This design comes from an exercise in tuning for small area on the open sky130 flow, not from production work. The RTL was checked by simulation tests, not by an equivalence proof against the original design. Some runs may be left out. An edit can pass the tests and still lose a function that they never use.

==> flow/design.v <==
module clk_divider(
    input clk,
    input rst,                   
    input [32:0] d_val, 
    output d_clk,
    output d_rise                
    );
        reg [32:1] cnt;
        reg x;
        assign d_clk=x; 
        assign d_rise=(cnt==((d_val/2)-1)) && !x;
        always @(posedge clk)
        begin 
            if(rst)
                begin
                    cnt<=0;
                    x<=1'b0;
                end
            else if(cnt==((d_val/2)-1))
                begin
                    cnt<=0;
                    x<=~x;
                end
            else 
                cnt<=cnt+1;
        end
endmodule
module seg_decoder(
        input [3:0] val, 
        output [7:0] out 
);
reg [7:0] code;
assign out=code; 
always@(val)
begin
        case(val)
        4'd0:code=8'b0111_1110;
        4'd1:code=8'b0011_0000;
        4'd2:code=8'b0110_1101;
        4'd3:code=8'b0111_1001;
        4'd4:code=8'b0011_0011;
        4'd5:code=8'b0101_1011;
        4'd6:code=8'b0101_1111;
        4'd7:code=8'b0111_0000;
        4'd8:code=8'b0111_1111;
        4'd9:code=8'b0111_1011;
        default:code=8'b01111111;
        endcase
end
endmodule
module disp(
        input [31:0] val,
        input clk,
        input rst,
        output [3:0] digit_sel,
        output [7:0] seg
  );
  wire r_clk;
  wire r_rise;
  localparam integer clk_1khz=1000;
  reg [31:0] register;
  reg [3:0] bit4; 
  reg [3:0] bit3; 
  reg [3:0] bit2; 
  reg [3:0] bit1; 
  wire [3:0] bit0=0;
  reg [3:0] num_select;
  wire [7:0] seg_1;
  clk_divider refresh_clk(
        .clk(clk),
        .rst(rst),
        .d_val(clk_1khz),
        .d_clk(r_clk),
        .d_rise(r_rise)
  ); 
  always@(*)
    begin
      register=val;
      bit4=register/1000;
      bit3=register%1000/100;
      bit2=register%100/10;
      bit1=register%10;
    end
  reg[3:0] bit_ctrl;
  always@(posedge clk)
    begin
        if(rst)
            bit_ctrl<=4'b0001;
        else if(r_rise)
            bit_ctrl<={bit_ctrl[2:0],bit_ctrl[3]};
    end  
    assign digit_sel=bit_ctrl;
    always @(*)
      begin
       case(bit_ctrl)
        4'b0001:num_select=bit1;
        4'b0010:num_select=bit2;
        4'b0100:num_select=bit3;
        4'b1000:num_select=bit4;
        default:num_select=bit0;
        endcase
      end
    seg_decoder p1(
            .val(num_select),
            .out(seg)
    );
endmodule
==> flow/run.sh <==
#!/bin/bash
# synth_recipe.tcl (not shown) runs the flow's synth.tcl, then flattens the netlist and writes it again
# the make line also repeats each setting of config.mk as NAME=value (left out here)
make -C /OpenROAD-flow-scripts/flow DESIGN_CONFIG=/design/flow/config.mk WORK_HOME=/design/flow/orfs CLKGATE_MAP_FILE= SYNTH_SCRIPT=/design/flow/synth_recipe.tcl finish
==> flow/config.mk <==
export PLATFORM = sky130hd
export DESIGN_NAME = disp
export DESIGN_NICKNAME = disp
export VERILOG_FILES = /design/flow/design.v
export SDC_FILE = /design/flow/constraint.sdc
export NUM_CORES = 4
export LEC_CHECK = 0
export CAP_MARGIN = 20
export CORE_MARGIN = 2
export CORE_UTILIZATION = 40
export SLEW_MARGIN = 20
==> flow/constraint.sdc <==
create_clock -name core_clock -period 250.0 [get_ports {clk}]
set_input_delay 50.0000 -clock core_clock [delete_from_list [all_inputs] [get_ports {clk}]]
set_output_delay 50.0000 -clock core_clock [all_outputs]
set_load 0.01 [all_outputs]
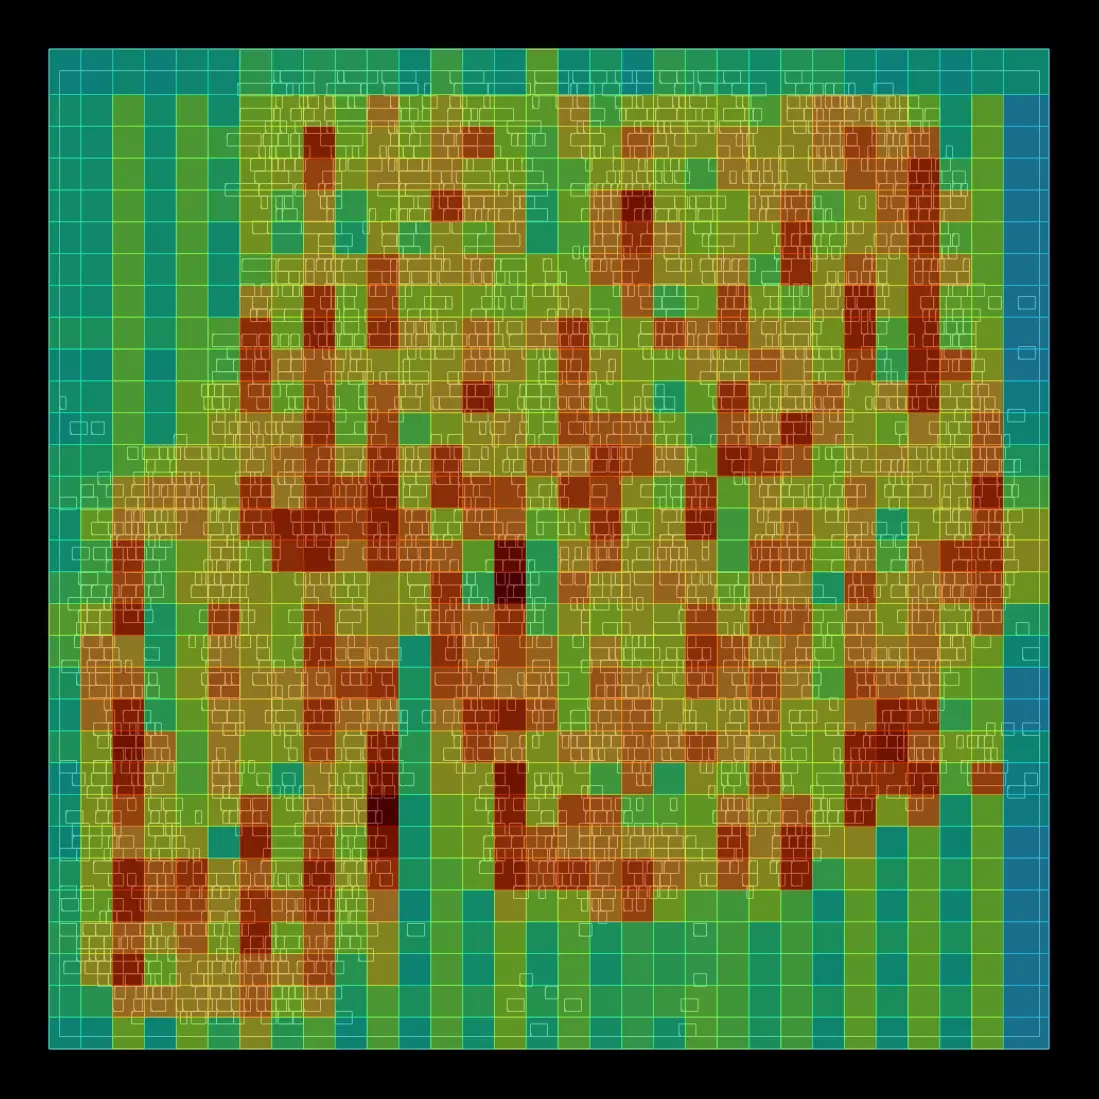
Figure 1: run 1, congestion heat map.
met3 Usage GRT: 0.964%
met1 GRT Util: 29.9%
wire per inst: 17.3 um
Layout Utilization: 42.4%
grt met2 use: 39.5%

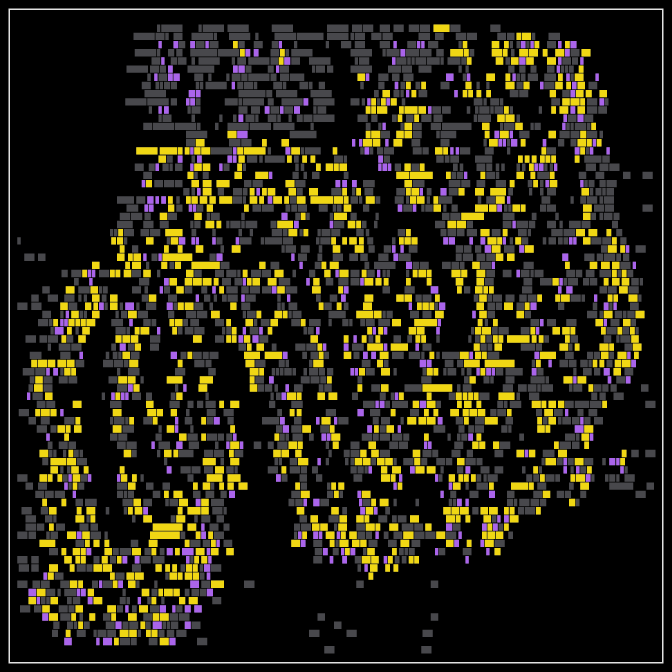
Figure 2: run 1, selected gate families.
Yellow marks inverting AOI/OAI gates, cells 827, where spread over the die. Purple marks NAND gates, cells 370, where spread over the die.

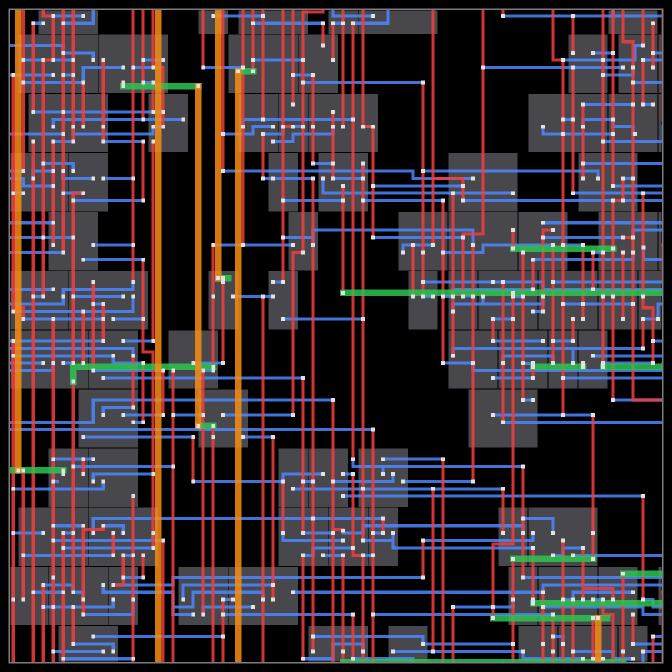
Figure 3: run 1, layout detail.
Region (93, 50) to (123, 80) um. Cells in gray, sequential cells in the stronger gray; small squares are vias.
Red marks met2. Blue marks met1. Orange marks met4. Green marks met3.
Most frequent: nand2_1 (7), nor2_1 (6), o21ai_0 (5). 70 logic cells have their middle in the window. Sequential cells in the window: 0.

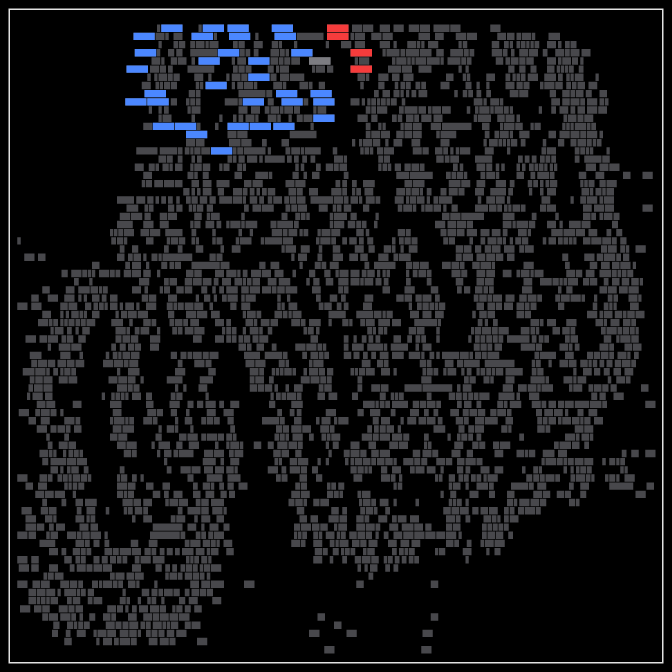
Figure 4: run 1, where the registers sit.
Other sequential cells in the stronger gray, the rest of the logic in the fainter gray.
Blue marks refresh_clk.cnt, placed flops 32. Red marks bit_ctrl, placed flops 4, where north.

run 1: worst max-delay path, delay by kind of cell:
family,cells,cell delay (ns)
and+or+nand+nor,10,2.88
xor gates and xnor gates,3,0.74
buffers and inverters,3,1.97
adders and majority gates,1,0.34
muxes,3,1.65
AOI/OAI and AO/OA,45,15.34
run 1: metrics by stage:
stage,utilization [%],instance area (um2),setup slack (ns)
6_report,42.4,18900,127.01
5_1_grt,42.4,18900,125.27
4_1_cts,42.4,18900,127.27
3_5_place_dp,42.0,18700,127.29
3_3_place_gp,42.0,18700,127.50
2_1_floorplan,-,18100,132.81
run 1: Yosys cell counts, drive strengths merged, types with 36 or more instances:
| cell | n |
|---|---|
| nor2 | 267 |
| a211oi | 75 |
| o21ai | 169 |
| clkbuf | 114 |
| xnor2 | 137 |
| a21oi | 168 |
| a31oi | 61 |
| xor2 | 42 |
| and2 | 47 |
| nand2 | 216 |
| o31ai | 36 |
| dfxtp | 37 |
| or3 | 39 |
| nor3 | 111 |
| o21a | 41 |
| buf | 65 |
| and3 | 43 |
| inv | 63 |
| o211ai | 56 |
| nand3 | 97 |
| mux2i | 65 |
run 1: worst max-delay path by stage:
stage                     endpoint  cells past startpoint  slack, ns
after floorplan             seg[5]                     65     132.81
after global placement      seg[5]                     65     127.50
after detailed placement    seg[5]                     65     127.29
after CTS                   seg[5]                     64     127.27
after global routing        seg[5]                     65     125.27
final                       seg[5]                     65     127.01
run 1: cells in the final DEF (no fill, tap or decap), drive strengths merged, types with 22 or more instances in the layout:
master,instances
o22ai,34
nand3,97
a211o,26
xnor2,137
or2,33
clkdlybuf4s50,44
nand2,216
maj3,26
a21oi,168
nand2b,22
o31ai,36
mux2,28
a31oi,61
a2111oi,27
nor2,267
dfxtp,37
mux2i,65
xor2,42
and2,47
nor4,34
a211oi,75
o21a,41
buf,26
a21o,31
nor3,111
a311oi,23
and3,43
nand4,23
or3,39
inv,63
o21ai,169
o211ai,56
run 1: sequential cells by signal, indices dropped and copies added (netlist names):
register,flops
bit_ctrl,4
refresh_clk.x,1
refresh_clk.cnt,32
==> impl_metrics.ini, run 1 <==
[detailed_routing]
num_vias = 21100
drc = 0
ant_nets = 0
top_layer_used = met4
met2_length_um = 26500
via_per_inst = 6.63
routed_wl_um = 55100
drtIter0Drc = 1921
first_pass_iters = 9
met3_length_um = 2500
wl_met1_um = 24900

[placement]
dpl.hpwl_um = 41200
place_congestion = 0.947
place_inst = 3170
io_buffer_count = 44

[setup_path]
path_common_cell = a211oi_2
reg2reg_slack_ns = 247.47
path_class = in2out
r2r_cells = 10
critPathRequiredTime_ns = 200.00
r2r_end = refresh_clk.cnt[32]
crit_start = val[24]
worstSetupStartpointType = primary input
crit_slowest_cell = clkdlybuf4s50_1
worstPathArrival_ns = 72.99
cpPeakStageDelay_ns = 0.86
worstPathMaxFanout = 22
cp-end-kind = output port
timing.rr.start = refresh_clk.cnt[11]

[logic_synthesis]
ys_seq_area_share_pct = 4.09
yosys.area_share.adder_pct = 2.00
synth_warnings = 4
synth_ff_type = dfxtp_1
synth_edf_count = 0
synthArstFlopShare_pct = 0
synth_top_area_share_pct = 6.23
syn_inst = 2687
synth_cell_types = 140
synth_compound_area_share_pct = 45.1
synth_xor_xnor_area_share_pct = 9.08
syn-cell-area_um2 = 18100
yosysTopAreaCell = xnor2_1
synth_simple_gate_area_share_pct = 28.2
synth_top_family_by_area = compound AO/OA/AOI/OAI gates
synth_area_leaders = xnor2_1, nor2_1, nand2_1
muxShareOfSynthArea_pct = 5.58
ys_seq_elements = 37
synth_area_per_cell_um2 = 6.75

[sta]
slew_violations = 0
maxSlewHeadroom_pct = 31.2
fmax_ghz = 0.00813
hold_violations = 0
fin_crit_ns = 122.99
fin_tns_setup_ns = 0
rsz0062_at_grt = no
tightest_slew_ns = 1.02
fin_worst_skew_ns = 0.00347
hold_ws_ns = 0.462
timing.final.crit_share_pct = 49.2
setup_viol = 0

[cts]
htree_levels = 2
cts-root-buf = clkbuf_16
numCtsBuffers = 5
cts_tree = yes
clock_latency_ns = 0.28
clockBufferDepth = 2
cts_resized = 0
post_cts_buffers = 0
cts_sinks = 37
clk_pin_slew_ns = 0.05
holdBufCountCts = 0

[final_layout]
syn2layout_area_growth_pct = 4.04
final_layout_size_suffix_gt1_share_pct = 8.28
final_cells = 3178
buffer_area_share_pct = 3.40
multi_input_cells = 2399
n_all_buffers = 71
n_sequential_cell = 37
final_nets = 2628
multi_input_area_um2 = 16300
multi_input_area_share_pct = 86.6
n_antenna_cell = 0
largest_cell_class = multi-input gates
clk_share_pct = 0.756
seq_area_um2 = 741
nClkBuffers = 7
fillers = 4631
nNonClkInverters = 72
seq_share_pct = 3.93

[global_route]
gr-max-usage-layer = met2
grt_use_total_pct = 22.5
grt_pass1_vias = 19500
grt_pass1_wl_um = 93900
grt_antenna_before_repair = 0
grt_max_degree = 54
grt_remaining_overflow = 0

[die]
coreArea_um2 = 44500
dieHeight_um = 217
dieWidth_um = 217
nWellTaps = 592
initial_core_util_pct = 40.7
io-pin-count = 46
num_rows = 77
fp.dieArea_um2 = 47000

[hold_path]
hold_path_depth = 1
min_to = refresh_clk.cnt[1]
hold_class = reg2reg
worstHoldStart = refresh_clk.cnt[1]

[outcome]
status = timing/DRC/antenna clean

[job]
cap_violations = 0
--- run 2 (changed files replaced; the others as in run 1) ---
==> flow/design.v <==
module clk_divider(
    input clk,
    input rst,
    output reg [1:0] sel
    );
    reg [9:0] c;
    wire wrap = &c;
    always @(posedge clk) begin
        if (rst) begin
            c <= 10'd524;
            sel <= 2'd0;
        end else begin
            c <= wrap ? 10'd24 : c + 10'd1;
            if (wrap) sel <= sel + 2'd1;
        end
    end
endmodule
module segdec(input th, input [3:0] x, output reg [7:0] seg);
  always @(*) begin
    case ({th, x})
      5'b00000: seg = 8'b01111111;
      5'b00001: seg = 8'b01111011;
      5'b00010: seg = 8'b00110011;
      5'b00011: seg = 8'b01011011;
      5'b01000: seg = 8'b01011111;
      5'b01001: seg = 8'b01110000;
      5'b01010: seg = 8'b01101101;
      5'b01011: seg = 8'b01111001;
      5'b01110: seg = 8'b01111110;
      5'b01111: seg = 8'b00110000;
      5'b10000: seg = 8'b01111110;
      5'b10001: seg = 8'b00110000;
      5'b10010: seg = 8'b01101101;
      5'b10011: seg = 8'b01111001;
      5'b10100: seg = 8'b00110011;
      5'b10101: seg = 8'b01011011;
      5'b10110: seg = 8'b01011111;
      5'b10111: seg = 8'b01110000;
      5'b11000: seg = 8'b01111111;
      5'b11001: seg = 8'b01111011;
      5'b11010: seg = 8'b01111111;
      5'b11011: seg = 8'b01111111;
      5'b11100: seg = 8'b01111111;
      5'b11101: seg = 8'b01111111;
      5'b11110: seg = 8'b01111111;
      5'b11111: seg = 8'b01111111;
      default: seg = 8'b0111_1111;
    endcase
  end
endmodule
module disp(
        input [31:0] val,
        input clk,
        input rst,
        output [3:0] digit_sel,
        output [7:0] seg
  );
  wire [1:0] s;
  wire [7:0] S;
  wire [3:0] dun, dte, dhu, dth;
  reg [3:0] num;
  clk_divider refresh(.clk(clk), .rst(rst), .sel(s));
  assign digit_sel = {s == 2'd3, s == 2'd2, s == 2'd1, s == 2'd0};
  sumtree u_sum(.y(val[31:7]), .S(S));
  dabble u_dab(.r({S, val[6:0]}), .dun(dun), .dte(dte), .dhu(dhu), .dth(dth));
  always @(*) begin
    case (s)
      2'd0: num = dun;
      2'd1: num = dte;
      2'd2: num = dhu;
      default: num = dth;
    endcase
  end
  segdec p1(.th(s == 2'd3), .x(num), .seg(seg));
endmodule
module sumtree(input [24:0] y, output [7:0] S);
  wire t1, t2;
  fadd at1(.a(y[0]), .b(y[7]), .c(y[13]), .s(t1), .co(t2));
  wire t3, t4;
  fadd at3(.a(y[14]), .b(y[18]), .c(y[21]), .s(t3), .co(t4));
  wire t5, t6;
  fadd at5(.a(y[24]), .b(t1), .c(t3), .s(t5), .co(t6));
  wire t7, t8;
  fadd at7(.a(y[1]), .b(y[7]), .c(y[8]), .s(t7), .co(t8));
  wire t9, t10;
  fadd at9(.a(y[13]), .b(y[15]), .c(y[18]), .s(t9), .co(t10));
  wire t11, t12;
  fadd at11(.a(y[19]), .b(y[21]), .c(y[22]), .s(t11), .co(t12));
  wire t13, t14;
  fadd at13(.a(y[24]), .b(t2), .c(t4), .s(t13), .co(t14));
  wire t15, t16;
  fadd at15(.a(t6), .b(t7), .c(t9), .s(t15), .co(t16));
  wire t17, t18;
  fadd at17(.a(t11), .b(t13), .c(t15), .s(t17), .co(t18));
  wire t19, t20;
  fadd at19(.a(y[2]), .b(y[8]), .c(y[9]), .s(t19), .co(t20));
  wire t21, t22;
  fadd at21(.a(y[16]), .b(y[19]), .c(y[20]), .s(t21), .co(t22));
  wire t23, t24;
  fadd at23(.a(y[22]), .b(y[23]), .c(t8), .s(t23), .co(t24));
  wire t25, t26;
  fadd at25(.a(t10), .b(t12), .c(t14), .s(t25), .co(t26));
  wire t27, t28;
  fadd at27(.a(t16), .b(t18), .c(t19), .s(t27), .co(t28));
  wire t29, t30;
  fadd at29(.a(t21), .b(t23), .c(t25), .s(t29), .co(t30));
  wire t31, t32;
  fadd at31(.a(y[3]), .b(y[9]), .c(y[10]), .s(t31), .co(t32));
  wire t33, t34;
  fadd at33(.a(y[14]), .b(y[17]), .c(y[20]), .s(t33), .co(t34));
  wire t35, t36;
  fadd at35(.a(y[21]), .b(y[23]), .c(y[24]), .s(t35), .co(t36));
  wire t37, t38;
  fadd at37(.a(t20), .b(t22), .c(t24), .s(t37), .co(t38));
  wire t39, t40;
  fadd at39(.a(t26), .b(t28), .c(t30), .s(t39), .co(t40));
  wire t41, t42;
  fadd at41(.a(t31), .b(t33), .c(t35), .s(t41), .co(t42));
  wire t43, t44;
  fadd at43(.a(t37), .b(t39), .c(t41), .s(t43), .co(t44));
  wire t45, t46;
  fadd at45(.a(y[4]), .b(y[10]), .c(y[11]), .s(t45), .co(t46));
  wire t47, t48;
  fadd at47(.a(y[15]), .b(y[18]), .c(y[21]), .s(t47), .co(t48));
  wire t49, t50;
  fadd at49(.a(y[22]), .b(y[24]), .c(t32), .s(t49), .co(t50));
  wire t51, t52;
  fadd at51(.a(t34), .b(t36), .c(t38), .s(t51), .co(t52));
  wire t53, t54;
  fadd at53(.a(t40), .b(t42), .c(t44), .s(t53), .co(t54));
  wire t55, t56;
  fadd at55(.a(t45), .b(t47), .c(t49), .s(t55), .co(t56));
  wire t57, t58;
  fadd at57(.a(t51), .b(t53), .c(t55), .s(t57), .co(t58));
  wire t59, t60;
  fadd at59(.a(y[5]), .b(y[11]), .c(y[12]), .s(t59), .co(t60));
  wire t61, t62;
  fadd at61(.a(y[16]), .b(y[19]), .c(y[22]), .s(t61), .co(t62));
  wire t63, t64;
  fadd at63(.a(y[23]), .b(t46), .c(t48), .s(t63), .co(t64));
  wire t65, t66;
  fadd at65(.a(t50), .b(t52), .c(t54), .s(t65), .co(t66));
  wire t67, t68;
  fadd at67(.a(t56), .b(t58), .c(t59), .s(t67), .co(t68));
  wire t69, t70;
  fadd at69(.a(t61), .b(t63), .c(t65), .s(t69), .co(t70));
  wire t71, t72;
  fadd at71(.a(y[6]), .b(y[12]), .c(y[13]), .s(t71), .co(t72));
  wire t73, t74;
  fadd at73(.a(y[17]), .b(y[20]), .c(y[23]), .s(t73), .co(t74));
  wire t75, t76;
  fadd at75(.a(y[24]), .b(t60), .c(t62), .s(t75), .co(t76));
  wire t77, t78;
  fadd at77(.a(t64), .b(t66), .c(t68), .s(t77), .co(t78));
  wire t79, t80;
  fadd at79(.a(t70), .b(t71), .c(t73), .s(t79), .co(t80));
  wire t81, t82;
  fadd at81(.a(t75), .b(t77), .c(t79), .s(t81), .co(t82));
  wire t83, t84;
  fadd at83(.a(t5), .b(t72), .c(t74), .s(t83), .co(t84));
  wire t85, t86;
  fadd at85(.a(t76), .b(t78), .c(t80), .s(t85), .co(t86));
  wire t87, t88;
  fadd at87(.a(t82), .b(t83), .c(t85), .s(t87), .co(t88));
  wire t89, t90;
  fadd at89(.a(t17), .b(t72), .c(t74), .s(t89), .co(t90));
  wire t91, t92;
  fadd at91(.a(t76), .b(t78), .c(t80), .s(t91), .co(t92));
  wire t93, t94;
  fadd at93(.a(t82), .b(t84), .c(t86), .s(t93), .co(t94));
  wire t95, t96;
  fadd at95(.a(t88), .b(t89), .c(t91), .s(t95), .co(t96));
  wire t97, t98;
  fadd at97(.a(t27), .b(t29), .c(t90), .s(t97), .co(t98));
  wire t99, t100;
  fadd at99(.a(t92), .b(t94), .c(t96), .s(t99), .co(t100));
  wire t101, t102;
  fadd at101(.a(t43), .b(t98), .c(t100), .s(t101), .co(t102));
  wire t103, t104;
  hadd at103(.a(t93), .b(t95), .s(t103), .co(t104));
  wire t105, t106;
  fadd at105(.a(t97), .b(t99), .c(t104), .s(t105), .co(t106));
  wire t107, t108;
  hadd at107(.a(t101), .b(t106), .s(t107), .co(t108));
  wire t109, t110;
  fadd at109(.a(t57), .b(t102), .c(t108), .s(t109), .co(t110));
  wire t111, t112;
  fadd at111(.a(t67), .b(t69), .c(t110), .s(t111), .co(t112));
  wire t113, t114;
  hadd at113(.a(t81), .b(t112), .s(t113), .co(t114));
  assign S = {t114, t113, t111, t109, t107, t105, t103, t87};
endmodule
module dabble(input [14:0] r, output [3:0] dun, output [3:0] dte, output [3:0] dhu, output [3:0] dth);
  wire [39:1] q;
  wire [2:0] g1, g2, g3, g4, g5, g6, g7, g8, g9, g10, g11, g12, g13, g14, g15, g16, g17, g18, g19, g20, g21, g22, g23, g24, g25, g26, g27, g28, g29, g30, g31, g32, g33, g34, g35, g36, g37, g38, g39;
  assign q[1] = 1'b0;
  assign g1 = {1'b1, ~r[14], 1'b1};
  dstep u2 (.b(r[13]), .g(g1), .q(q[2]), .gn(g2));
  dstep u3 (.b(r[12]), .g(g2), .q(q[3]), .gn(g3));
  dstep u4 (.b(r[11]), .g(g3), .q(q[4]), .gn(g4));
  dstep u5 (.b(r[10]), .g(g4), .q(q[5]), .gn(g5));
  dstep u6 (.b(r[9]), .g(g5), .q(q[6]), .gn(g6));
  dstep u7 (.b(r[8]), .g(g6), .q(q[7]), .gn(g7));
  dstep u8 (.b(r[7]), .g(g7), .q(q[8]), .gn(g8));
  dstep u9 (.b(r[6]), .g(g8), .q(q[9]), .gn(g9));
  dstep u10 (.b(r[5]), .g(g9), .q(q[10]), .gn(g10));
  dstep u11 (.b(r[4]), .g(g10), .q(q[11]), .gn(g11));
  dstep u12 (.b(r[3]), .g(g11), .q(q[12]), .gn(g12));
  dstep u13 (.b(r[2]), .g(g12), .q(q[13]), .gn(g13));
  dstep u14 (.b(r[1]), .g(g13), .q(q[14]), .gn(g14));
  assign q[15] = 1'b0;
  assign g15 = {1'b1, ~q[1], 1'b1};
  dstep u16 (.b(q[2]), .g(g15), .q(q[16]), .gn(g16));
  dstep u17 (.b(q[3]), .g(g16), .q(q[17]), .gn(g17));
  dstep u18 (.b(q[4]), .g(g17), .q(q[18]), .gn(g18));
  dstep u19 (.b(q[5]), .g(g18), .q(q[19]), .gn(g19));
  dstep u20 (.b(q[6]), .g(g19), .q(q[20]), .gn(g20));
  dstep u21 (.b(q[7]), .g(g20), .q(q[21]), .gn(g21));
  dstep u22 (.b(q[8]), .g(g21), .q(q[22]), .gn(g22));
  dstep u23 (.b(q[9]), .g(g22), .q(q[23]), .gn(g23));
  dstep u24 (.b(q[10]), .g(g23), .q(q[24]), .gn(g24));
  dstep u25 (.b(q[11]), .g(g24), .q(q[25]), .gn(g25));
  dstep u26 (.b(q[12]), .g(g25), .q(q[26]), .gn(g26));
  dstep u27 (.b(q[13]), .g(g26), .q(q[27]), .gn(g27));
  assign q[28] = 1'b0;
  assign g28 = {1'b1, ~q[15], 1'b1};
  dstep u29 (.b(q[16]), .g(g28), .q(q[29]), .gn(g29));
  dstep u30 (.b(q[17]), .g(g29), .q(q[30]), .gn(g30));
  dstep u31 (.b(q[18]), .g(g30), .q(q[31]), .gn(g31));
  dstep u32 (.b(q[19]), .g(g31), .q(q[32]), .gn(g32));
  dstep u33 (.b(q[20]), .g(g32), .q(q[33]), .gn(g33));
  dstep u34 (.b(q[21]), .g(g33), .q(q[34]), .gn(g34));
  dstep u35 (.b(q[22]), .g(g34), .q(q[35]), .gn(g35));
  dstep u36 (.b(q[23]), .g(g35), .q(q[36]), .gn(g36));
  dstep u37 (.b(q[24]), .g(g36), .q(q[37]), .gn(g37));
  dstep u38 (.b(q[25]), .g(g37), .q(q[38]), .gn(g38));
  dstep u39 (.b(q[26]), .g(g38), .q(q[39]), .gn(g39));
  assign dun = {g14, r[0]};
  assign dte = {g27, q[14]};
  assign dhu = {g39, q[27]};
  assign dth = {q[36], q[37], q[38], q[39]};
endmodule
module dstep(input b, input [2:0] g, output q, output [2:0] gn);
  assign q = (~b & ~g[0] & ~g[1] & ~g[2]) | (b & ~g[0] & ~g[1] & ~g[2]) | (b & g[0] & ~g[1] & ~g[2]) | (~b & ~g[0] & g[1] & ~g[2]) | (b & ~g[0] & g[1] & ~g[2]) | (b & g[0] & g[1] & ~g[2]) | (~b & ~g[0] & ~g[1] & g[2]) | (b & ~g[0] & ~g[1] & g[2]) | (~b & ~g[0] & g[1] & g[2]) | (b & ~g[0] & g[1] & g[2]);
  assign gn[0] = (b & g[0] & ~g[1] & ~g[2]) | (~b & ~g[0] & g[1] & ~g[2]) | (b & ~g[0] & g[1] & ~g[2]) | (~b & g[0] & g[1] & ~g[2]) | (b & g[0] & g[1] & ~g[2]) | (~b & ~g[0] & ~g[1] & g[2]) | (b & ~g[0] & ~g[1] & g[2]) | (~b & g[0] & ~g[1] & g[2]) | (~b & ~g[0] & g[1] & g[2]) | (b & ~g[0] & g[1] & g[2]) | (~b & g[0] & g[1] & g[2]) | (b & g[0] & g[1] & g[2]);
  assign gn[1] = (b & g[0] & ~g[1] & ~g[2]) | (~b & ~g[0] & g[1] & ~g[2]) | (b & ~g[0] & g[1] & ~g[2]) | (~b & g[0] & g[1] & ~g[2]) | (b & g[0] & g[1] & ~g[2]) | (~b & ~g[0] & g[1] & g[2]) | (~b & g[0] & g[1] & g[2]);
  assign gn[2] = (~b & ~g[0] & ~g[1] & ~g[2]) | (b & g[0] & ~g[1] & ~g[2]) | (~b & ~g[0] & g[1] & ~g[2]) | (b & ~g[0] & g[1] & ~g[2]) | (~b & g[0] & g[1] & ~g[2]) | (b & g[0] & g[1] & ~g[2]) | (~b & ~g[0] & ~g[1] & g[2]) | (b & g[0] & ~g[1] & g[2]) | (~b & ~g[0] & g[1] & g[2]) | (b & ~g[0] & g[1] & g[2]) | (~b & g[0] & g[1] & g[2]) | (b & g[0] & g[1] & g[2]);
endmodule
module fadd(input a, input b, input c, output s, output co);
  assign s = a ^ b ^ c;
  assign co = (a & (b | c)) | (b & c);
endmodule
module hadd(input a, input b, output s, output co);
  assign s = a ^ b;
  assign co = a & b;
endmodule
==> flow/config.mk <==
export PLATFORM = sky130hd
export DESIGN_NAME = disp
export DESIGN_NICKNAME = disp
export VERILOG_FILES = /design/flow/design.v
export SDC_FILE = /design/flow/constraint.sdc
export NUM_CORES = 4
export LEC_CHECK = 0
export ABC_AREA = 0
export CAP_MARGIN = 20
export CORE_MARGIN = 2
export CORE_UTILIZATION = 40
export SLEW_MARGIN = 20
export SYNTH_HIERARCHICAL = 1
export SYNTH_MINIMUM_KEEP_SIZE = 0
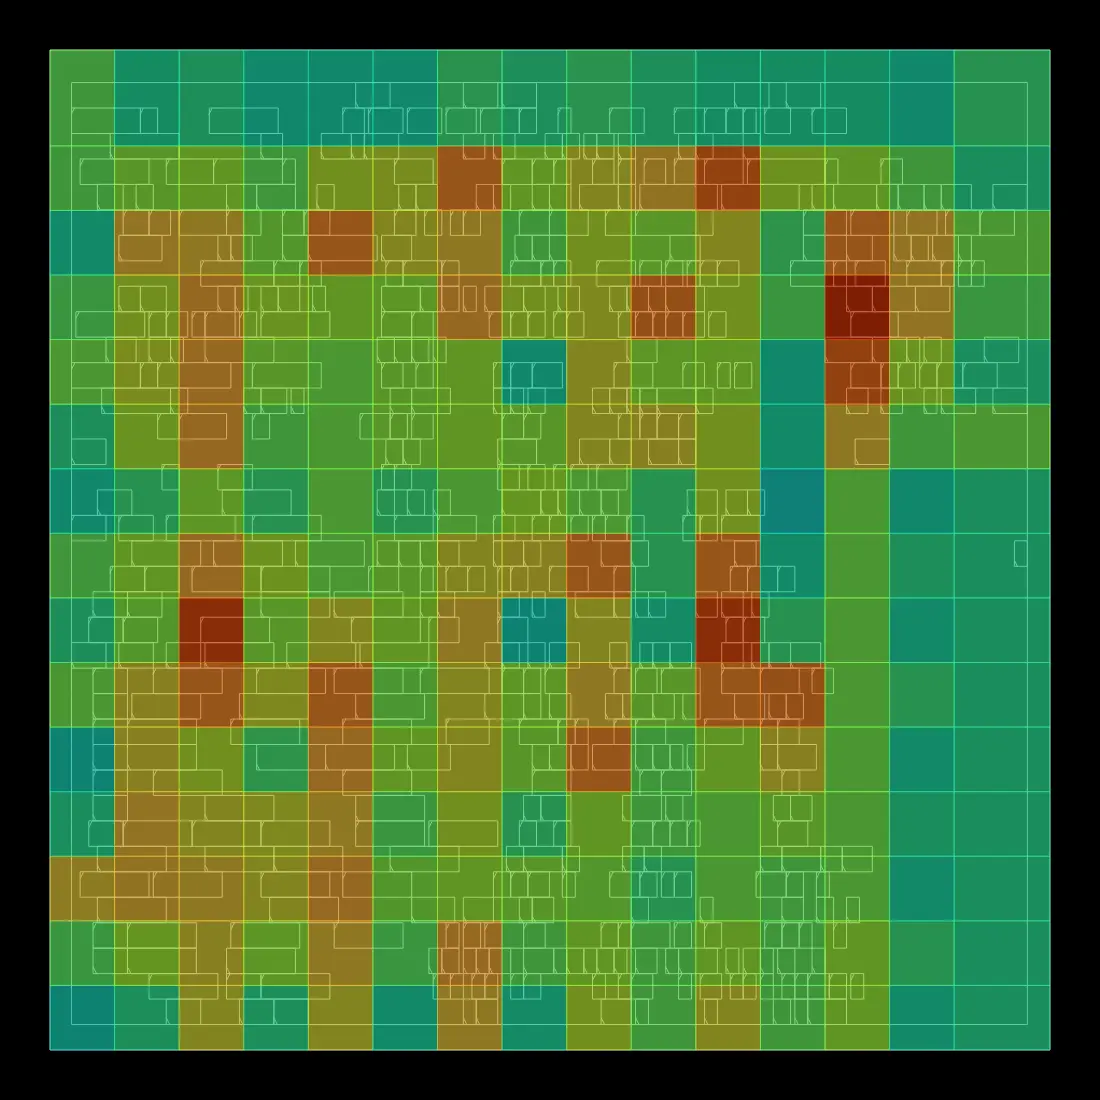
Figure 5: run 2, congestion heat map.
total track usage: 14.8%
met1 GRT Util: 17.7%
Layout Utilization: 47.0%
met3 Usage GRT: 0.851%
grt met2 use: 29.5%

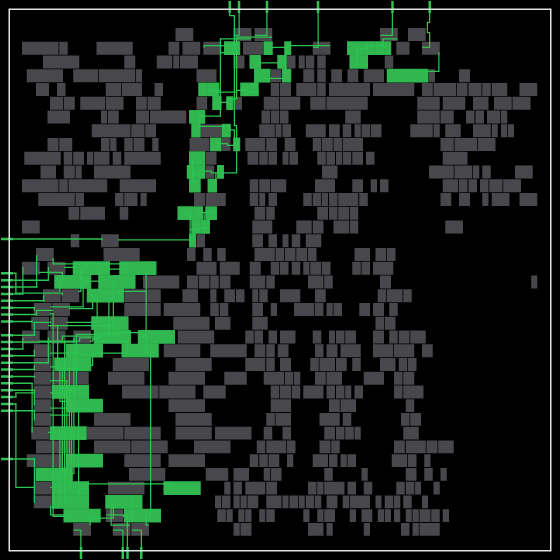
Figure 6: run 2, I/O nets highlighted.
Green marks val, bits 32, direction input, edge 22 west, 6 north, 4 south, end cells 59, buffers 32, wire 1,050 um.

==> impl_metrics.ini, run 2 <==
[final_layout]
final_cells = 688
multi_input_area_um2 = 3800
final_nets = 652
n_antenna_cell = 0
largest_reg_flops = 10
final_common_cell = a21oi_1
final_area_um2 = 4830
syn2layout_area_growth_pct = 14.2
reg.largest.list = refresh.c x10, refresh.sel x2
regMostFlops = refresh.c
final_layout_size_suffix_gt1_share_pct = 9.78
seq_area_um2 = 240
fillers = 1033
mostFrequentLayoutCells = a21oi_1, fa_1, clkdlybuf4s50_1

[cts]
numCtsBuffers = 3
htree_levels = 1
cts_resized = 0
cts_tree = yes
clock_latency_ns = 0.24
post_cts_buffers = 0
clockBufferDepth = 2
holdBufCountCts = 0
cts-root-buf = clkbuf_8
clk_pin_slew_ns = 0.05
cts_sinks = 12

[setup_path]
critPathRequiredTime_ns = 200.00
reg2reg_slack_ns = 248.32
worstSetupStartpointType = primary input
r2r_cells = 4
cp-end-kind = output port
r2r_end = refresh.sel[0]
crit_slowest_cell = clkdlybuf4s50_1
path_common_cell = fa_1
path_class = in2out
cpPeakStageDelay_ns = 0.61
worstPathArrival_ns = 66.05
timing.rr.start = refresh.c[0]
worstPathMaxFanout = 6

[die]
dieWidth_um = 107
num_rows = 37
io-pin-count = 46
coreArea_um2 = 10300
dieHeight_um = 107
fp.dieArea_um2 = 11400
initial_core_util_pct = 41.2

[placement]
dpl_worst_slack_ns = 133.85
dpl.hpwl_um = 7140
place_congestion = 0.809
place_inst = 685
dpl_cell_area_um2 = 4790
io_buffer_count = 44

[hold_path]
hold_path_depth = 1
worstHoldStart = refresh.c[0]
hold_class = reg2reg
min_to = refresh.c[0]

[detailed_routing]
wire_per_inst_um = 11.8
routed_wl_um = 8150
num_vias = 3576
drtIter0Drc = 92
via_per_inst = 5.20
first_pass_iters = 4
ant_nets = 0
drc = 0

[sta]
maxSlewHeadroom_pct = 55.1
tightest_slew_ns = 0.667
timing.final.crit_share_pct = 46.4
setup_viol = 0
fin_tns_setup_ns = 0
fmax_ghz = 0.00862
hold_ws_ns = 0.473
fin_crit_ns = 116.04
fin_worst_skew_ns = 0.000819
rsz0062_at_grt = no
slew_violations = 0
hold_violations = 0
setup_ws_ns = 133.96

[global_route]
grt_antenna_before_repair = 0
grt_max_degree = 16
grt_remaining_overflow = 0
grt_pass1_wl_um = 14400
grt_pass1_vias = 3457

[logic_synthesis]
syn-cell-area_um2 = 4230
syn_inst = 496
synth_warnings = 9
synth_area_per_cell_um2 = 8.53

[job]
cap_violations = 0

[outcome]
status = timing/DRC/antenna clean
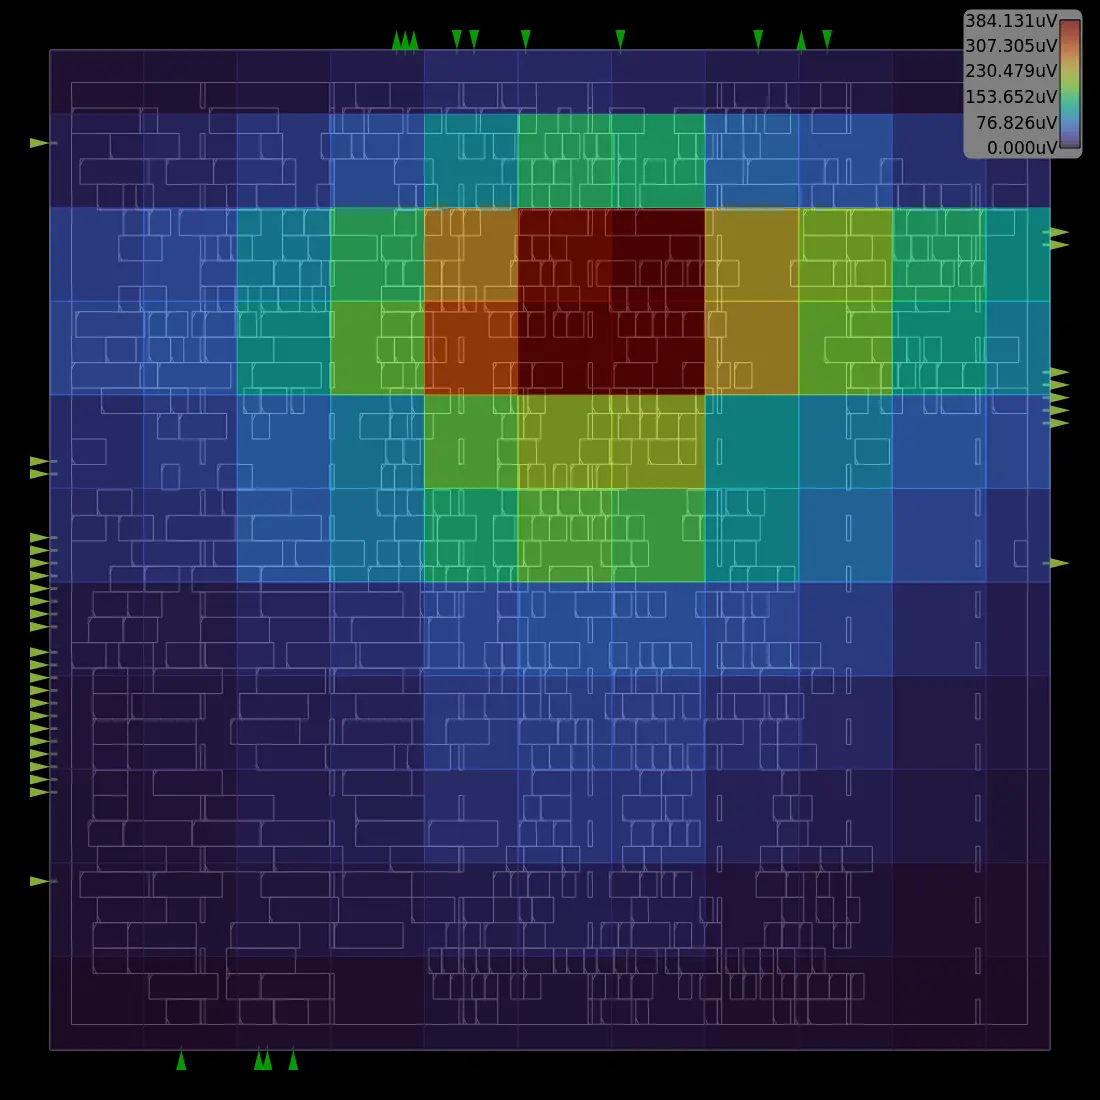
Figure 7: run 2, IR drop map.

==> run 2: worst max path at each step <==
stage	cells after the start	from	to	slack, ns
6_report	52	val[28]	seg[3]	133.96
3_3_place_gp	53	val[28]	seg[3]	134.28
2_1_floorplan	52	val[7]	seg[3]	135.85
5_1_grt	52	val[20]	seg[3]	132.73
3_5_place_dp	53	val[20]	seg[3]	133.85
4_1_cts	53	val[20]	seg[3]	133.86
==> run 2: layout make-up <==
type,count,share of cell area (%)
clock buffer,3,0.854
inverter,36,2.80
multi-input combinational,457,78.7
sequential,12,4.97
tap,136,3.52
timing repair buffer,44,9.11
==> run 2: worst max-delay path, delay by kind of cell <==
kind | cells | cell delay [ns]
AO/OA/AOI/OAI | 20 | 4.43
XOR/XNOR | 2 | 0.34
adder cells (fa/ha/maj) | 21 | 8.73
buffers and inverters | 4 | 1.29
multiplexers | 1 | 0.53
AND/OR/NAND/NOR | 4 | 0.70
==> run 2: per-layer routing <==
metal | vias up | GRT usage (%) | part of all wire [%]
met5 | - | 0 | 0
met4 | 0 | 2.23 | 0.53
met3 | 6 | 0.851 | 2.3
li1 | 1829 | - | -
met2 | 47 | 29.5 | 53
met1 | 1694 | 17.7 | 44
==> run 3: a larger rewrite; changed files in full <==
==> flow/design.v <==
module clk_divider(
    input clk,
    input rst,
    output reg [1:0] sel,
    output [3:0] digit_sel
    );
    localparam [9:0] POL = 10'h2d5;
    localparam [9:0] W = 10'h387;
    localparam [9:0] R = 10'h27c;
    reg [9:0] p;
    wire [9:0] l = p ^ POL;
    wire wrap = (l == W);
    wire [9:0] ln = {l[8:0], l[9] ^ l[2]} ^ {2'b00, wrap, 7'b0000000};
    always @(posedge clk) begin
        if (rst) begin
            p <= R ^ POL;
            sel <= 2'd0;
        end else begin
            p <= ln ^ POL;
            if (wrap) sel <= {sel[0], ~sel[1]};
        end
    end
    assign digit_sel = {sel == 2'b10, sel == 2'b11, sel == 2'b01, sel == 2'b00};
endmodule
module seg_decoder(input [1:0] s, input [3:0] digit_sel, input [2:0] gu, input bu, input [2:0] gt, input bt,
                   input [2:0] gh, input bh, input [3:0] th, output [7:0] seg);
  reg [3:0] tc; reg [3:0] x; reg [6:0] c;
  always @(*) begin
    case (th)
      4'd0: tc = 4'b0110;
      4'd1: tc = 4'b0111;
      4'd2: tc = 4'b1110;
      4'd3: tc = 4'b1111;
      4'd4: tc = 4'b0100;
      4'd5: tc = 4'b0101;
      4'd6: tc = 4'b1010;
      4'd7: tc = 4'b1011;
      4'd8: tc = 4'b0010;
      4'd9: tc = 4'b0011;
      4'd10: tc = 4'b0010;
      4'd11: tc = 4'b0010;
      4'd12: tc = 4'b0010;
      4'd13: tc = 4'b0010;
      4'd14: tc = 4'b0010;
      4'd15: tc = 4'b0010;
      default: tc = 4'b0000;
    endcase
  end
  always @(*) begin
    case (s)
      2'b00: x = {gu, bu};
      2'b01: x = {gt, bt};
      2'b11: x = {gh, bh};
      default: x = tc;
    endcase
  end
  always @(*) begin
    case (x)
      4'b0010: c = 7'b1111111;
      4'b0011: c = 7'b1111011;
      4'b0100: c = 7'b0110011;
      4'b0101: c = 7'b1011011;
      4'b0110: c = 7'b1111110;
      4'b0111: c = 7'b0110000;
      4'b1010: c = 7'b1011111;
      4'b1011: c = 7'b1110000;
      4'b1110: c = 7'b1101101;
      4'b1111: c = 7'b1111001;
      default: c = 7'b1111111;
    endcase
  end
  assign seg = {1'b0, c};
endmodule
module disp(
        input [31:0] val,
        input clk,
        input rst,
        output [3:0] digit_sel,
        output [7:0] seg
  );
  wire [1:0] s;
  wire [7:0] sm;
  wire [2:0] gu, gt, gh;
  wire bt, bh;
  wire [3:0] th;
  clk_divider refresh(.clk(clk), .rst(rst), .sel(s), .digit_sel(digit_sel));
  sumtree u_sum(.y(val[31:7]), .S(sm));
  dabble u_dab(.S(sm), .v(val[6:1]), .gu(gu), .gt(gt), .bt(bt), .gh(gh), .bh(bh), .th(th));
  seg_decoder p1(.s(s), .digit_sel(digit_sel), .gu(gu), .bu(val[0]), .gt(gt), .bt(bt), .gh(gh), .bh(bh), .th(th), .seg(seg));
endmodule
module sumtree(input [24:0] y, output [7:0] S);
  wire t1, t2;
  fadd at1(.a(y[0]), .b(y[7]), .c(y[13]), .s(t1), .co(t2));
  wire t3, t4;
  fadd at3(.a(y[14]), .b(y[18]), .c(y[21]), .s(t3), .co(t4));
  wire t5, t6;
  fadd at5(.a(y[24]), .b(t1), .c(t3), .s(t5), .co(t6));
  wire t7, t8;
  fadd at7(.a(y[1]), .b(y[7]), .c(y[8]), .s(t7), .co(t8));
  wire t9, t10;
  fadd at9(.a(y[13]), .b(y[15]), .c(y[18]), .s(t9), .co(t10));
  wire t11, t12;
  fadd at11(.a(y[19]), .b(y[21]), .c(y[22]), .s(t11), .co(t12));
  wire t13, t14;
  fadd at13(.a(y[24]), .b(t2), .c(t4), .s(t13), .co(t14));
  wire t15, t16;
  fadd at15(.a(t6), .b(t7), .c(t9), .s(t15), .co(t16));
  wire t17, t18;
  fadd at17(.a(t11), .b(t13), .c(t15), .s(t17), .co(t18));
  wire t19, t20;
  fadd at19(.a(y[2]), .b(y[8]), .c(y[9]), .s(t19), .co(t20));
  wire t21, t22;
  fadd at21(.a(y[16]), .b(y[19]), .c(y[20]), .s(t21), .co(t22));
  wire t23, t24;
  fadd at23(.a(y[22]), .b(y[23]), .c(t8), .s(t23), .co(t24));
  wire t25, t26;
  fadd at25(.a(t10), .b(t12), .c(t14), .s(t25), .co(t26));
  wire t27, t28;
  fadd at27(.a(t16), .b(t18), .c(t19), .s(t27), .co(t28));
  wire t29, t30;
  fadd at29(.a(t21), .b(t23), .c(t25), .s(t29), .co(t30));
  wire t31, t32;
  fadd at31(.a(y[3]), .b(y[9]), .c(y[10]), .s(t31), .co(t32));
  wire t33, t34;
  fadd at33(.a(y[14]), .b(y[17]), .c(y[20]), .s(t33), .co(t34));
  wire t35, t36;
  fadd at35(.a(y[21]), .b(y[23]), .c(y[24]), .s(t35), .co(t36));
  wire t37, t38;
  fadd at37(.a(t20), .b(t22), .c(t24), .s(t37), .co(t38));
  wire t39, t40;
  fadd at39(.a(t26), .b(t28), .c(t30), .s(t39), .co(t40));
  wire t41, t42;
  fadd at41(.a(t31), .b(t33), .c(t35), .s(t41), .co(t42));
  wire t43, t44;
  fadd at43(.a(t37), .b(t39), .c(t41), .s(t43), .co(t44));
  wire t45, t46;
  fadd at45(.a(y[4]), .b(y[10]), .c(y[11]), .s(t45), .co(t46));
  wire t47, t48;
  fadd at47(.a(y[15]), .b(y[18]), .c(y[21]), .s(t47), .co(t48));
  wire t49, t50;
  fadd at49(.a(y[22]), .b(y[24]), .c(t32), .s(t49), .co(t50));
  wire t51, t52;
  fadd at51(.a(t34), .b(t36), .c(t38), .s(t51), .co(t52));
  wire t53, t54;
  fadd at53(.a(t40), .b(t42), .c(t44), .s(t53), .co(t54));
  wire t55, t56;
  fadd at55(.a(t45), .b(t47), .c(t49), .s(t55), .co(t56));
  wire t57, t58;
  fadd at57(.a(t51), .b(t53), .c(t55), .s(t57), .co(t58));
  wire t59, t60;
  fadd at59(.a(y[5]), .b(y[11]), .c(y[12]), .s(t59), .co(t60));
  wire t61, t62;
  fadd at61(.a(y[16]), .b(y[19]), .c(y[22]), .s(t61), .co(t62));
  wire t63, t64;
  fadd at63(.a(y[23]), .b(t46), .c(t48), .s(t63), .co(t64));
  wire t65, t66;
  fadd at65(.a(t50), .b(t52), .c(t54), .s(t65), .co(t66));
  wire t67, t68;
  fadd at67(.a(t56), .b(t58), .c(t59), .s(t67), .co(t68));
  wire t69, t70;
  fadd at69(.a(t61), .b(t63), .c(t65), .s(t69), .co(t70));
  wire t71, t72;
  fadd at71(.a(y[6]), .b(y[12]), .c(y[13]), .s(t71), .co(t72));
  wire t73, t74;
  fadd at73(.a(y[17]), .b(y[20]), .c(y[23]), .s(t73), .co(t74));
  wire t75, t76;
  fadd at75(.a(y[24]), .b(t60), .c(t62), .s(t75), .co(t76));
  wire t77, t78;
  fadd at77(.a(t64), .b(t66), .c(t68), .s(t77), .co(t78));
  wire t79, t80;
  fadd at79(.a(t70), .b(t71), .c(t73), .s(t79), .co(t80));
  wire t81, t82;
  fadd at81(.a(t75), .b(t77), .c(t79), .s(t81), .co(t82));
  wire t83, t84;
  fadd at83(.a(t5), .b(t72), .c(t74), .s(t83), .co(t84));
  wire t85, t86;
  fadd at85(.a(t76), .b(t78), .c(t80), .s(t85), .co(t86));
  wire t87, t88;
  fadd at87(.a(t82), .b(t83), .c(t85), .s(t87), .co(t88));
  wire t89, t90;
  fadd at89(.a(t17), .b(t72), .c(t74), .s(t89), .co(t90));
  wire t91, t92;
  fadd at91(.a(t76), .b(t78), .c(t80), .s(t91), .co(t92));
  wire t93, t94;
  fadd at93(.a(t82), .b(t84), .c(t86), .s(t93), .co(t94));
  wire t95, t96;
  fadd at95(.a(t88), .b(t89), .c(t91), .s(t95), .co(t96));
  wire t97, t98;
  fadd at97(.a(t27), .b(t29), .c(t90), .s(t97), .co(t98));
  wire t99, t100;
  fadd at99(.a(t92), .b(t94), .c(t96), .s(t99), .co(t100));
  wire t101, t102;
  fadd at101(.a(t43), .b(t98), .c(t100), .s(t101), .co(t102));
  wire t103, t104;
  hadd at103(.a(t93), .b(t95), .s(t103), .co(t104));
  wire t105, t106;
  fadd at105(.a(t97), .b(t99), .c(t104), .s(t105), .co(t106));
  wire t107, t108;
  hadd at107(.a(t101), .b(t106), .s(t107), .co(t108));
  wire t109, t110;
  fadd at109(.a(t57), .b(t102), .c(t108), .s(t109), .co(t110));
  wire t111, t112;
  fadd at111(.a(t67), .b(t69), .c(t110), .s(t111), .co(t112));
  wire t113, t114;
  hadd at113(.a(t81), .b(t112), .s(t113), .co(t114));
  assign S = {t114, t113, t111, t109, t107, t105, t103, t87};
endmodule
module dabble(input [7:0] S, input [6:1] v, output [2:0] gu, output [2:0] gt, output bt, output [2:0] gh, output bh, output [3:0] th);
  wire d1;
  assign d1 = (~S[6] & ~S[7]) | (S[6] & ~S[7]) | (S[6] & S[7]);
  wire d2;
  assign d2 = (~S[6] & ~S[7]) | (S[6] & ~S[7]) | (~S[6] & S[7]);
  wire d3;
  assign d3 = (S[5] & ~d1 & ~d2 & ~S[6]) | (~S[5] & d1 & ~d2 & ~S[6]) | (S[5] & d1 & ~d2 & ~S[6]) | (S[5] & ~d1 & d2 & ~S[6]) | (S[5] & ~d1 & ~d2 & S[6]) | (~S[5] & d1 & ~d2 & S[6]) | (S[5] & d1 & ~d2 & S[6]) | (S[5] & ~d1 & d2 & S[6]);
  wire d4;
  assign d4 = (~S[5] & ~d1 & ~d2 & ~S[6]) | (S[5] & ~d1 & ~d2 & ~S[6]) | (~S[5] & d1 & ~d2 & ~S[6]) | (S[5] & d1 & ~d2 & ~S[6]) | (~S[5] & ~d1 & d2 & ~S[6]) | (S[5] & ~d1 & d2 & ~S[6]) | (~S[5] & d1 & d2 & ~S[6]) | (S[5] & d1 & d2 & ~S[6]) | (~S[5] & ~d1 & ~d2 & S[6]) | (~S[5] & d1 & ~d2 & S[6]) | (S[5] & d1 & d2 & S[6]);
  wire d5;
  assign d5 = (S[5] & ~d1 & ~d2 & ~S[6]) | (~S[5] & d1 & ~d2 & ~S[6]) | (S[5] & d1 & ~d2 & ~S[6]) | (S[5] & ~d1 & d2 & ~S[6]) | (~S[5] & d1 & d2 & ~S[6]) | (S[5] & d1 & d2 & ~S[6]) | (S[5] & ~d1 & ~d2 & S[6]) | (~S[5] & d1 & ~d2 & S[6]) | (S[5] & d1 & ~d2 & S[6]) | (~S[5] & d1 & d2 & S[6]);
  wire d6;
  assign d6 = (~S[5] & ~d1 & ~d2 & ~S[6]) | (~S[5] & d1 & ~d2 & ~S[6]) | (S[5] & d1 & d2 & ~S[6]) | (~S[5] & ~d1 & ~d2 & S[6]) | (~S[5] & d1 & ~d2 & S[6]) | (S[5] & d1 & d2 & S[6]);
  wire d7;
  wire [2:0] d8;
  dstep u8(.b(S[4]), .g({d6, d5, d4}), .q(d7), .gn(d8));
  wire d9;
  wire [2:0] d10;
  dstep u10(.b(S[3]), .g({d8[2], d8[1], d8[0]}), .q(d9), .gn(d10));
  wire d11;
  wire [2:0] d12;
  dstep u12(.b(S[2]), .g({d10[2], d10[1], d10[0]}), .q(d11), .gn(d12));
  wire d13;
  wire [2:0] d14;
  dstep u14(.b(S[1]), .g({d12[2], d12[1], d12[0]}), .q(d13), .gn(d14));
  wire d15;
  wire [2:0] d16;
  dstep u16(.b(S[0]), .g({d14[2], d14[1], d14[0]}), .q(d15), .gn(d16));
  wire d17;
  wire [2:0] d18;
  dstep u18(.b(v[6]), .g({d16[2], d16[1], d16[0]}), .q(d17), .gn(d18));
  wire d19;
  wire [2:0] d20;
  dstep u20(.b(v[5]), .g({d18[2], d18[1], d18[0]}), .q(d19), .gn(d20));
  wire d21;
  wire [2:0] d22;
  dstep u22(.b(v[4]), .g({d20[2], d20[1], d20[0]}), .q(d21), .gn(d22));
  wire d23;
  wire [2:0] d24;
  dstep u24(.b(v[3]), .g({d22[2], d22[1], d22[0]}), .q(d23), .gn(d24));
  wire d25;
  wire [2:0] d26;
  dstep u26(.b(v[2]), .g({d24[2], d24[1], d24[0]}), .q(d25), .gn(d26));
  wire d27;
  wire [2:0] d28;
  dstep u28(.b(v[1]), .g({d26[2], d26[1], d26[0]}), .q(d27), .gn(d28));
  wire d29;
  assign d29 = (~d7 & ~d3) | (d7 & ~d3) | (d7 & d3);
  wire d30;
  assign d30 = (~d7 & ~d3) | (d7 & ~d3) | (~d7 & d3);
  wire d31;
  assign d31 = (d9 & ~d29 & ~d30 & ~d7) | (~d9 & d29 & ~d30 & ~d7) | (d9 & d29 & ~d30 & ~d7) | (d9 & ~d29 & d30 & ~d7) | (d9 & ~d29 & ~d30 & d7) | (~d9 & d29 & ~d30 & d7) | (d9 & d29 & ~d30 & d7) | (d9 & ~d29 & d30 & d7);
  wire d32;
  assign d32 = (~d9 & ~d29 & ~d30 & ~d7) | (d9 & ~d29 & ~d30 & ~d7) | (~d9 & d29 & ~d30 & ~d7) | (d9 & d29 & ~d30 & ~d7) | (~d9 & ~d29 & d30 & ~d7) | (d9 & ~d29 & d30 & ~d7) | (~d9 & d29 & d30 & ~d7) | (d9 & d29 & d30 & ~d7) | (~d9 & ~d29 & ~d30 & d7) | (~d9 & d29 & ~d30 & d7) | (d9 & d29 & d30 & d7);
  wire d33;
  assign d33 = (d9 & ~d29 & ~d30 & ~d7) | (~d9 & d29 & ~d30 & ~d7) | (d9 & d29 & ~d30 & ~d7) | (d9 & ~d29 & d30 & ~d7) | (~d9 & d29 & d30 & ~d7) | (d9 & d29 & d30 & ~d7) | (d9 & ~d29 & ~d30 & d7) | (~d9 & d29 & ~d30 & d7) | (d9 & d29 & ~d30 & d7) | (~d9 & d29 & d30 & d7);
  wire d34;
  assign d34 = (~d9 & ~d29 & ~d30 & ~d7) | (~d9 & d29 & ~d30 & ~d7) | (d9 & d29 & d30 & ~d7) | (~d9 & ~d29 & ~d30 & d7) | (~d9 & d29 & ~d30 & d7) | (d9 & d29 & d30 & d7);
  wire d35;
  wire [2:0] d36;
  dstep u36(.b(d11), .g({d34, d33, d32}), .q(d35), .gn(d36));
  wire d37;
  wire [2:0] d38;
  dstep u38(.b(d13), .g({d36[2], d36[1], d36[0]}), .q(d37), .gn(d38));
  wire d39;
  wire [2:0] d40;
  dstep u40(.b(d15), .g({d38[2], d38[1], d38[0]}), .q(d39), .gn(d40));
  wire d41;
  wire [2:0] d42;
  dstep u42(.b(d17), .g({d40[2], d40[1], d40[0]}), .q(d41), .gn(d42));
  wire d43;
  wire [2:0] d44;
  dstep u44(.b(d19), .g({d42[2], d42[1], d42[0]}), .q(d43), .gn(d44));
  wire d45;
  wire [2:0] d46;
  dstep u46(.b(d21), .g({d44[2], d44[1], d44[0]}), .q(d45), .gn(d46));
  wire d47;
  wire [2:0] d48;
  dstep u48(.b(d23), .g({d46[2], d46[1], d46[0]}), .q(d47), .gn(d48));
  wire d49;
  wire [2:0] d50;
  dstep u50(.b(d25), .g({d48[2], d48[1], d48[0]}), .q(d49), .gn(d50));
  wire d51;
  assign d51 = (~d35 & ~d31) | (d35 & ~d31) | (d35 & d31);
  wire d52;
  assign d52 = (~d35 & ~d31) | (d35 & ~d31) | (~d35 & d31);
  wire d53;
  assign d53 = (d37 & ~d51 & ~d52 & ~d35) | (~d37 & d51 & ~d52 & ~d35) | (d37 & d51 & ~d52 & ~d35) | (d37 & ~d51 & d52 & ~d35) | (d37 & ~d51 & ~d52 & d35) | (~d37 & d51 & ~d52 & d35) | (d37 & d51 & ~d52 & d35) | (d37 & ~d51 & d52 & d35);
  wire d54;
  assign d54 = (~d37 & ~d51 & ~d52 & ~d35) | (d37 & ~d51 & ~d52 & ~d35) | (~d37 & d51 & ~d52 & ~d35) | (d37 & d51 & ~d52 & ~d35) | (~d37 & ~d51 & d52 & ~d35) | (d37 & ~d51 & d52 & ~d35) | (~d37 & d51 & d52 & ~d35) | (d37 & d51 & d52 & ~d35) | (~d37 & ~d51 & ~d52 & d35) | (~d37 & d51 & ~d52 & d35) | (d37 & d51 & d52 & d35);
  wire d55;
  assign d55 = (d37 & ~d51 & ~d52 & ~d35) | (~d37 & d51 & ~d52 & ~d35) | (d37 & d51 & ~d52 & ~d35) | (d37 & ~d51 & d52 & ~d35) | (~d37 & d51 & d52 & ~d35) | (d37 & d51 & d52 & ~d35) | (d37 & ~d51 & ~d52 & d35) | (~d37 & d51 & ~d52 & d35) | (d37 & d51 & ~d52 & d35) | (~d37 & d51 & d52 & d35);
  wire d56;
  assign d56 = (~d37 & ~d51 & ~d52 & ~d35) | (~d37 & d51 & ~d52 & ~d35) | (d37 & d51 & d52 & ~d35) | (~d37 & ~d51 & ~d52 & d35) | (~d37 & d51 & ~d52 & d35) | (d37 & d51 & d52 & d35);
  wire d57;
  wire [2:0] d58;
  dstep u58(.b(d39), .g({d56, d55, d54}), .q(d57), .gn(d58));
  wire d59;
  wire [2:0] d60;
  dstep u60(.b(d41), .g({d58[2], d58[1], d58[0]}), .q(d59), .gn(d60));
  wire d61;
  wire [2:0] d62;
  dstep u62(.b(d43), .g({d60[2], d60[1], d60[0]}), .q(d61), .gn(d62));
  wire d63;
  wire [2:0] d64;
  dstep u64(.b(d45), .g({d62[2], d62[1], d62[0]}), .q(d63), .gn(d64));
  wire d65;
  wire [2:0] d66;
  dstep u66(.b(d47), .g({d64[2], d64[1], d64[0]}), .q(d65), .gn(d66));
  assign gu = {d28[2], d28[1], d28[0]};
  assign gt = {d50[2], d50[1], d50[0]};
  assign gh = {d66[2], d66[1], d66[0]};
  assign bt = d27;
  assign bh = d49;
  assign th = {d59, d61, d63, d65};
endmodule
module dstep(input b, input [2:0] g, output q, output [2:0] gn);
  assign q = (b & ~g[0] & ~g[1] & ~g[2]) | (~b & g[0] & ~g[1] & ~g[2]) | (b & g[0] & ~g[1] & ~g[2]) | (b & ~g[0] & g[1] & ~g[2]) | (b & ~g[0] & ~g[1] & g[2]) | (~b & g[0] & ~g[1] & g[2]) | (b & g[0] & ~g[1] & g[2]) | (b & ~g[0] & g[1] & g[2]);
  assign gn[0] = (~b & ~g[0] & ~g[1] & ~g[2]) | (b & ~g[0] & ~g[1] & ~g[2]) | (~b & g[0] & ~g[1] & ~g[2]) | (b & g[0] & ~g[1] & ~g[2]) | (~b & ~g[0] & g[1] & ~g[2]) | (b & ~g[0] & g[1] & ~g[2]) | (~b & g[0] & g[1] & ~g[2]) | (b & g[0] & g[1] & ~g[2]) | (~b & ~g[0] & ~g[1] & g[2]) | (~b & g[0] & ~g[1] & g[2]) | (b & g[0] & g[1] & g[2]);
  assign gn[1] = (b & ~g[0] & g[1] & ~g[2]) | (~b & g[0] & g[1] & ~g[2]) | (b & g[0] & g[1] & ~g[2]) | (b & ~g[0] & ~g[1] & g[2]) | (~b & g[0] & ~g[1] & g[2]) | (b & g[0] & ~g[1] & g[2]) | (~b & g[0] & g[1] & g[2]);
  assign gn[2] = (~b & ~g[0] & ~g[1] & ~g[2]) | (~b & g[0] & ~g[1] & ~g[2]) | (b & g[0] & g[1] & ~g[2]) | (~b & ~g[0] & ~g[1] & g[2]) | (~b & g[0] & ~g[1] & g[2]) | (b & g[0] & g[1] & g[2]);
endmodule
module fadd(input a, input b, input c, output s, output co);
  assign s = a ^ b ^ c;
  assign co = (a & (b | c)) | (b & c);
endmodule
module hadd(input a, input b, output s, output co);
  assign s = a ^ b;
  assign co = a & b;
endmodule
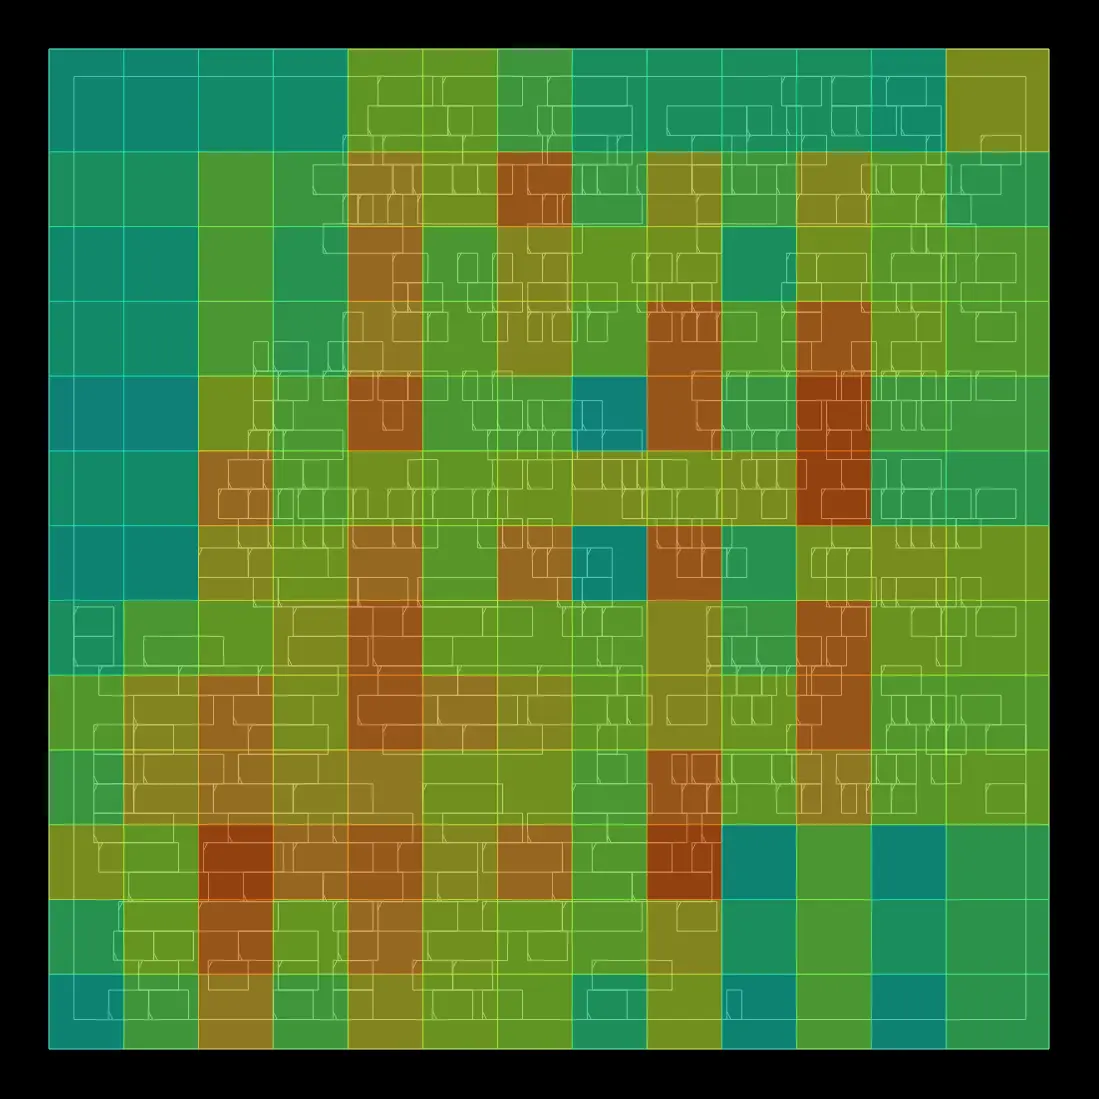
Figure 8: run 3, congestion heat map.
grt met2 use: 27.5%
met1 GRT Util: 21.0%
wire per inst: 12.5 um
Layout Utilization: 47.3%
total track usage: 15.4%

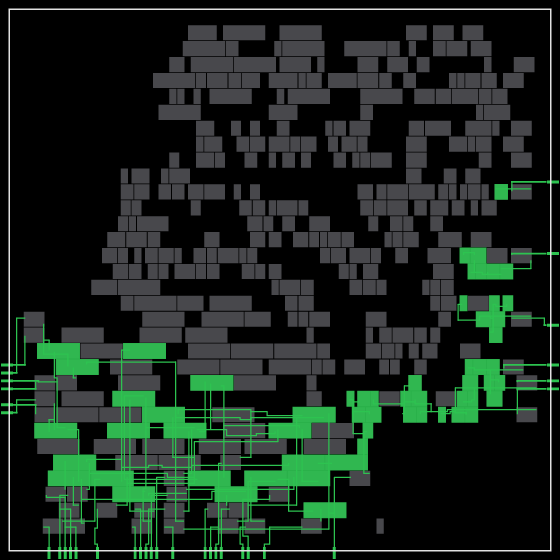
Figure 9: run 3, I/O nets highlighted.
Green marks val, bits 32, direction input, edge 20 south, 6 east, 6 west, end cells 59, buffers 32, wire 1,080 um.

==> impl_metrics.ini, run 3 <==
[logic_synthesis]
synth_warnings = 8
syn-cell-area_um2 = 3120
syn_inst = 338
synth_area_per_cell_um2 = 9.22

[sta]
rsz0062_at_grt = no
fmax_ghz = 0.00859
tightest_slew_ns = 0.555
hold_violations = 0
maxSlewHeadroom_pct = 63.0
timing.final.crit_share_pct = 46.6
setup_viol = 0
fin_worst_skew_ns = 0.00286
setup_ws_ns = 133.56
slew_violations = 0
fin_tns_setup_ns = 0
fin_crit_ns = 116.44

[detailed_routing]
drtIter0Drc = 104
routed_wl_um = 5880
ant_nets = 0
first_pass_iters = 4
via_per_inst = 5.40
num_vias = 2548
drc = 0

[hold_path]
hold_class = reg2reg

[setup_path]
cp-end-kind = output port
worstSetupStartpointType = primary input
path_class = in2out
crit_slowest_cell = clkdlybuf4s50_1
worstPathMaxFanout = 6
critPathRequiredTime_ns = 200.00
cpPeakStageDelay_ns = 0.63
worstPathArrival_ns = 66.44
path_common_cell = fa_1

[die]
fp.dieArea_um2 = 8520
initial_core_util_pct = 40.8
dieHeight_um = 92.3
coreArea_um2 = 7650
io-pin-count = 46
dieWidth_um = 92.3
num_rows = 32

[cts]
numCtsBuffers = 3
htree_levels = 1
clockBufferDepth = 2
cts_resized = 0
clk_pin_slew_ns = 0.05
post_cts_buffers = 0
cts_tree = yes
holdBufCountCts = 0
cts-root-buf = clkbuf_8
clock_latency_ns = 0.24
cts_sinks = 12

[placement]
dpl_worst_slack_ns = 133.48
dpl.hpwl_um = 5230
place_inst = 469
place_congestion = 0.781
io_buffer_count = 44

[global_route]
grt_antenna_before_repair = 0
grt_pass1_wl_um = 11000
grt_remaining_overflow = 0
grt_max_degree = 19
grt_pass1_vias = 2526

[final_layout]
final_cells = 472
regMostFlops = refresh.p
reg.largest.list = refresh.p x10, refresh.sel x2
largest_reg_flops = 10
n_antenna_cell = 0
final_common_cell = fa_1
final_layout_size_suffix_gt1_share_pct = 4.05
mostFrequentLayoutCells = fa_1, clkdlybuf4s50_1, inv_1
final_nets = 466
syn2layout_area_growth_pct = 16.1

[outcome]
status = timing/DRC/antenna clean

[job]
cap_violations = 0

[pwr]
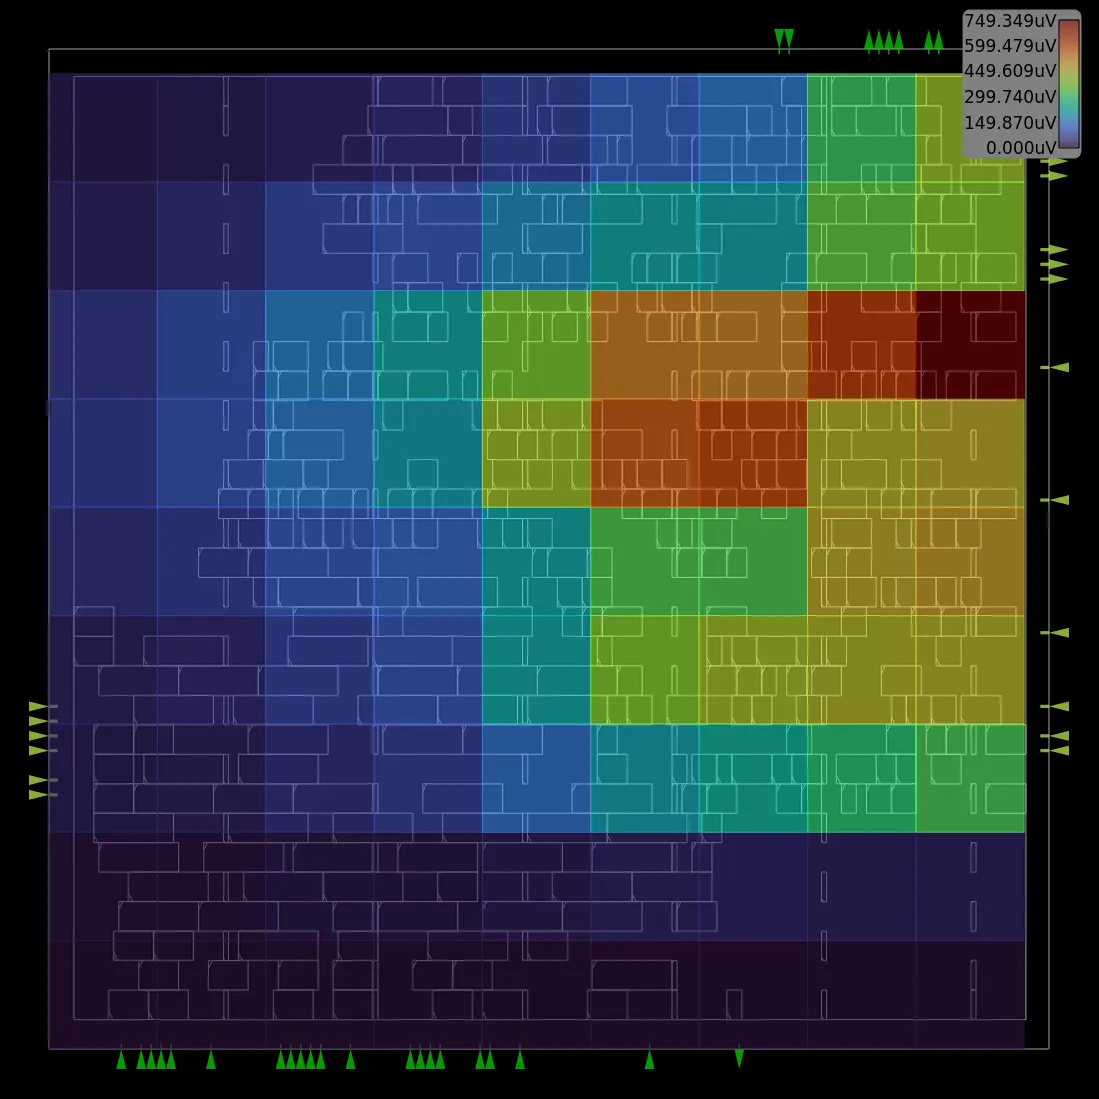
Figure 10: run 3, IR drop map.

-- run 3: metrics by stage --
stage                     util [%]  hold slack, ns  cell area (um2)
after detailed placement      46.8           0.377             3580
after global routing          47.3           0.404             3620
after CTS                     47.3           0.390             3620
after floorplan                  -           0.366             3120
final                         47.3           0.386             3620
after global placement        46.8           0.377             3580
-- run 3: final timing paths --
path                          to  slack [ns]          from  cells past startpoint
setup / recovery          seg[5]      133.56       val[20]                     52
hold / removal      refresh.p[5]        0.39  refresh.p[4]                      1
setup reg to reg  refresh.sel[1]      248.85  refresh.p[4]                      3
hold reg to reg     refresh.p[5]        0.39  refresh.p[4]                      1
-- run 3: layout make-up --
cell class	instances	area, um2
Clock buffer	3	41.3
Fill cell	725	4030
Inverter	28	105
Multi-Input combinational cell	283	2670
Sequential cell	12	240
Tap cell	102	128
Timing Repair Buffer	44	440
-- run 3: routing by layer --
metal	global-route usage (%)	vias to the layer above	wire (um)
li1	-	1340	-
met1	21.0	1176	2900
met2	27.5	29	2870
met3	1.46	3	100
met4	1.49	0	10
met5	0	-	0
-- run 3: worst max-delay path, delay by kind of cell --
kind                       cells  cell delay [ns]
and+or+nand+nor                4             0.69
buffers and inverters          3             1.27
AOI/OAI and AO/OA             23             5.59
muxes                          1             0.10
adders and majority gates     21             8.77
==> run 4: changes to the inputs <==
==> flow/flow/run.sh (new file) <==
#!/bin/bash
# Layout flow: the standard flow (standard.sh), except that synthesis maps the logic
# with an area-oriented ABC script (flow/abc_map.script: strash; dch; map -a) in place of
# ORFS's delay-oriented abc_speed.script.  Everything else, registers included, is the
# standard synthesis and layout.
set -euo pipefail
W=$(pwd)
rm -rf "$W/scripts_area"
cp -r "$FLOW_HOME/scripts" "$W/scripts_area"
cp "$W/flow/abc_map.script" "$W/scripts_area/abc_speed.script"
bash standard.sh SCRIPTS_DIR="$W/scripts_area" synth > "$W/synth.log" 2>&1
bash standard.sh > "$W/layout.log" 2>&1
==> flow/flow/abc_map.script (new file) <==
strash
dch
map -a
topo
==> flow/standard.sh (new file) <==
#!/bin/bash
# synth_recipe.tcl (not shown) runs the flow's synth.tcl, then flattens the netlist and writes it again
# the make line also repeats each setting of config.mk as NAME=value (left out here)
make -C /OpenROAD-flow-scripts/flow DESIGN_CONFIG=/design/flow/config.mk WORK_HOME=/design/flow/orfs CLKGATE_MAP_FILE= SYNTH_SCRIPT=/design/flow/synth_recipe.tcl "${@:-finish}"
removed: flow/run.sh
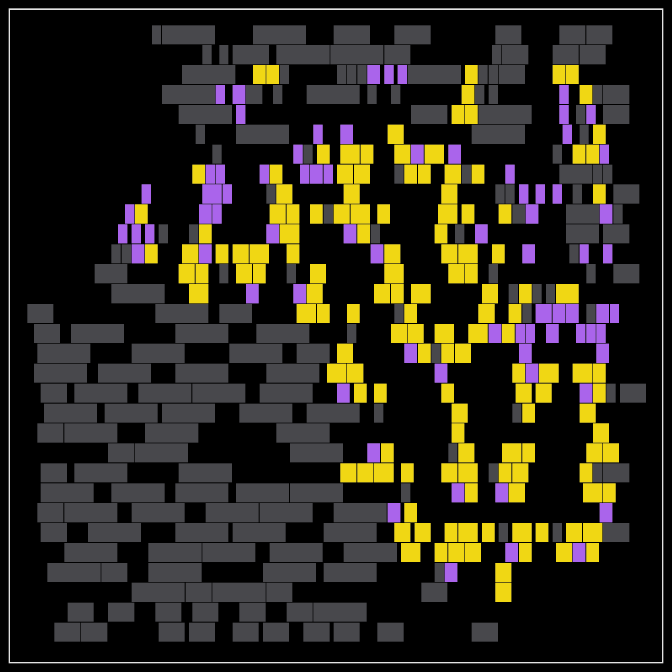
Figure 11: run 4, selected gate families.
Yellow marks inverting AOI/OAI gates, cells 140. Purple marks NAND gates, cells 75.

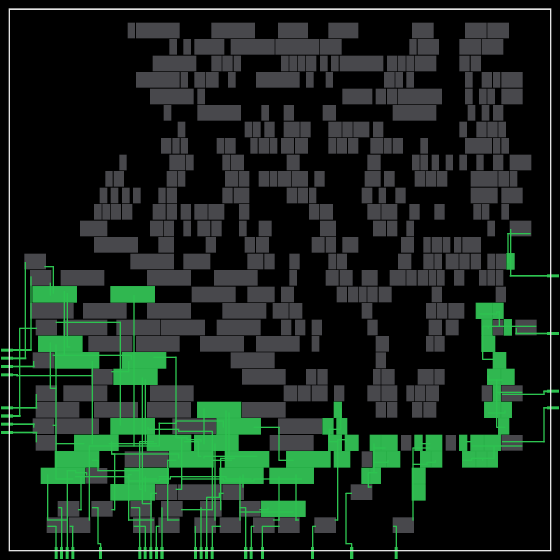
Figure 12: run 4, I/O nets highlighted.
Green marks val, bits 32, direction input, edge 20 south, 8 west, 4 east, end cells 59, buffers 32, wire 933 um.

==> impl_metrics.ini, run 4 <==
[outcome]
status = timing/DRC/antenna clean

[setup_path]
path_class = in2out
worstPathArrival_ns = 66.39
path_common_cell = fa_1
crit_slowest_cell = clkdlybuf4s50_1
worstPathMaxFanout = 6
worstSetupStartpointType = primary input
cpPeakStageDelay_ns = 0.63
cp-end-kind = output port
critPathRequiredTime_ns = 200.00

[detailed_routing]
ant_nets = 0
drtIter0Drc = 49
first_pass_iters = 4
via_per_inst = 5.33
drc = 0
routed_wl_um = 5780
num_vias = 2651

[cts]
holdBufCountCts = 0
clock_latency_ns = 0.24
cts_tree = yes
clockBufferDepth = 2
numCtsBuffers = 3
cts-root-buf = clkbuf_8
clk_pin_slew_ns = 0.05
htree_levels = 1
post_cts_buffers = 0
cts_resized = 0
cts_sinks = 12

[die]
initial_core_util_pct = 40.6
dieWidth_um = 89.1
num_rows = 31
fp.dieArea_um2 = 7930
dieHeight_um = 89.1
io-pin-count = 46
coreArea_um2 = 7140

[global_route]
grt_antenna_before_repair = 0
grt_max_degree = 11
grt_pass1_wl_um = 10100
grt_remaining_overflow = 0
grt_pass1_vias = 2415

[logic_synthesis]
synth_area_per_cell_um2 = 7.97
syn_inst = 363
syn-cell-area_um2 = 2890
synth_warnings = 8

[sta]
fin_tns_setup_ns = 0
slew_violations = 0
setup_viol = 0
rsz0062_at_grt = no
fin_crit_ns = 116.40
hold_violations = 0
timing.final.crit_share_pct = 46.6
fin_worst_skew_ns = 0.00543
fmax_ghz = 0.00859

[final_layout]
reg.largest.list = refresh.p x10, refresh.sel x2
mostFrequentLayoutCells = fa_1, clkdlybuf4s50_1, nor2_1
final_common_cell = fa_1
n_antenna_cell = 0
multi_input_area_um2 = 2490
final_layout_size_suffix_gt1_share_pct = 1.01
final_nets = 493
regMostFlops = refresh.p
seq_area_um2 = 240
fillers = 754
largest_reg_flops = 10
syn2layout_area_growth_pct = 18.0

[placement]
io_buffer_count = 44
place_congestion = 0.807
dpl.hpwl_um = 5170

[job]
cap_violations = 0

[hold_path]
hold_class = reg2reg
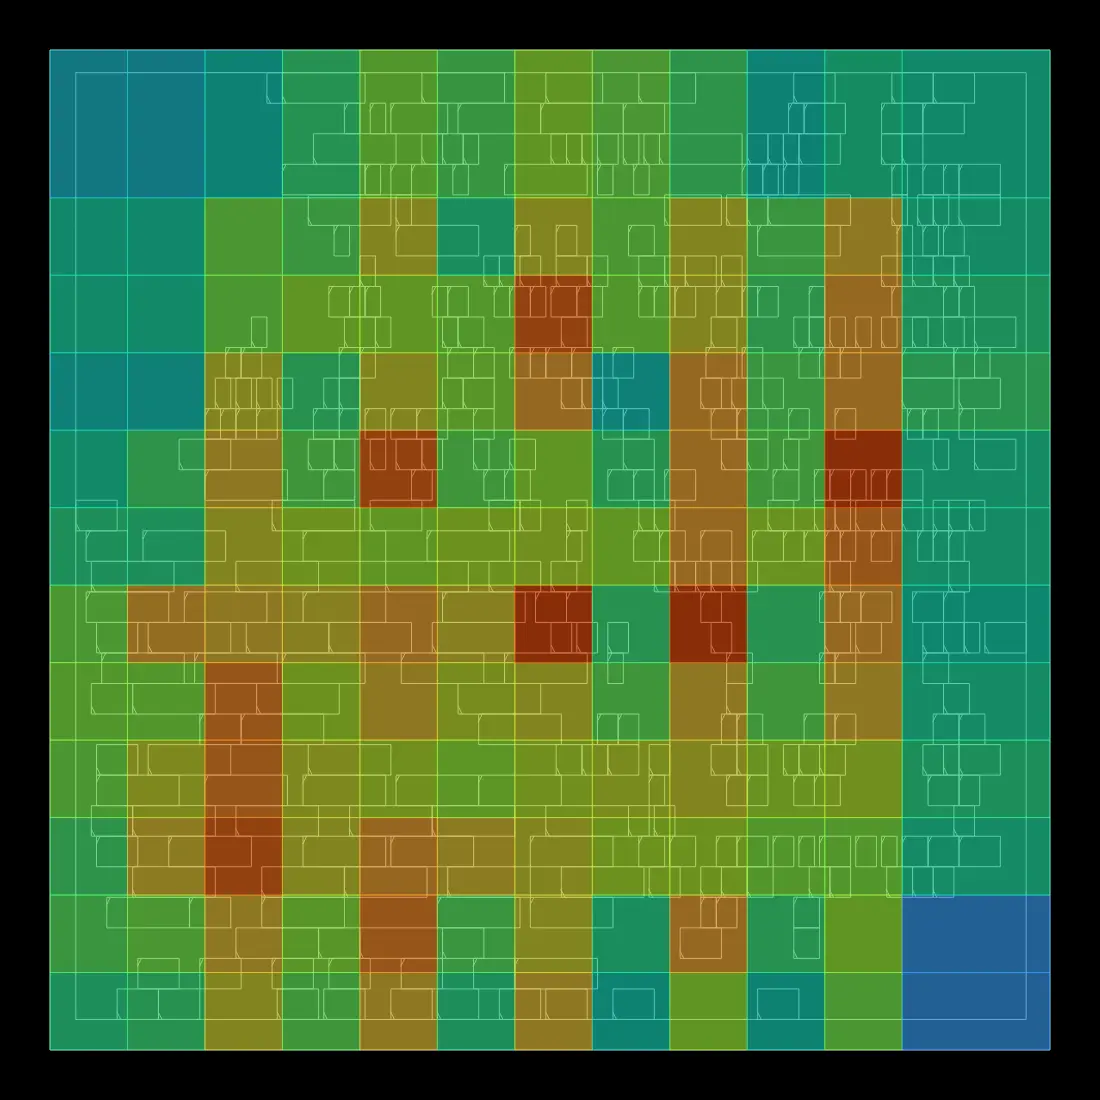
Figure 13: run 4, congestion heat map.
wire per inst: 11.6 um
total track usage: 15.7%
global routing's busiest layer: met2
Layout Utilization: 47.9%
grt met2 use: 30.1%

[run 4: layout make-up]
type                    count  share of cell area, %
clock buffers               4                   1.61
multi-input cells         321                   73.0
flip-flops and latches     12                   7.03
well taps                  99                   3.63
repair buffers             44                   12.9
inverters                  17                   1.87
[run 4: worst paths after layout]
check | to | start | cells past startpoint | slack, ns
min | refresh.p[5] | refresh.p[4] | 1 | 0.38
min reg2reg | refresh.p[5] | refresh.p[4] | 1 | 0.38
max | seg[2] | val[28] | 52 | 133.61
max reg2reg | refresh.sel[0] | refresh.p[0] | 6 | 248.64
[run 4: through the flow]
stage | setup slack, ns | instances | util [%] | hold slack (ns) | instance area, um2
3_5_place_dp | 133.64 | 493 | 47.1 | 0.375 | 3360
6_report | 133.61 | 497 | 47.9 | 0.384 | 3420
2_1_floorplan | 135.81 | 363 | - | 0.367 | 2890
5_1_grt | 132.30 | 497 | 47.9 | 0.398 | 3420
3_3_place_gp | 133.97 | 493 | 47.1 | 0.374 | 3360
4_1_cts | 133.62 | 497 | 47.9 | 0.387 | 3420
[run 4: metal layers]
metal  GRT usage (%)  vias up  wire length [um]
met1            20.2     1218              2680
met4           0.407        0                 0
met5               0        -                 0
li1                -     1411                 -
met2            30.1       22              3010
met3            1.66        0                99
[run 4: worst max-delay path, delay by kind of cell]
family	cells	cell delay (ns)
adder cells (fa/ha/maj)	20	8.50
buffers and inverters	4	1.48
AO/OA/AOI/OAI	26	6.14
AND/OR/NAND/NOR	2	0.23
==> run 5: changes to the inputs <==
--- a/flow/flow/run.sh
+++ b/flow/flow/run.sh
@@ -10,3 +10,3 @@
 cp "$W/flow/abc_map.script" "$W/scripts_area/abc_speed.script"
 bash standard.sh SCRIPTS_DIR="$W/scripts_area" synth > "$W/synth.log" 2>&1
-bash standard.sh > "$W/layout.log" 2>&1
+bash standard.sh BUFFER_PORTS_ARGS="-buffer_cell sky130_fd_sc_hd__buf_1" > "$W/layout.log" 2>&1
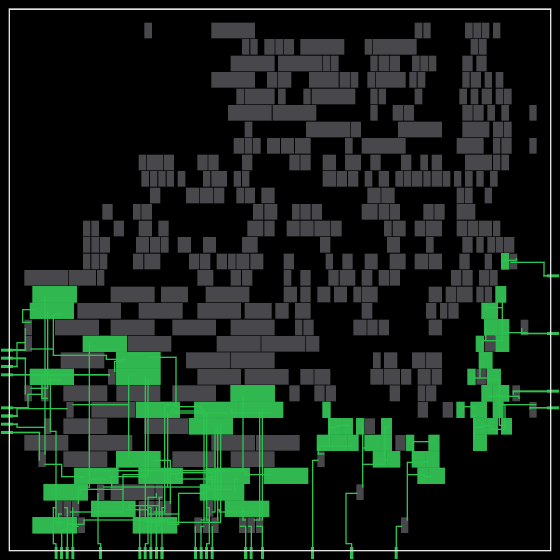
Figure 14: run 5, I/O nets highlighted.
Green marks val, bits 32, direction input, edge 20 south, 8 west, 4 east, end cells 59, buffers 32, wire 967 um.

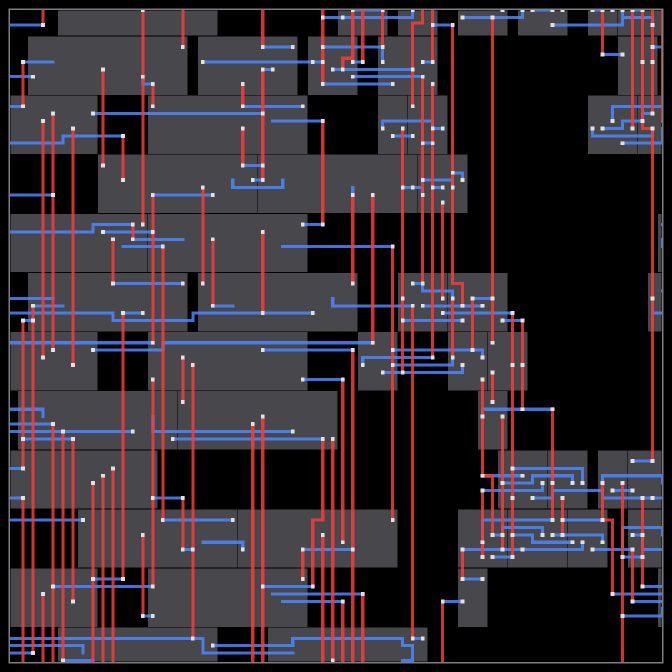
Figure 15: run 5, layout detail.
Region (30, 12) to (60, 42) um. Cells in gray, sequential cells in the stronger gray; small squares are vias.
Red marks met2. Blue marks met1.
Sequential cells in the window: 0. Most frequent: fa_1 (20), o211ai_1 (4), a31oi_1 (4). 44 logic cells have their middle in the window.

==> impl_metrics.ini, run 5 <==
[placement]
dpl_cell_area_um2 = 3090
dpl.hpwl_um = 5210
place_inst = 493
io_buffer_count = 44
place_congestion = 0.788

[hold_path]
min_to = refresh.p[5]
hold_path_depth = 1
worstHoldStart = refresh.p[4]
hold_class = reg2reg

[detailed_routing]
via_per_inst = 5.38
first_pass_iters = 4
routed_wl_um = 5820
drtIter0Drc = 69
num_vias = 2666
ant_nets = 0
drc = 0

[final_layout]
final_nets = 493
n_antenna_cell = 0
final_cells = 496
final_common_cell = fa_1
final_area_um2 = 3130
largest_reg_flops = 10
seq_area_um2 = 240
multi_input_area_um2 = 2490
mostFrequentLayoutCells = fa_1, buf_1, nor2_1
fillers = 750
final_layout_size_suffix_gt1_share_pct = 0.756
regMostFlops = refresh.p
syn2layout_area_growth_pct = 8.04
reg.largest.list = refresh.p x10, refresh.sel x2

[setup_path]
crit_slowest_cell = fa_1
worstPathMaxFanout = 6
cp-end-kind = output port
worstPathArrival_ns = 65.61
cpPeakStageDelay_ns = 0.50
worstSetupStartpointType = primary input
reg2reg_slack_ns = 248.69
path_class = in2out
r2r_end = refresh.sel[0]
timing.rr.start = refresh.p[0]
r2r_cells = 6
critPathRequiredTime_ns = 200.00
path_common_cell = fa_1

[logic_synthesis]
synth_area_per_cell_um2 = 7.97
syn_inst = 363
syn-cell-area_um2 = 2890
synth_warnings = 8

[global_route]
grt_pass1_vias = 2507
grt_max_degree = 11
grt_pass1_wl_um = 10500
grt_remaining_overflow = 0
grt_antenna_before_repair = 0

[sta]
setup_viol = 0
rsz0062_at_grt = no
fmax_ghz = 0.00865
timing.final.crit_share_pct = 46.2
hold_violations = 0
fin_worst_skew_ns = 0.00519
fin_crit_ns = 115.62
fin_tns_setup_ns = 0
slew_violations = 0

[cts]
numCtsBuffers = 3
clockBufferDepth = 2
cts-root-buf = clkbuf_8
htree_levels = 1
clk_pin_slew_ns = 0.05
post_cts_buffers = 0
clock_latency_ns = 0.24
cts_tree = yes
cts_sinks = 12
holdBufCountCts = 0
cts_resized = 0

[die]
io-pin-count = 46
dieWidth_um = 89.1
initial_core_util_pct = 40.6
coreArea_um2 = 7140
fp.dieArea_um2 = 7930
dieHeight_um = 89.1
num_rows = 31

[outcome]
status = timing/DRC/antenna clean

[job]
cap_violations = 0
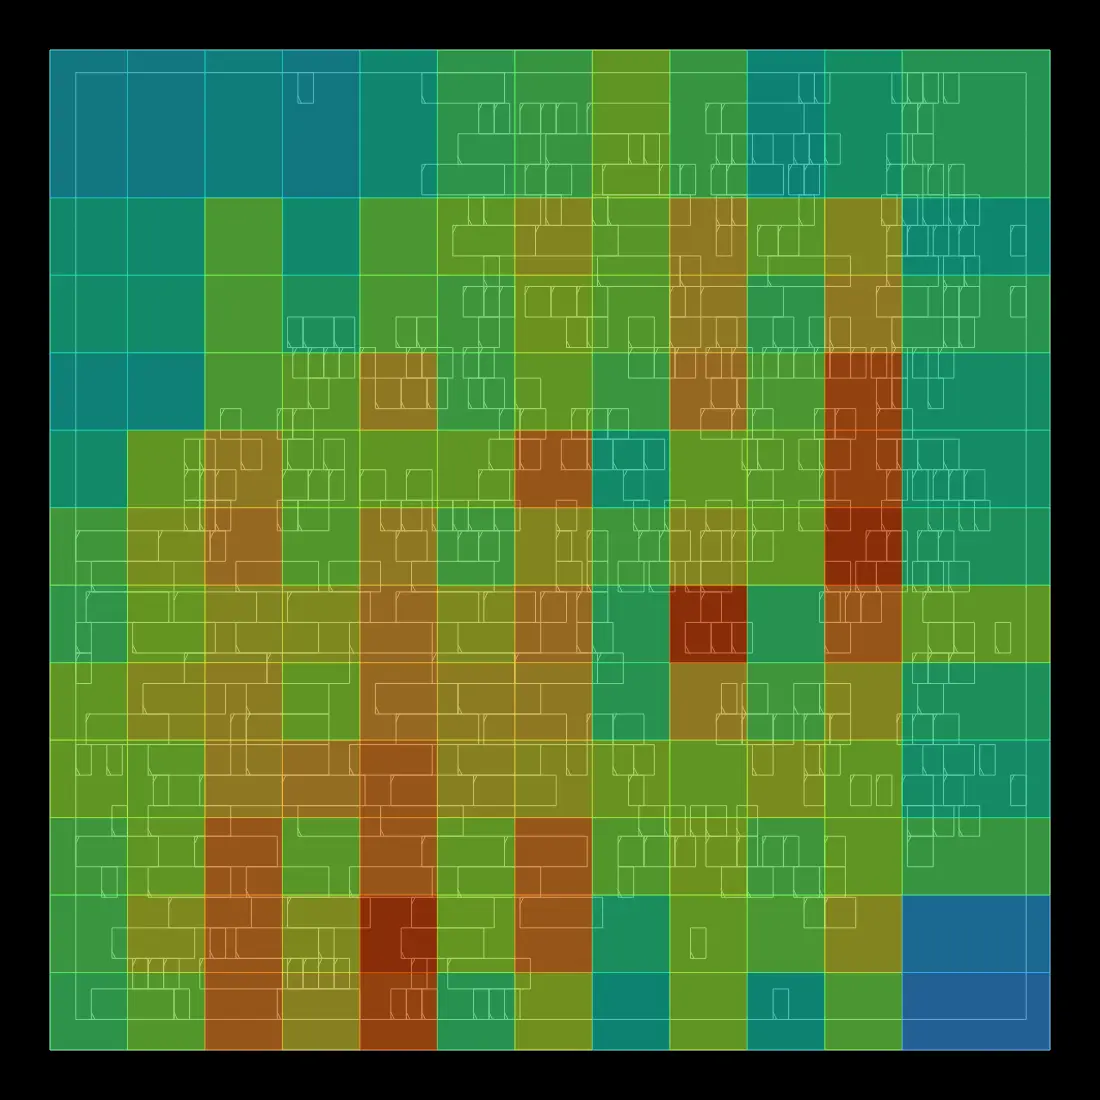
Figure 16: run 5, congestion heat map.
total track usage: 16.3%
wire per inst: 11.7 um

[run 5: final cells by class]
type,instances,area share [%]
Multi-Input combinational cell,321,79.7
Sequential cell,12,7.68
Timing Repair Buffer,44,5.28
Tap cell,99,3.96
Inverter,17,2.04
Clock buffer,3,1.32
[run 5: worst max path at each step]
stage / end / startpoint / slack [ns] / cells past startpoint
2_1_floorplan: seg[2] / val[7] / 135.81 / 51
3_3_place_gp: seg[2] / val[28] / 134.67 / 52
3_5_place_dp: seg[2] / val[28] / 134.37 / 52
4_1_cts: seg[2] / val[28] / 134.33 / 52
5_1_grt: seg[2] / val[28] / 133.03 / 52
6_report: seg[2] / val[28] / 134.39 / 52
[run 5: per-layer routing]
| layer | part of all wire [%] | routed length [um] | global-route usage, % |
|---|---|---|---|
| met1 | 45 | 2640 | 20.6 |
| met2 | 53 | 3080 | 31.8 |
| met3 | 1.6 | 94 | 1.57 |
| met4 | 0 | 0 | 0.407 |
| met5 | 0 | 0 | 0 |
[run 5: worst max-delay path: cells and delay by family]
kind | cells | cell delay [ns]
compound gates | 26 | 6.13
fa+ha+maj | 20 | 8.50
buf+inv | 4 | 0.74
simple gates | 2 | 0.25
[run 5: per-stage QoR]
step	util, %	worst slack (ns)	hold slack, ns
floorplan	-	135.81	0.367
global placement	43.2	134.67	0.371
detailed placement	43.2	134.37	0.377
CTS	43.8	134.33	0.388
global route	43.8	133.03	0.397
finish	43.8	134.39	0.387
## Run 6: large edit since run 5, in outline
flow/design.v: 337 -> 381 lines; modules unchanged: 4
  seg_decoder: edited, 49 -> 11 lines
  omux: new, 3 lines
  tconv: new, 12 lines
  sdec: new, 31 lines
  disp: edited, 17 -> 17 lines
  dabble: edited, 116 -> 146 lines
  dstep: edited, 6 -> 12 lines
==> module omux as of run 6 <==
module omux(input [3:0] e, input a, input b, input c, input d, output x);
  assign x = (e[0] & a) | (e[1] & b) | (e[2] & c) | (e[3] & d);
endmodule
==> module dstep as of run 6 <==
module dstep(input b, input [2:0] g, output q, output [2:0] gn);
  wire n1;
  wire n2;
  wire n3;
  assign n1 = ~(b | g[1]);
  assign q = ~((g[0] & g[1]) | n1);
  assign n2 = ~((b | g[1]) & (g[0] | g[2]));
  assign gn[0] = ~((b & g[0] & g[2]) | n2);
  assign n3 = ~(b & g[0] & g[1]);
  assign gn[1] = ~((b | g[0]) & g[2] & n3);
  assign gn[2] = ~((b | g[0]) & n3);
endmodule
==> module seg_decoder as of run 6 <==
module seg_decoder(input [3:0] digit_sel, input [2:0] gu, input bu, input [2:0] gt, input bt,
                   input [2:0] gh, input bh, input [3:0] th, output [7:0] seg);
  wire [3:0] tc, x;
  tconv u_tc(.t(th), .c(tc));
  omux m0(.e(digit_sel), .a(bu), .b(bt), .c(bh), .d(tc[0]), .x(x[0]));
  omux m1(.e(digit_sel), .a(gu[0]), .b(gt[0]), .c(gh[0]), .d(tc[1]), .x(x[1]));
  omux m2(.e(digit_sel), .a(gu[1]), .b(gt[1]), .c(gh[1]), .d(tc[2]), .x(x[2]));
  omux m3(.e(digit_sel), .a(gu[2]), .b(gt[2]), .c(gh[2]), .d(tc[3]), .x(x[3]));
  sdec u_dec(.x(x), .seg(seg[6:0]));
  assign seg[7] = 1'b0;
endmodule
==> module tconv as of run 6 <==
module tconv(input [3:0] t, output [3:0] c);
  wire n1;
  wire n2;
  wire n3;
  assign n1 = ~t[3];
  assign n2 = ~(t[1] | t[2]);
  assign c[0] = (n1 | n2) & t[0];
  assign c[1] = ~((t[1] & t[2]) | t[3]);
  assign n3 = ~t[1];
  assign c[2] = ~(n3 & n1 & t[2]);
  assign c[3] = ~(t[3] | n3);
endmodule
==> module disp as of run 6 <==
module disp(
        input [31:0] val,
        input clk,
        input rst,
        output [3:0] digit_sel,
        output [7:0] seg
  );
  wire [1:0] s;
  wire [7:0] sm;
  wire [2:0] gu, gt, gh;
  wire bt, bh;
  wire [3:0] th;
  clk_divider refresh(.clk(clk), .rst(rst), .sel(s), .digit_sel(digit_sel));
  sumtree u_sum(.y(val[31:7]), .S(sm));
  dabble u_dab(.S(sm), .v(val[6:1]), .gu(gu), .gt(gt), .bt(bt), .gh(gh), .bh(bh), .th(th));
  seg_decoder p1(.digit_sel(digit_sel), .gu(gu), .bu(val[0]), .gt(gt), .bt(bt), .gh(gh), .bh(bh), .th(th), .seg(seg));
endmodule
==> module sdec as of run 6 <==
module sdec(input [3:0] x, output [6:0] seg);
  wire n1;
  wire n2;
  wire n3;
  wire n4;
  wire n5;
  wire n6;
  wire n7;
  wire n8;
  wire n9;
  wire n10;
  wire n11;
  assign n1 = ~(x[1] | x[3]);
  assign n2 = ~x[1];
  assign n3 = ~x[3];
  assign n4 = ~(n2 | n3);
  assign n5 = ~(n1 | n4);
  assign n6 = ~((x[0] | x[1]) & x[2]);
  assign n7 = ~n6;
  assign seg[0] = ~(n5 & n7);
  assign n8 = ~x[0];
  assign n9 = ~x[2];
  assign n10 = ~(n8 | n2 | n9);
  assign seg[1] = ~((x[0] & x[3]) | n4 | n10);
  assign seg[2] = ~(x[0] | n9);
  assign n11 = ~((x[0] & x[1]) | x[2]);
  assign seg[3] = ~((n5 & x[0] & x[2]) | n11);
  assign seg[4] = ~(n4 & n8);
  assign seg[5] = ~((x[0] | x[3]) & n6);
  assign seg[6] = ~((n11 | n10) & n3);
endmodule
--- a/flow/config.mk
+++ b/flow/config.mk
@@ -10,4 +10,5 @@
 export CORE_MARGIN = 2
 export CORE_UTILIZATION = 40
+export CTS_BUF_LIST = sky130_fd_sc_hd__clkbuf_4
 export SLEW_MARGIN = 20
 export SYNTH_HIERARCHICAL = 1
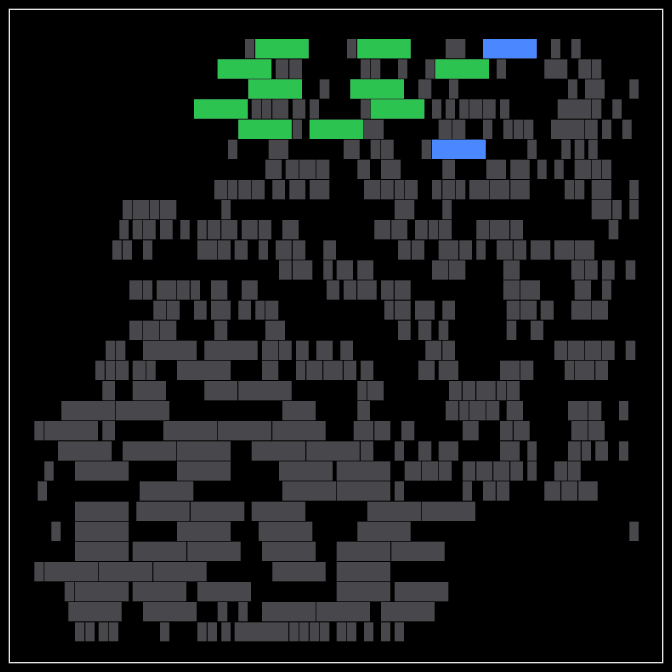
Figure 17: run 6, where the registers sit.
Other cells in gray.
Green marks refresh.p, placed flops 10, where north. Blue marks refresh.sel, placed flops 2.

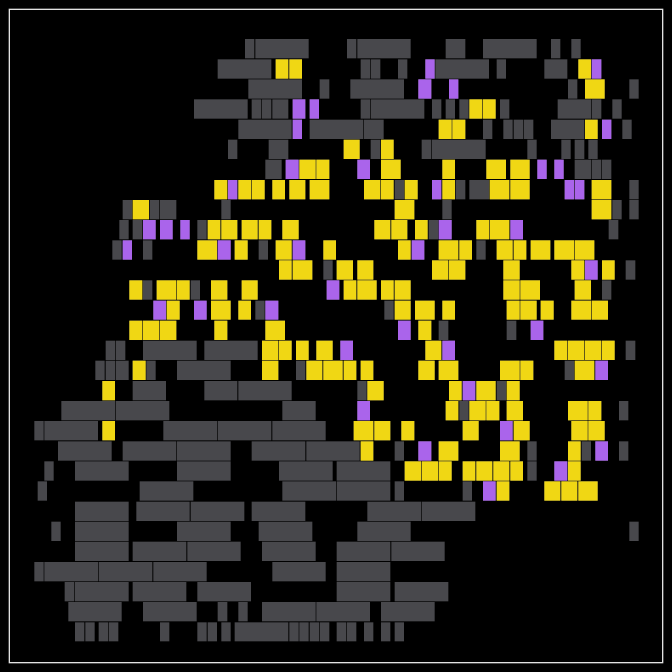
Figure 18: run 6, selected gate families.
Purple marks NAND gates, cells 42. Yellow marks inverting AOI/OAI gates, cells 148.

==> impl_metrics.ini, run 6 <==
[logic_synthesis]
syn_inst = 342
synth_warnings = 7
syn-cell-area_um2 = 2840
synth_area_per_cell_um2 = 8.29

[global_route]
grt_max_degree = 9
grt_antenna_before_repair = 0
grt_remaining_overflow = 0
grt_use_total_pct = 15.2
grt_pass1_wl_um = 9600
grt_pass1_vias = 2258

[setup_path]
worstPathArrival_ns = 65.86
worstSetupStartpointType = primary input
cp-end-kind = output port
cpPeakStageDelay_ns = 0.50
path_class = in2out
crit_slowest_cell = fa_1
path_common_cell = fa_1
worstPathMaxFanout = 6
critPathRequiredTime_ns = 200.00

[die]
coreArea_um2 = 6830
dieWidth_um = 88.2
num_rows = 30
io-pin-count = 46
initial_core_util_pct = 41.5
fp.dieArea_um2 = 7780
dieHeight_um = 88.2

[placement]
dpl.hpwl_um = 4950
place_congestion = 0.805
io_buffer_count = 44

[sta]
timing.final.crit_share_pct = 46.3
rsz0062_at_grt = no
hold_ws_ns = 0.392
fin_worst_skew_ns = 0.00891
setup_viol = 0
fin_tns_setup_ns = 0
fmax_ghz = 0.00863
fin_crit_ns = 115.86
hold_violations = 0
slew_violations = 0

[cts]
numCtsBuffers = 3
post_cts_buffers = 0
clock_latency_ns = 0.28
cts_resized = 0
clk_pin_slew_ns = 0.08
cts_sinks = 12
clockBufferDepth = 2
cts_tree = yes
cts-root-buf = clkbuf_4
htree_levels = 1
holdBufCountCts = 0

[detailed_routing]
wire_per_inst_um = 11.6
first_pass_iters = 4
routed_wl_um = 5500
num_vias = 2535
drtIter0Drc = 107
ant_nets = 0
via_per_inst = 5.36
drc = 0

[final_layout]
final_nets = 471
mostFrequentLayoutCells = fa_1, nor2_1, buf_1
final_common_cell = fa_1
fillers = 730
n_antenna_cell = 0
final_layout_size_suffix_gt1_share_pct = 2.12
largest_reg_flops = 10
syn2layout_area_growth_pct = 7.54
reg.largest.list = refresh.p x10, refresh.sel x2
regMostFlops = refresh.p
multi_input_area_um2 = 2440
seq_area_um2 = 240

[job]
cap_violations = 0

[hold_path]
hold_class = reg2reg

[outcome]
status = timing/DRC/antenna clean
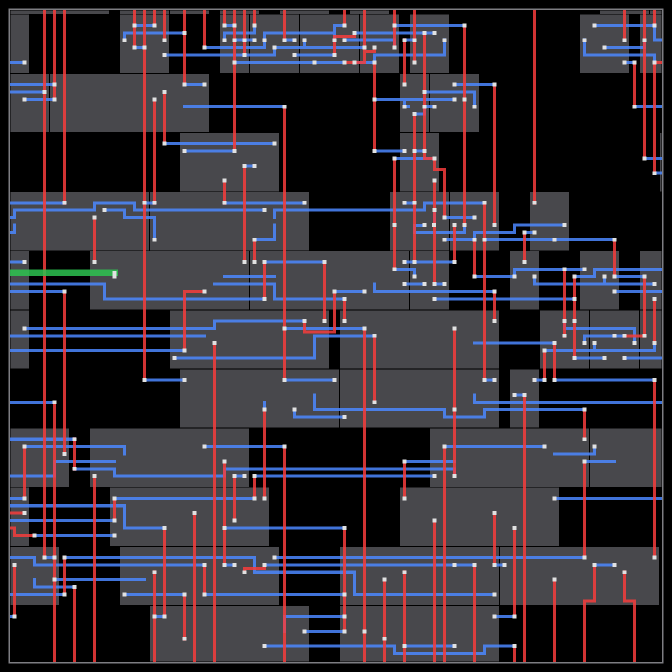
Figure 19: run 6, layout detail.
Region (29, 11) to (59, 41) um. Cells in gray, sequential cells in the stronger gray; small squares are vias.
Red marks met2. Green marks met3. Blue marks met1.
Sequential cells in the window: 0. 39 logic cells have their middle in the window. Most frequent: fa_1 (18), a31oi_1 (5).

## run 6: final timing paths
kind                                   start             end  slack [ns]  cells after the start
worst min-delay path            refresh.p[4]    refresh.p[5]        0.39                      1
worst max register to register  refresh.p[0]  refresh.sel[0]      248.67                      6
worst min register to register  refresh.p[4]    refresh.p[5]        0.39                      1
worst max-delay path                 val[28]          seg[6]      134.14                     52
## run 6: cell type report
type / count / share of cell area [%]
Clock buffer: 3 / 0.738
Clock inverter: 1 / 0.123
Inverter: 15 / 1.85
Multi-Input combinational cell: 302 / 80.1
Sequential cell: 12 / 7.88
Tap cell: 96 / 3.94
Timing Repair Buffer: 44 / 5.41
## run 6: critical path: cells and delay by family
family          cells  cell delay, ns
simple gates        3            0.49
fa+ha+maj          21            8.76
compound gates     25            6.11
buf+inv             3            0.49
## run 6: layer usage
metal / track usage, % / vias up / part of all wire, %
met3: 1.40 / 0 / 2.9
met2: 25.9 / 35 / 46
met4: 1.24 / 0 / 0
met5: 0 / - / 0
li1: - / 1357 / -
met1: 22.0 / 1143 / 51
## run 6: stage by stage
step	cell area (um2)	cells	utilization (%)	setup slack [ns]
global placement	3020	469	44.3	134.55
global route	3050	473	44.7	132.85
CTS	3050	473	44.7	134.11
floorplan	2840	342	-	135.64
finish	3050	473	44.7	134.14
detailed placement	3020	469	44.3	134.10

## Gallery

Layout detail.
image #1
Region (30, 12) to (60, 42) um. Cells in gray, sequential cells in the stronger gray; small squares are vias.
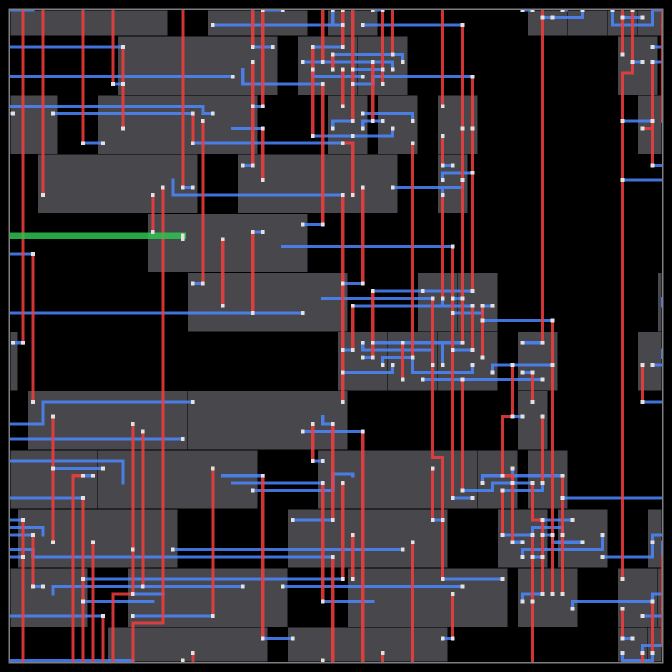
image #2
Region (38, 17) to (68, 47) um. Cells in gray, sequential cells in the stronger gray; small squares are vias.
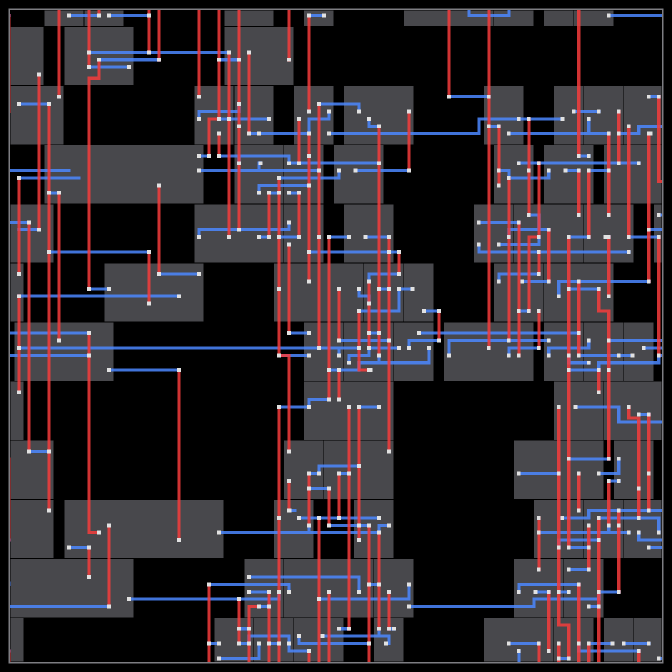
image #3
Region (31, 13) to (61, 43) um. Cells in gray, sequential cells in the stronger gray; small squares are vias.
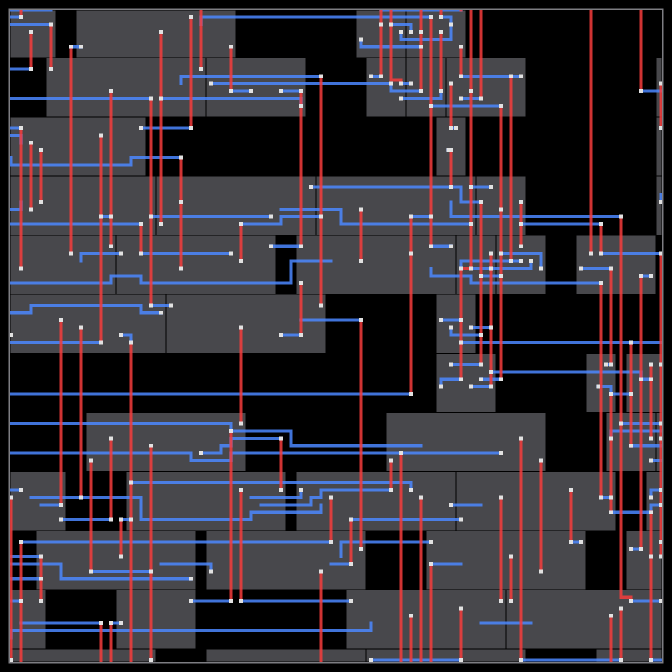
image #3: run 3
image #2: run 2
image #1: run 4

Key to image #3:
Red marks met2. Blue marks met1.
39 logic cells have their middle in the window. Sequential cells in the window: 0. Most frequent: fa_1 (21), nand3_1 (3), o22ai_1 (3).


==> layout pictures side by side <==
Selected gate families.
picture 1
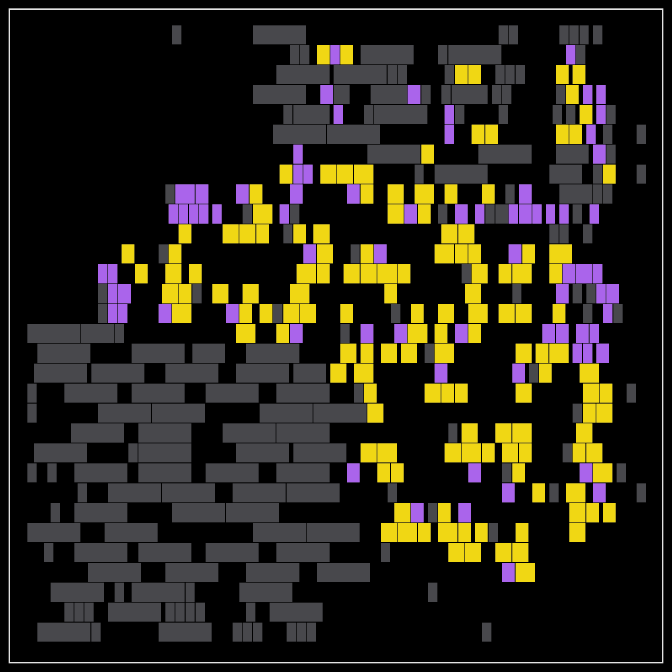
picture 2
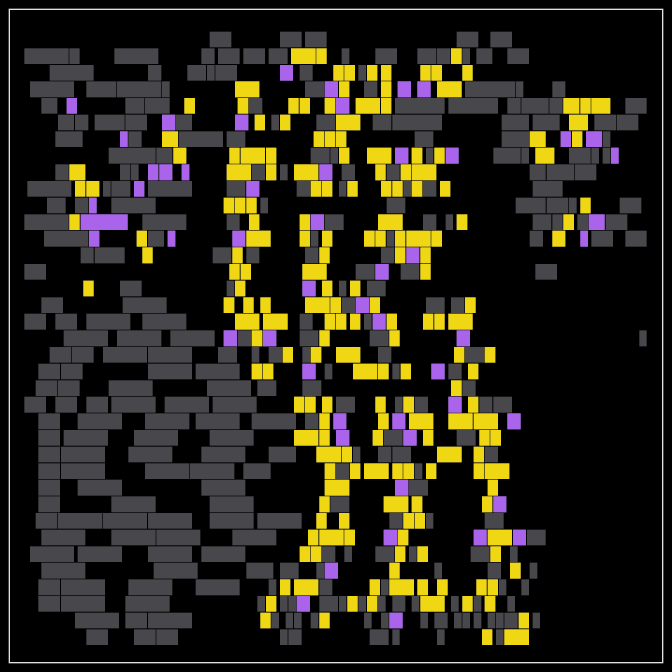
run 5: picture 1
run 2: picture 2

Key to picture 1:
Yellow marks inverting AOI/OAI gates, cells 140. Purple marks NAND gates, cells 75.

-- port drivers added, routing unchanged --
Ports are ideal in the flow. The routed layouts listed here were re-timed in OpenROAD. Step 1 (the two cells are an assumption about what drives the block):
set clk [get_ports {clk}]
set_driving_cell -lib_cell sky130_fd_sc_hd__clkbuf_16 $clk
set_driving_cell -lib_cell sky130_fd_sc_hd__buf_2 [delete_from_list [all_inputs] $clk]
Step 2 also shifts input and output timing later by t, the mid clock arrival at the registers, as if the neighbouring blocks saw the same clock. Three values: ideal ports, drivers, drivers and shift; two values: the first two.
run	t, ns	setup slack, ns	hold WS [ns]	worst register clock-pin slew, ns	pins driven straight from the clock port
run 1	0.304	127.010 / 126.988 / 126.988	0.462 / 0.462 / 0.462	0.05 / 0.05	1
run 2	0.258	133.955 / 133.932 / 133.932	0.473 / 0.473 / 0.473	0.05 / 0.05	1
run 3	0.256	133.564 / 133.540 / 133.540	0.386 / 0.386 / 0.386	0.05 / 0.05	1
run 4	0.257	133.605 / 133.581 / 133.581	0.384 / 0.384 / 0.384	0.05 / 0.05	1
run 5	0.257	134.385 / 134.359 / 134.359	0.387 / 0.387 / 0.387	0.05 / 0.05	1
run 6	0.293	134.136 / 134.115 / 134.115	0.392 / 0.392 / 0.392	0.08 / 0.08	1
After both steps every run listed still meets setup and hold. The setup slack of run 5, which loses most, moves by -0.026 ns with the drivers and by -0.026 ns with both steps.
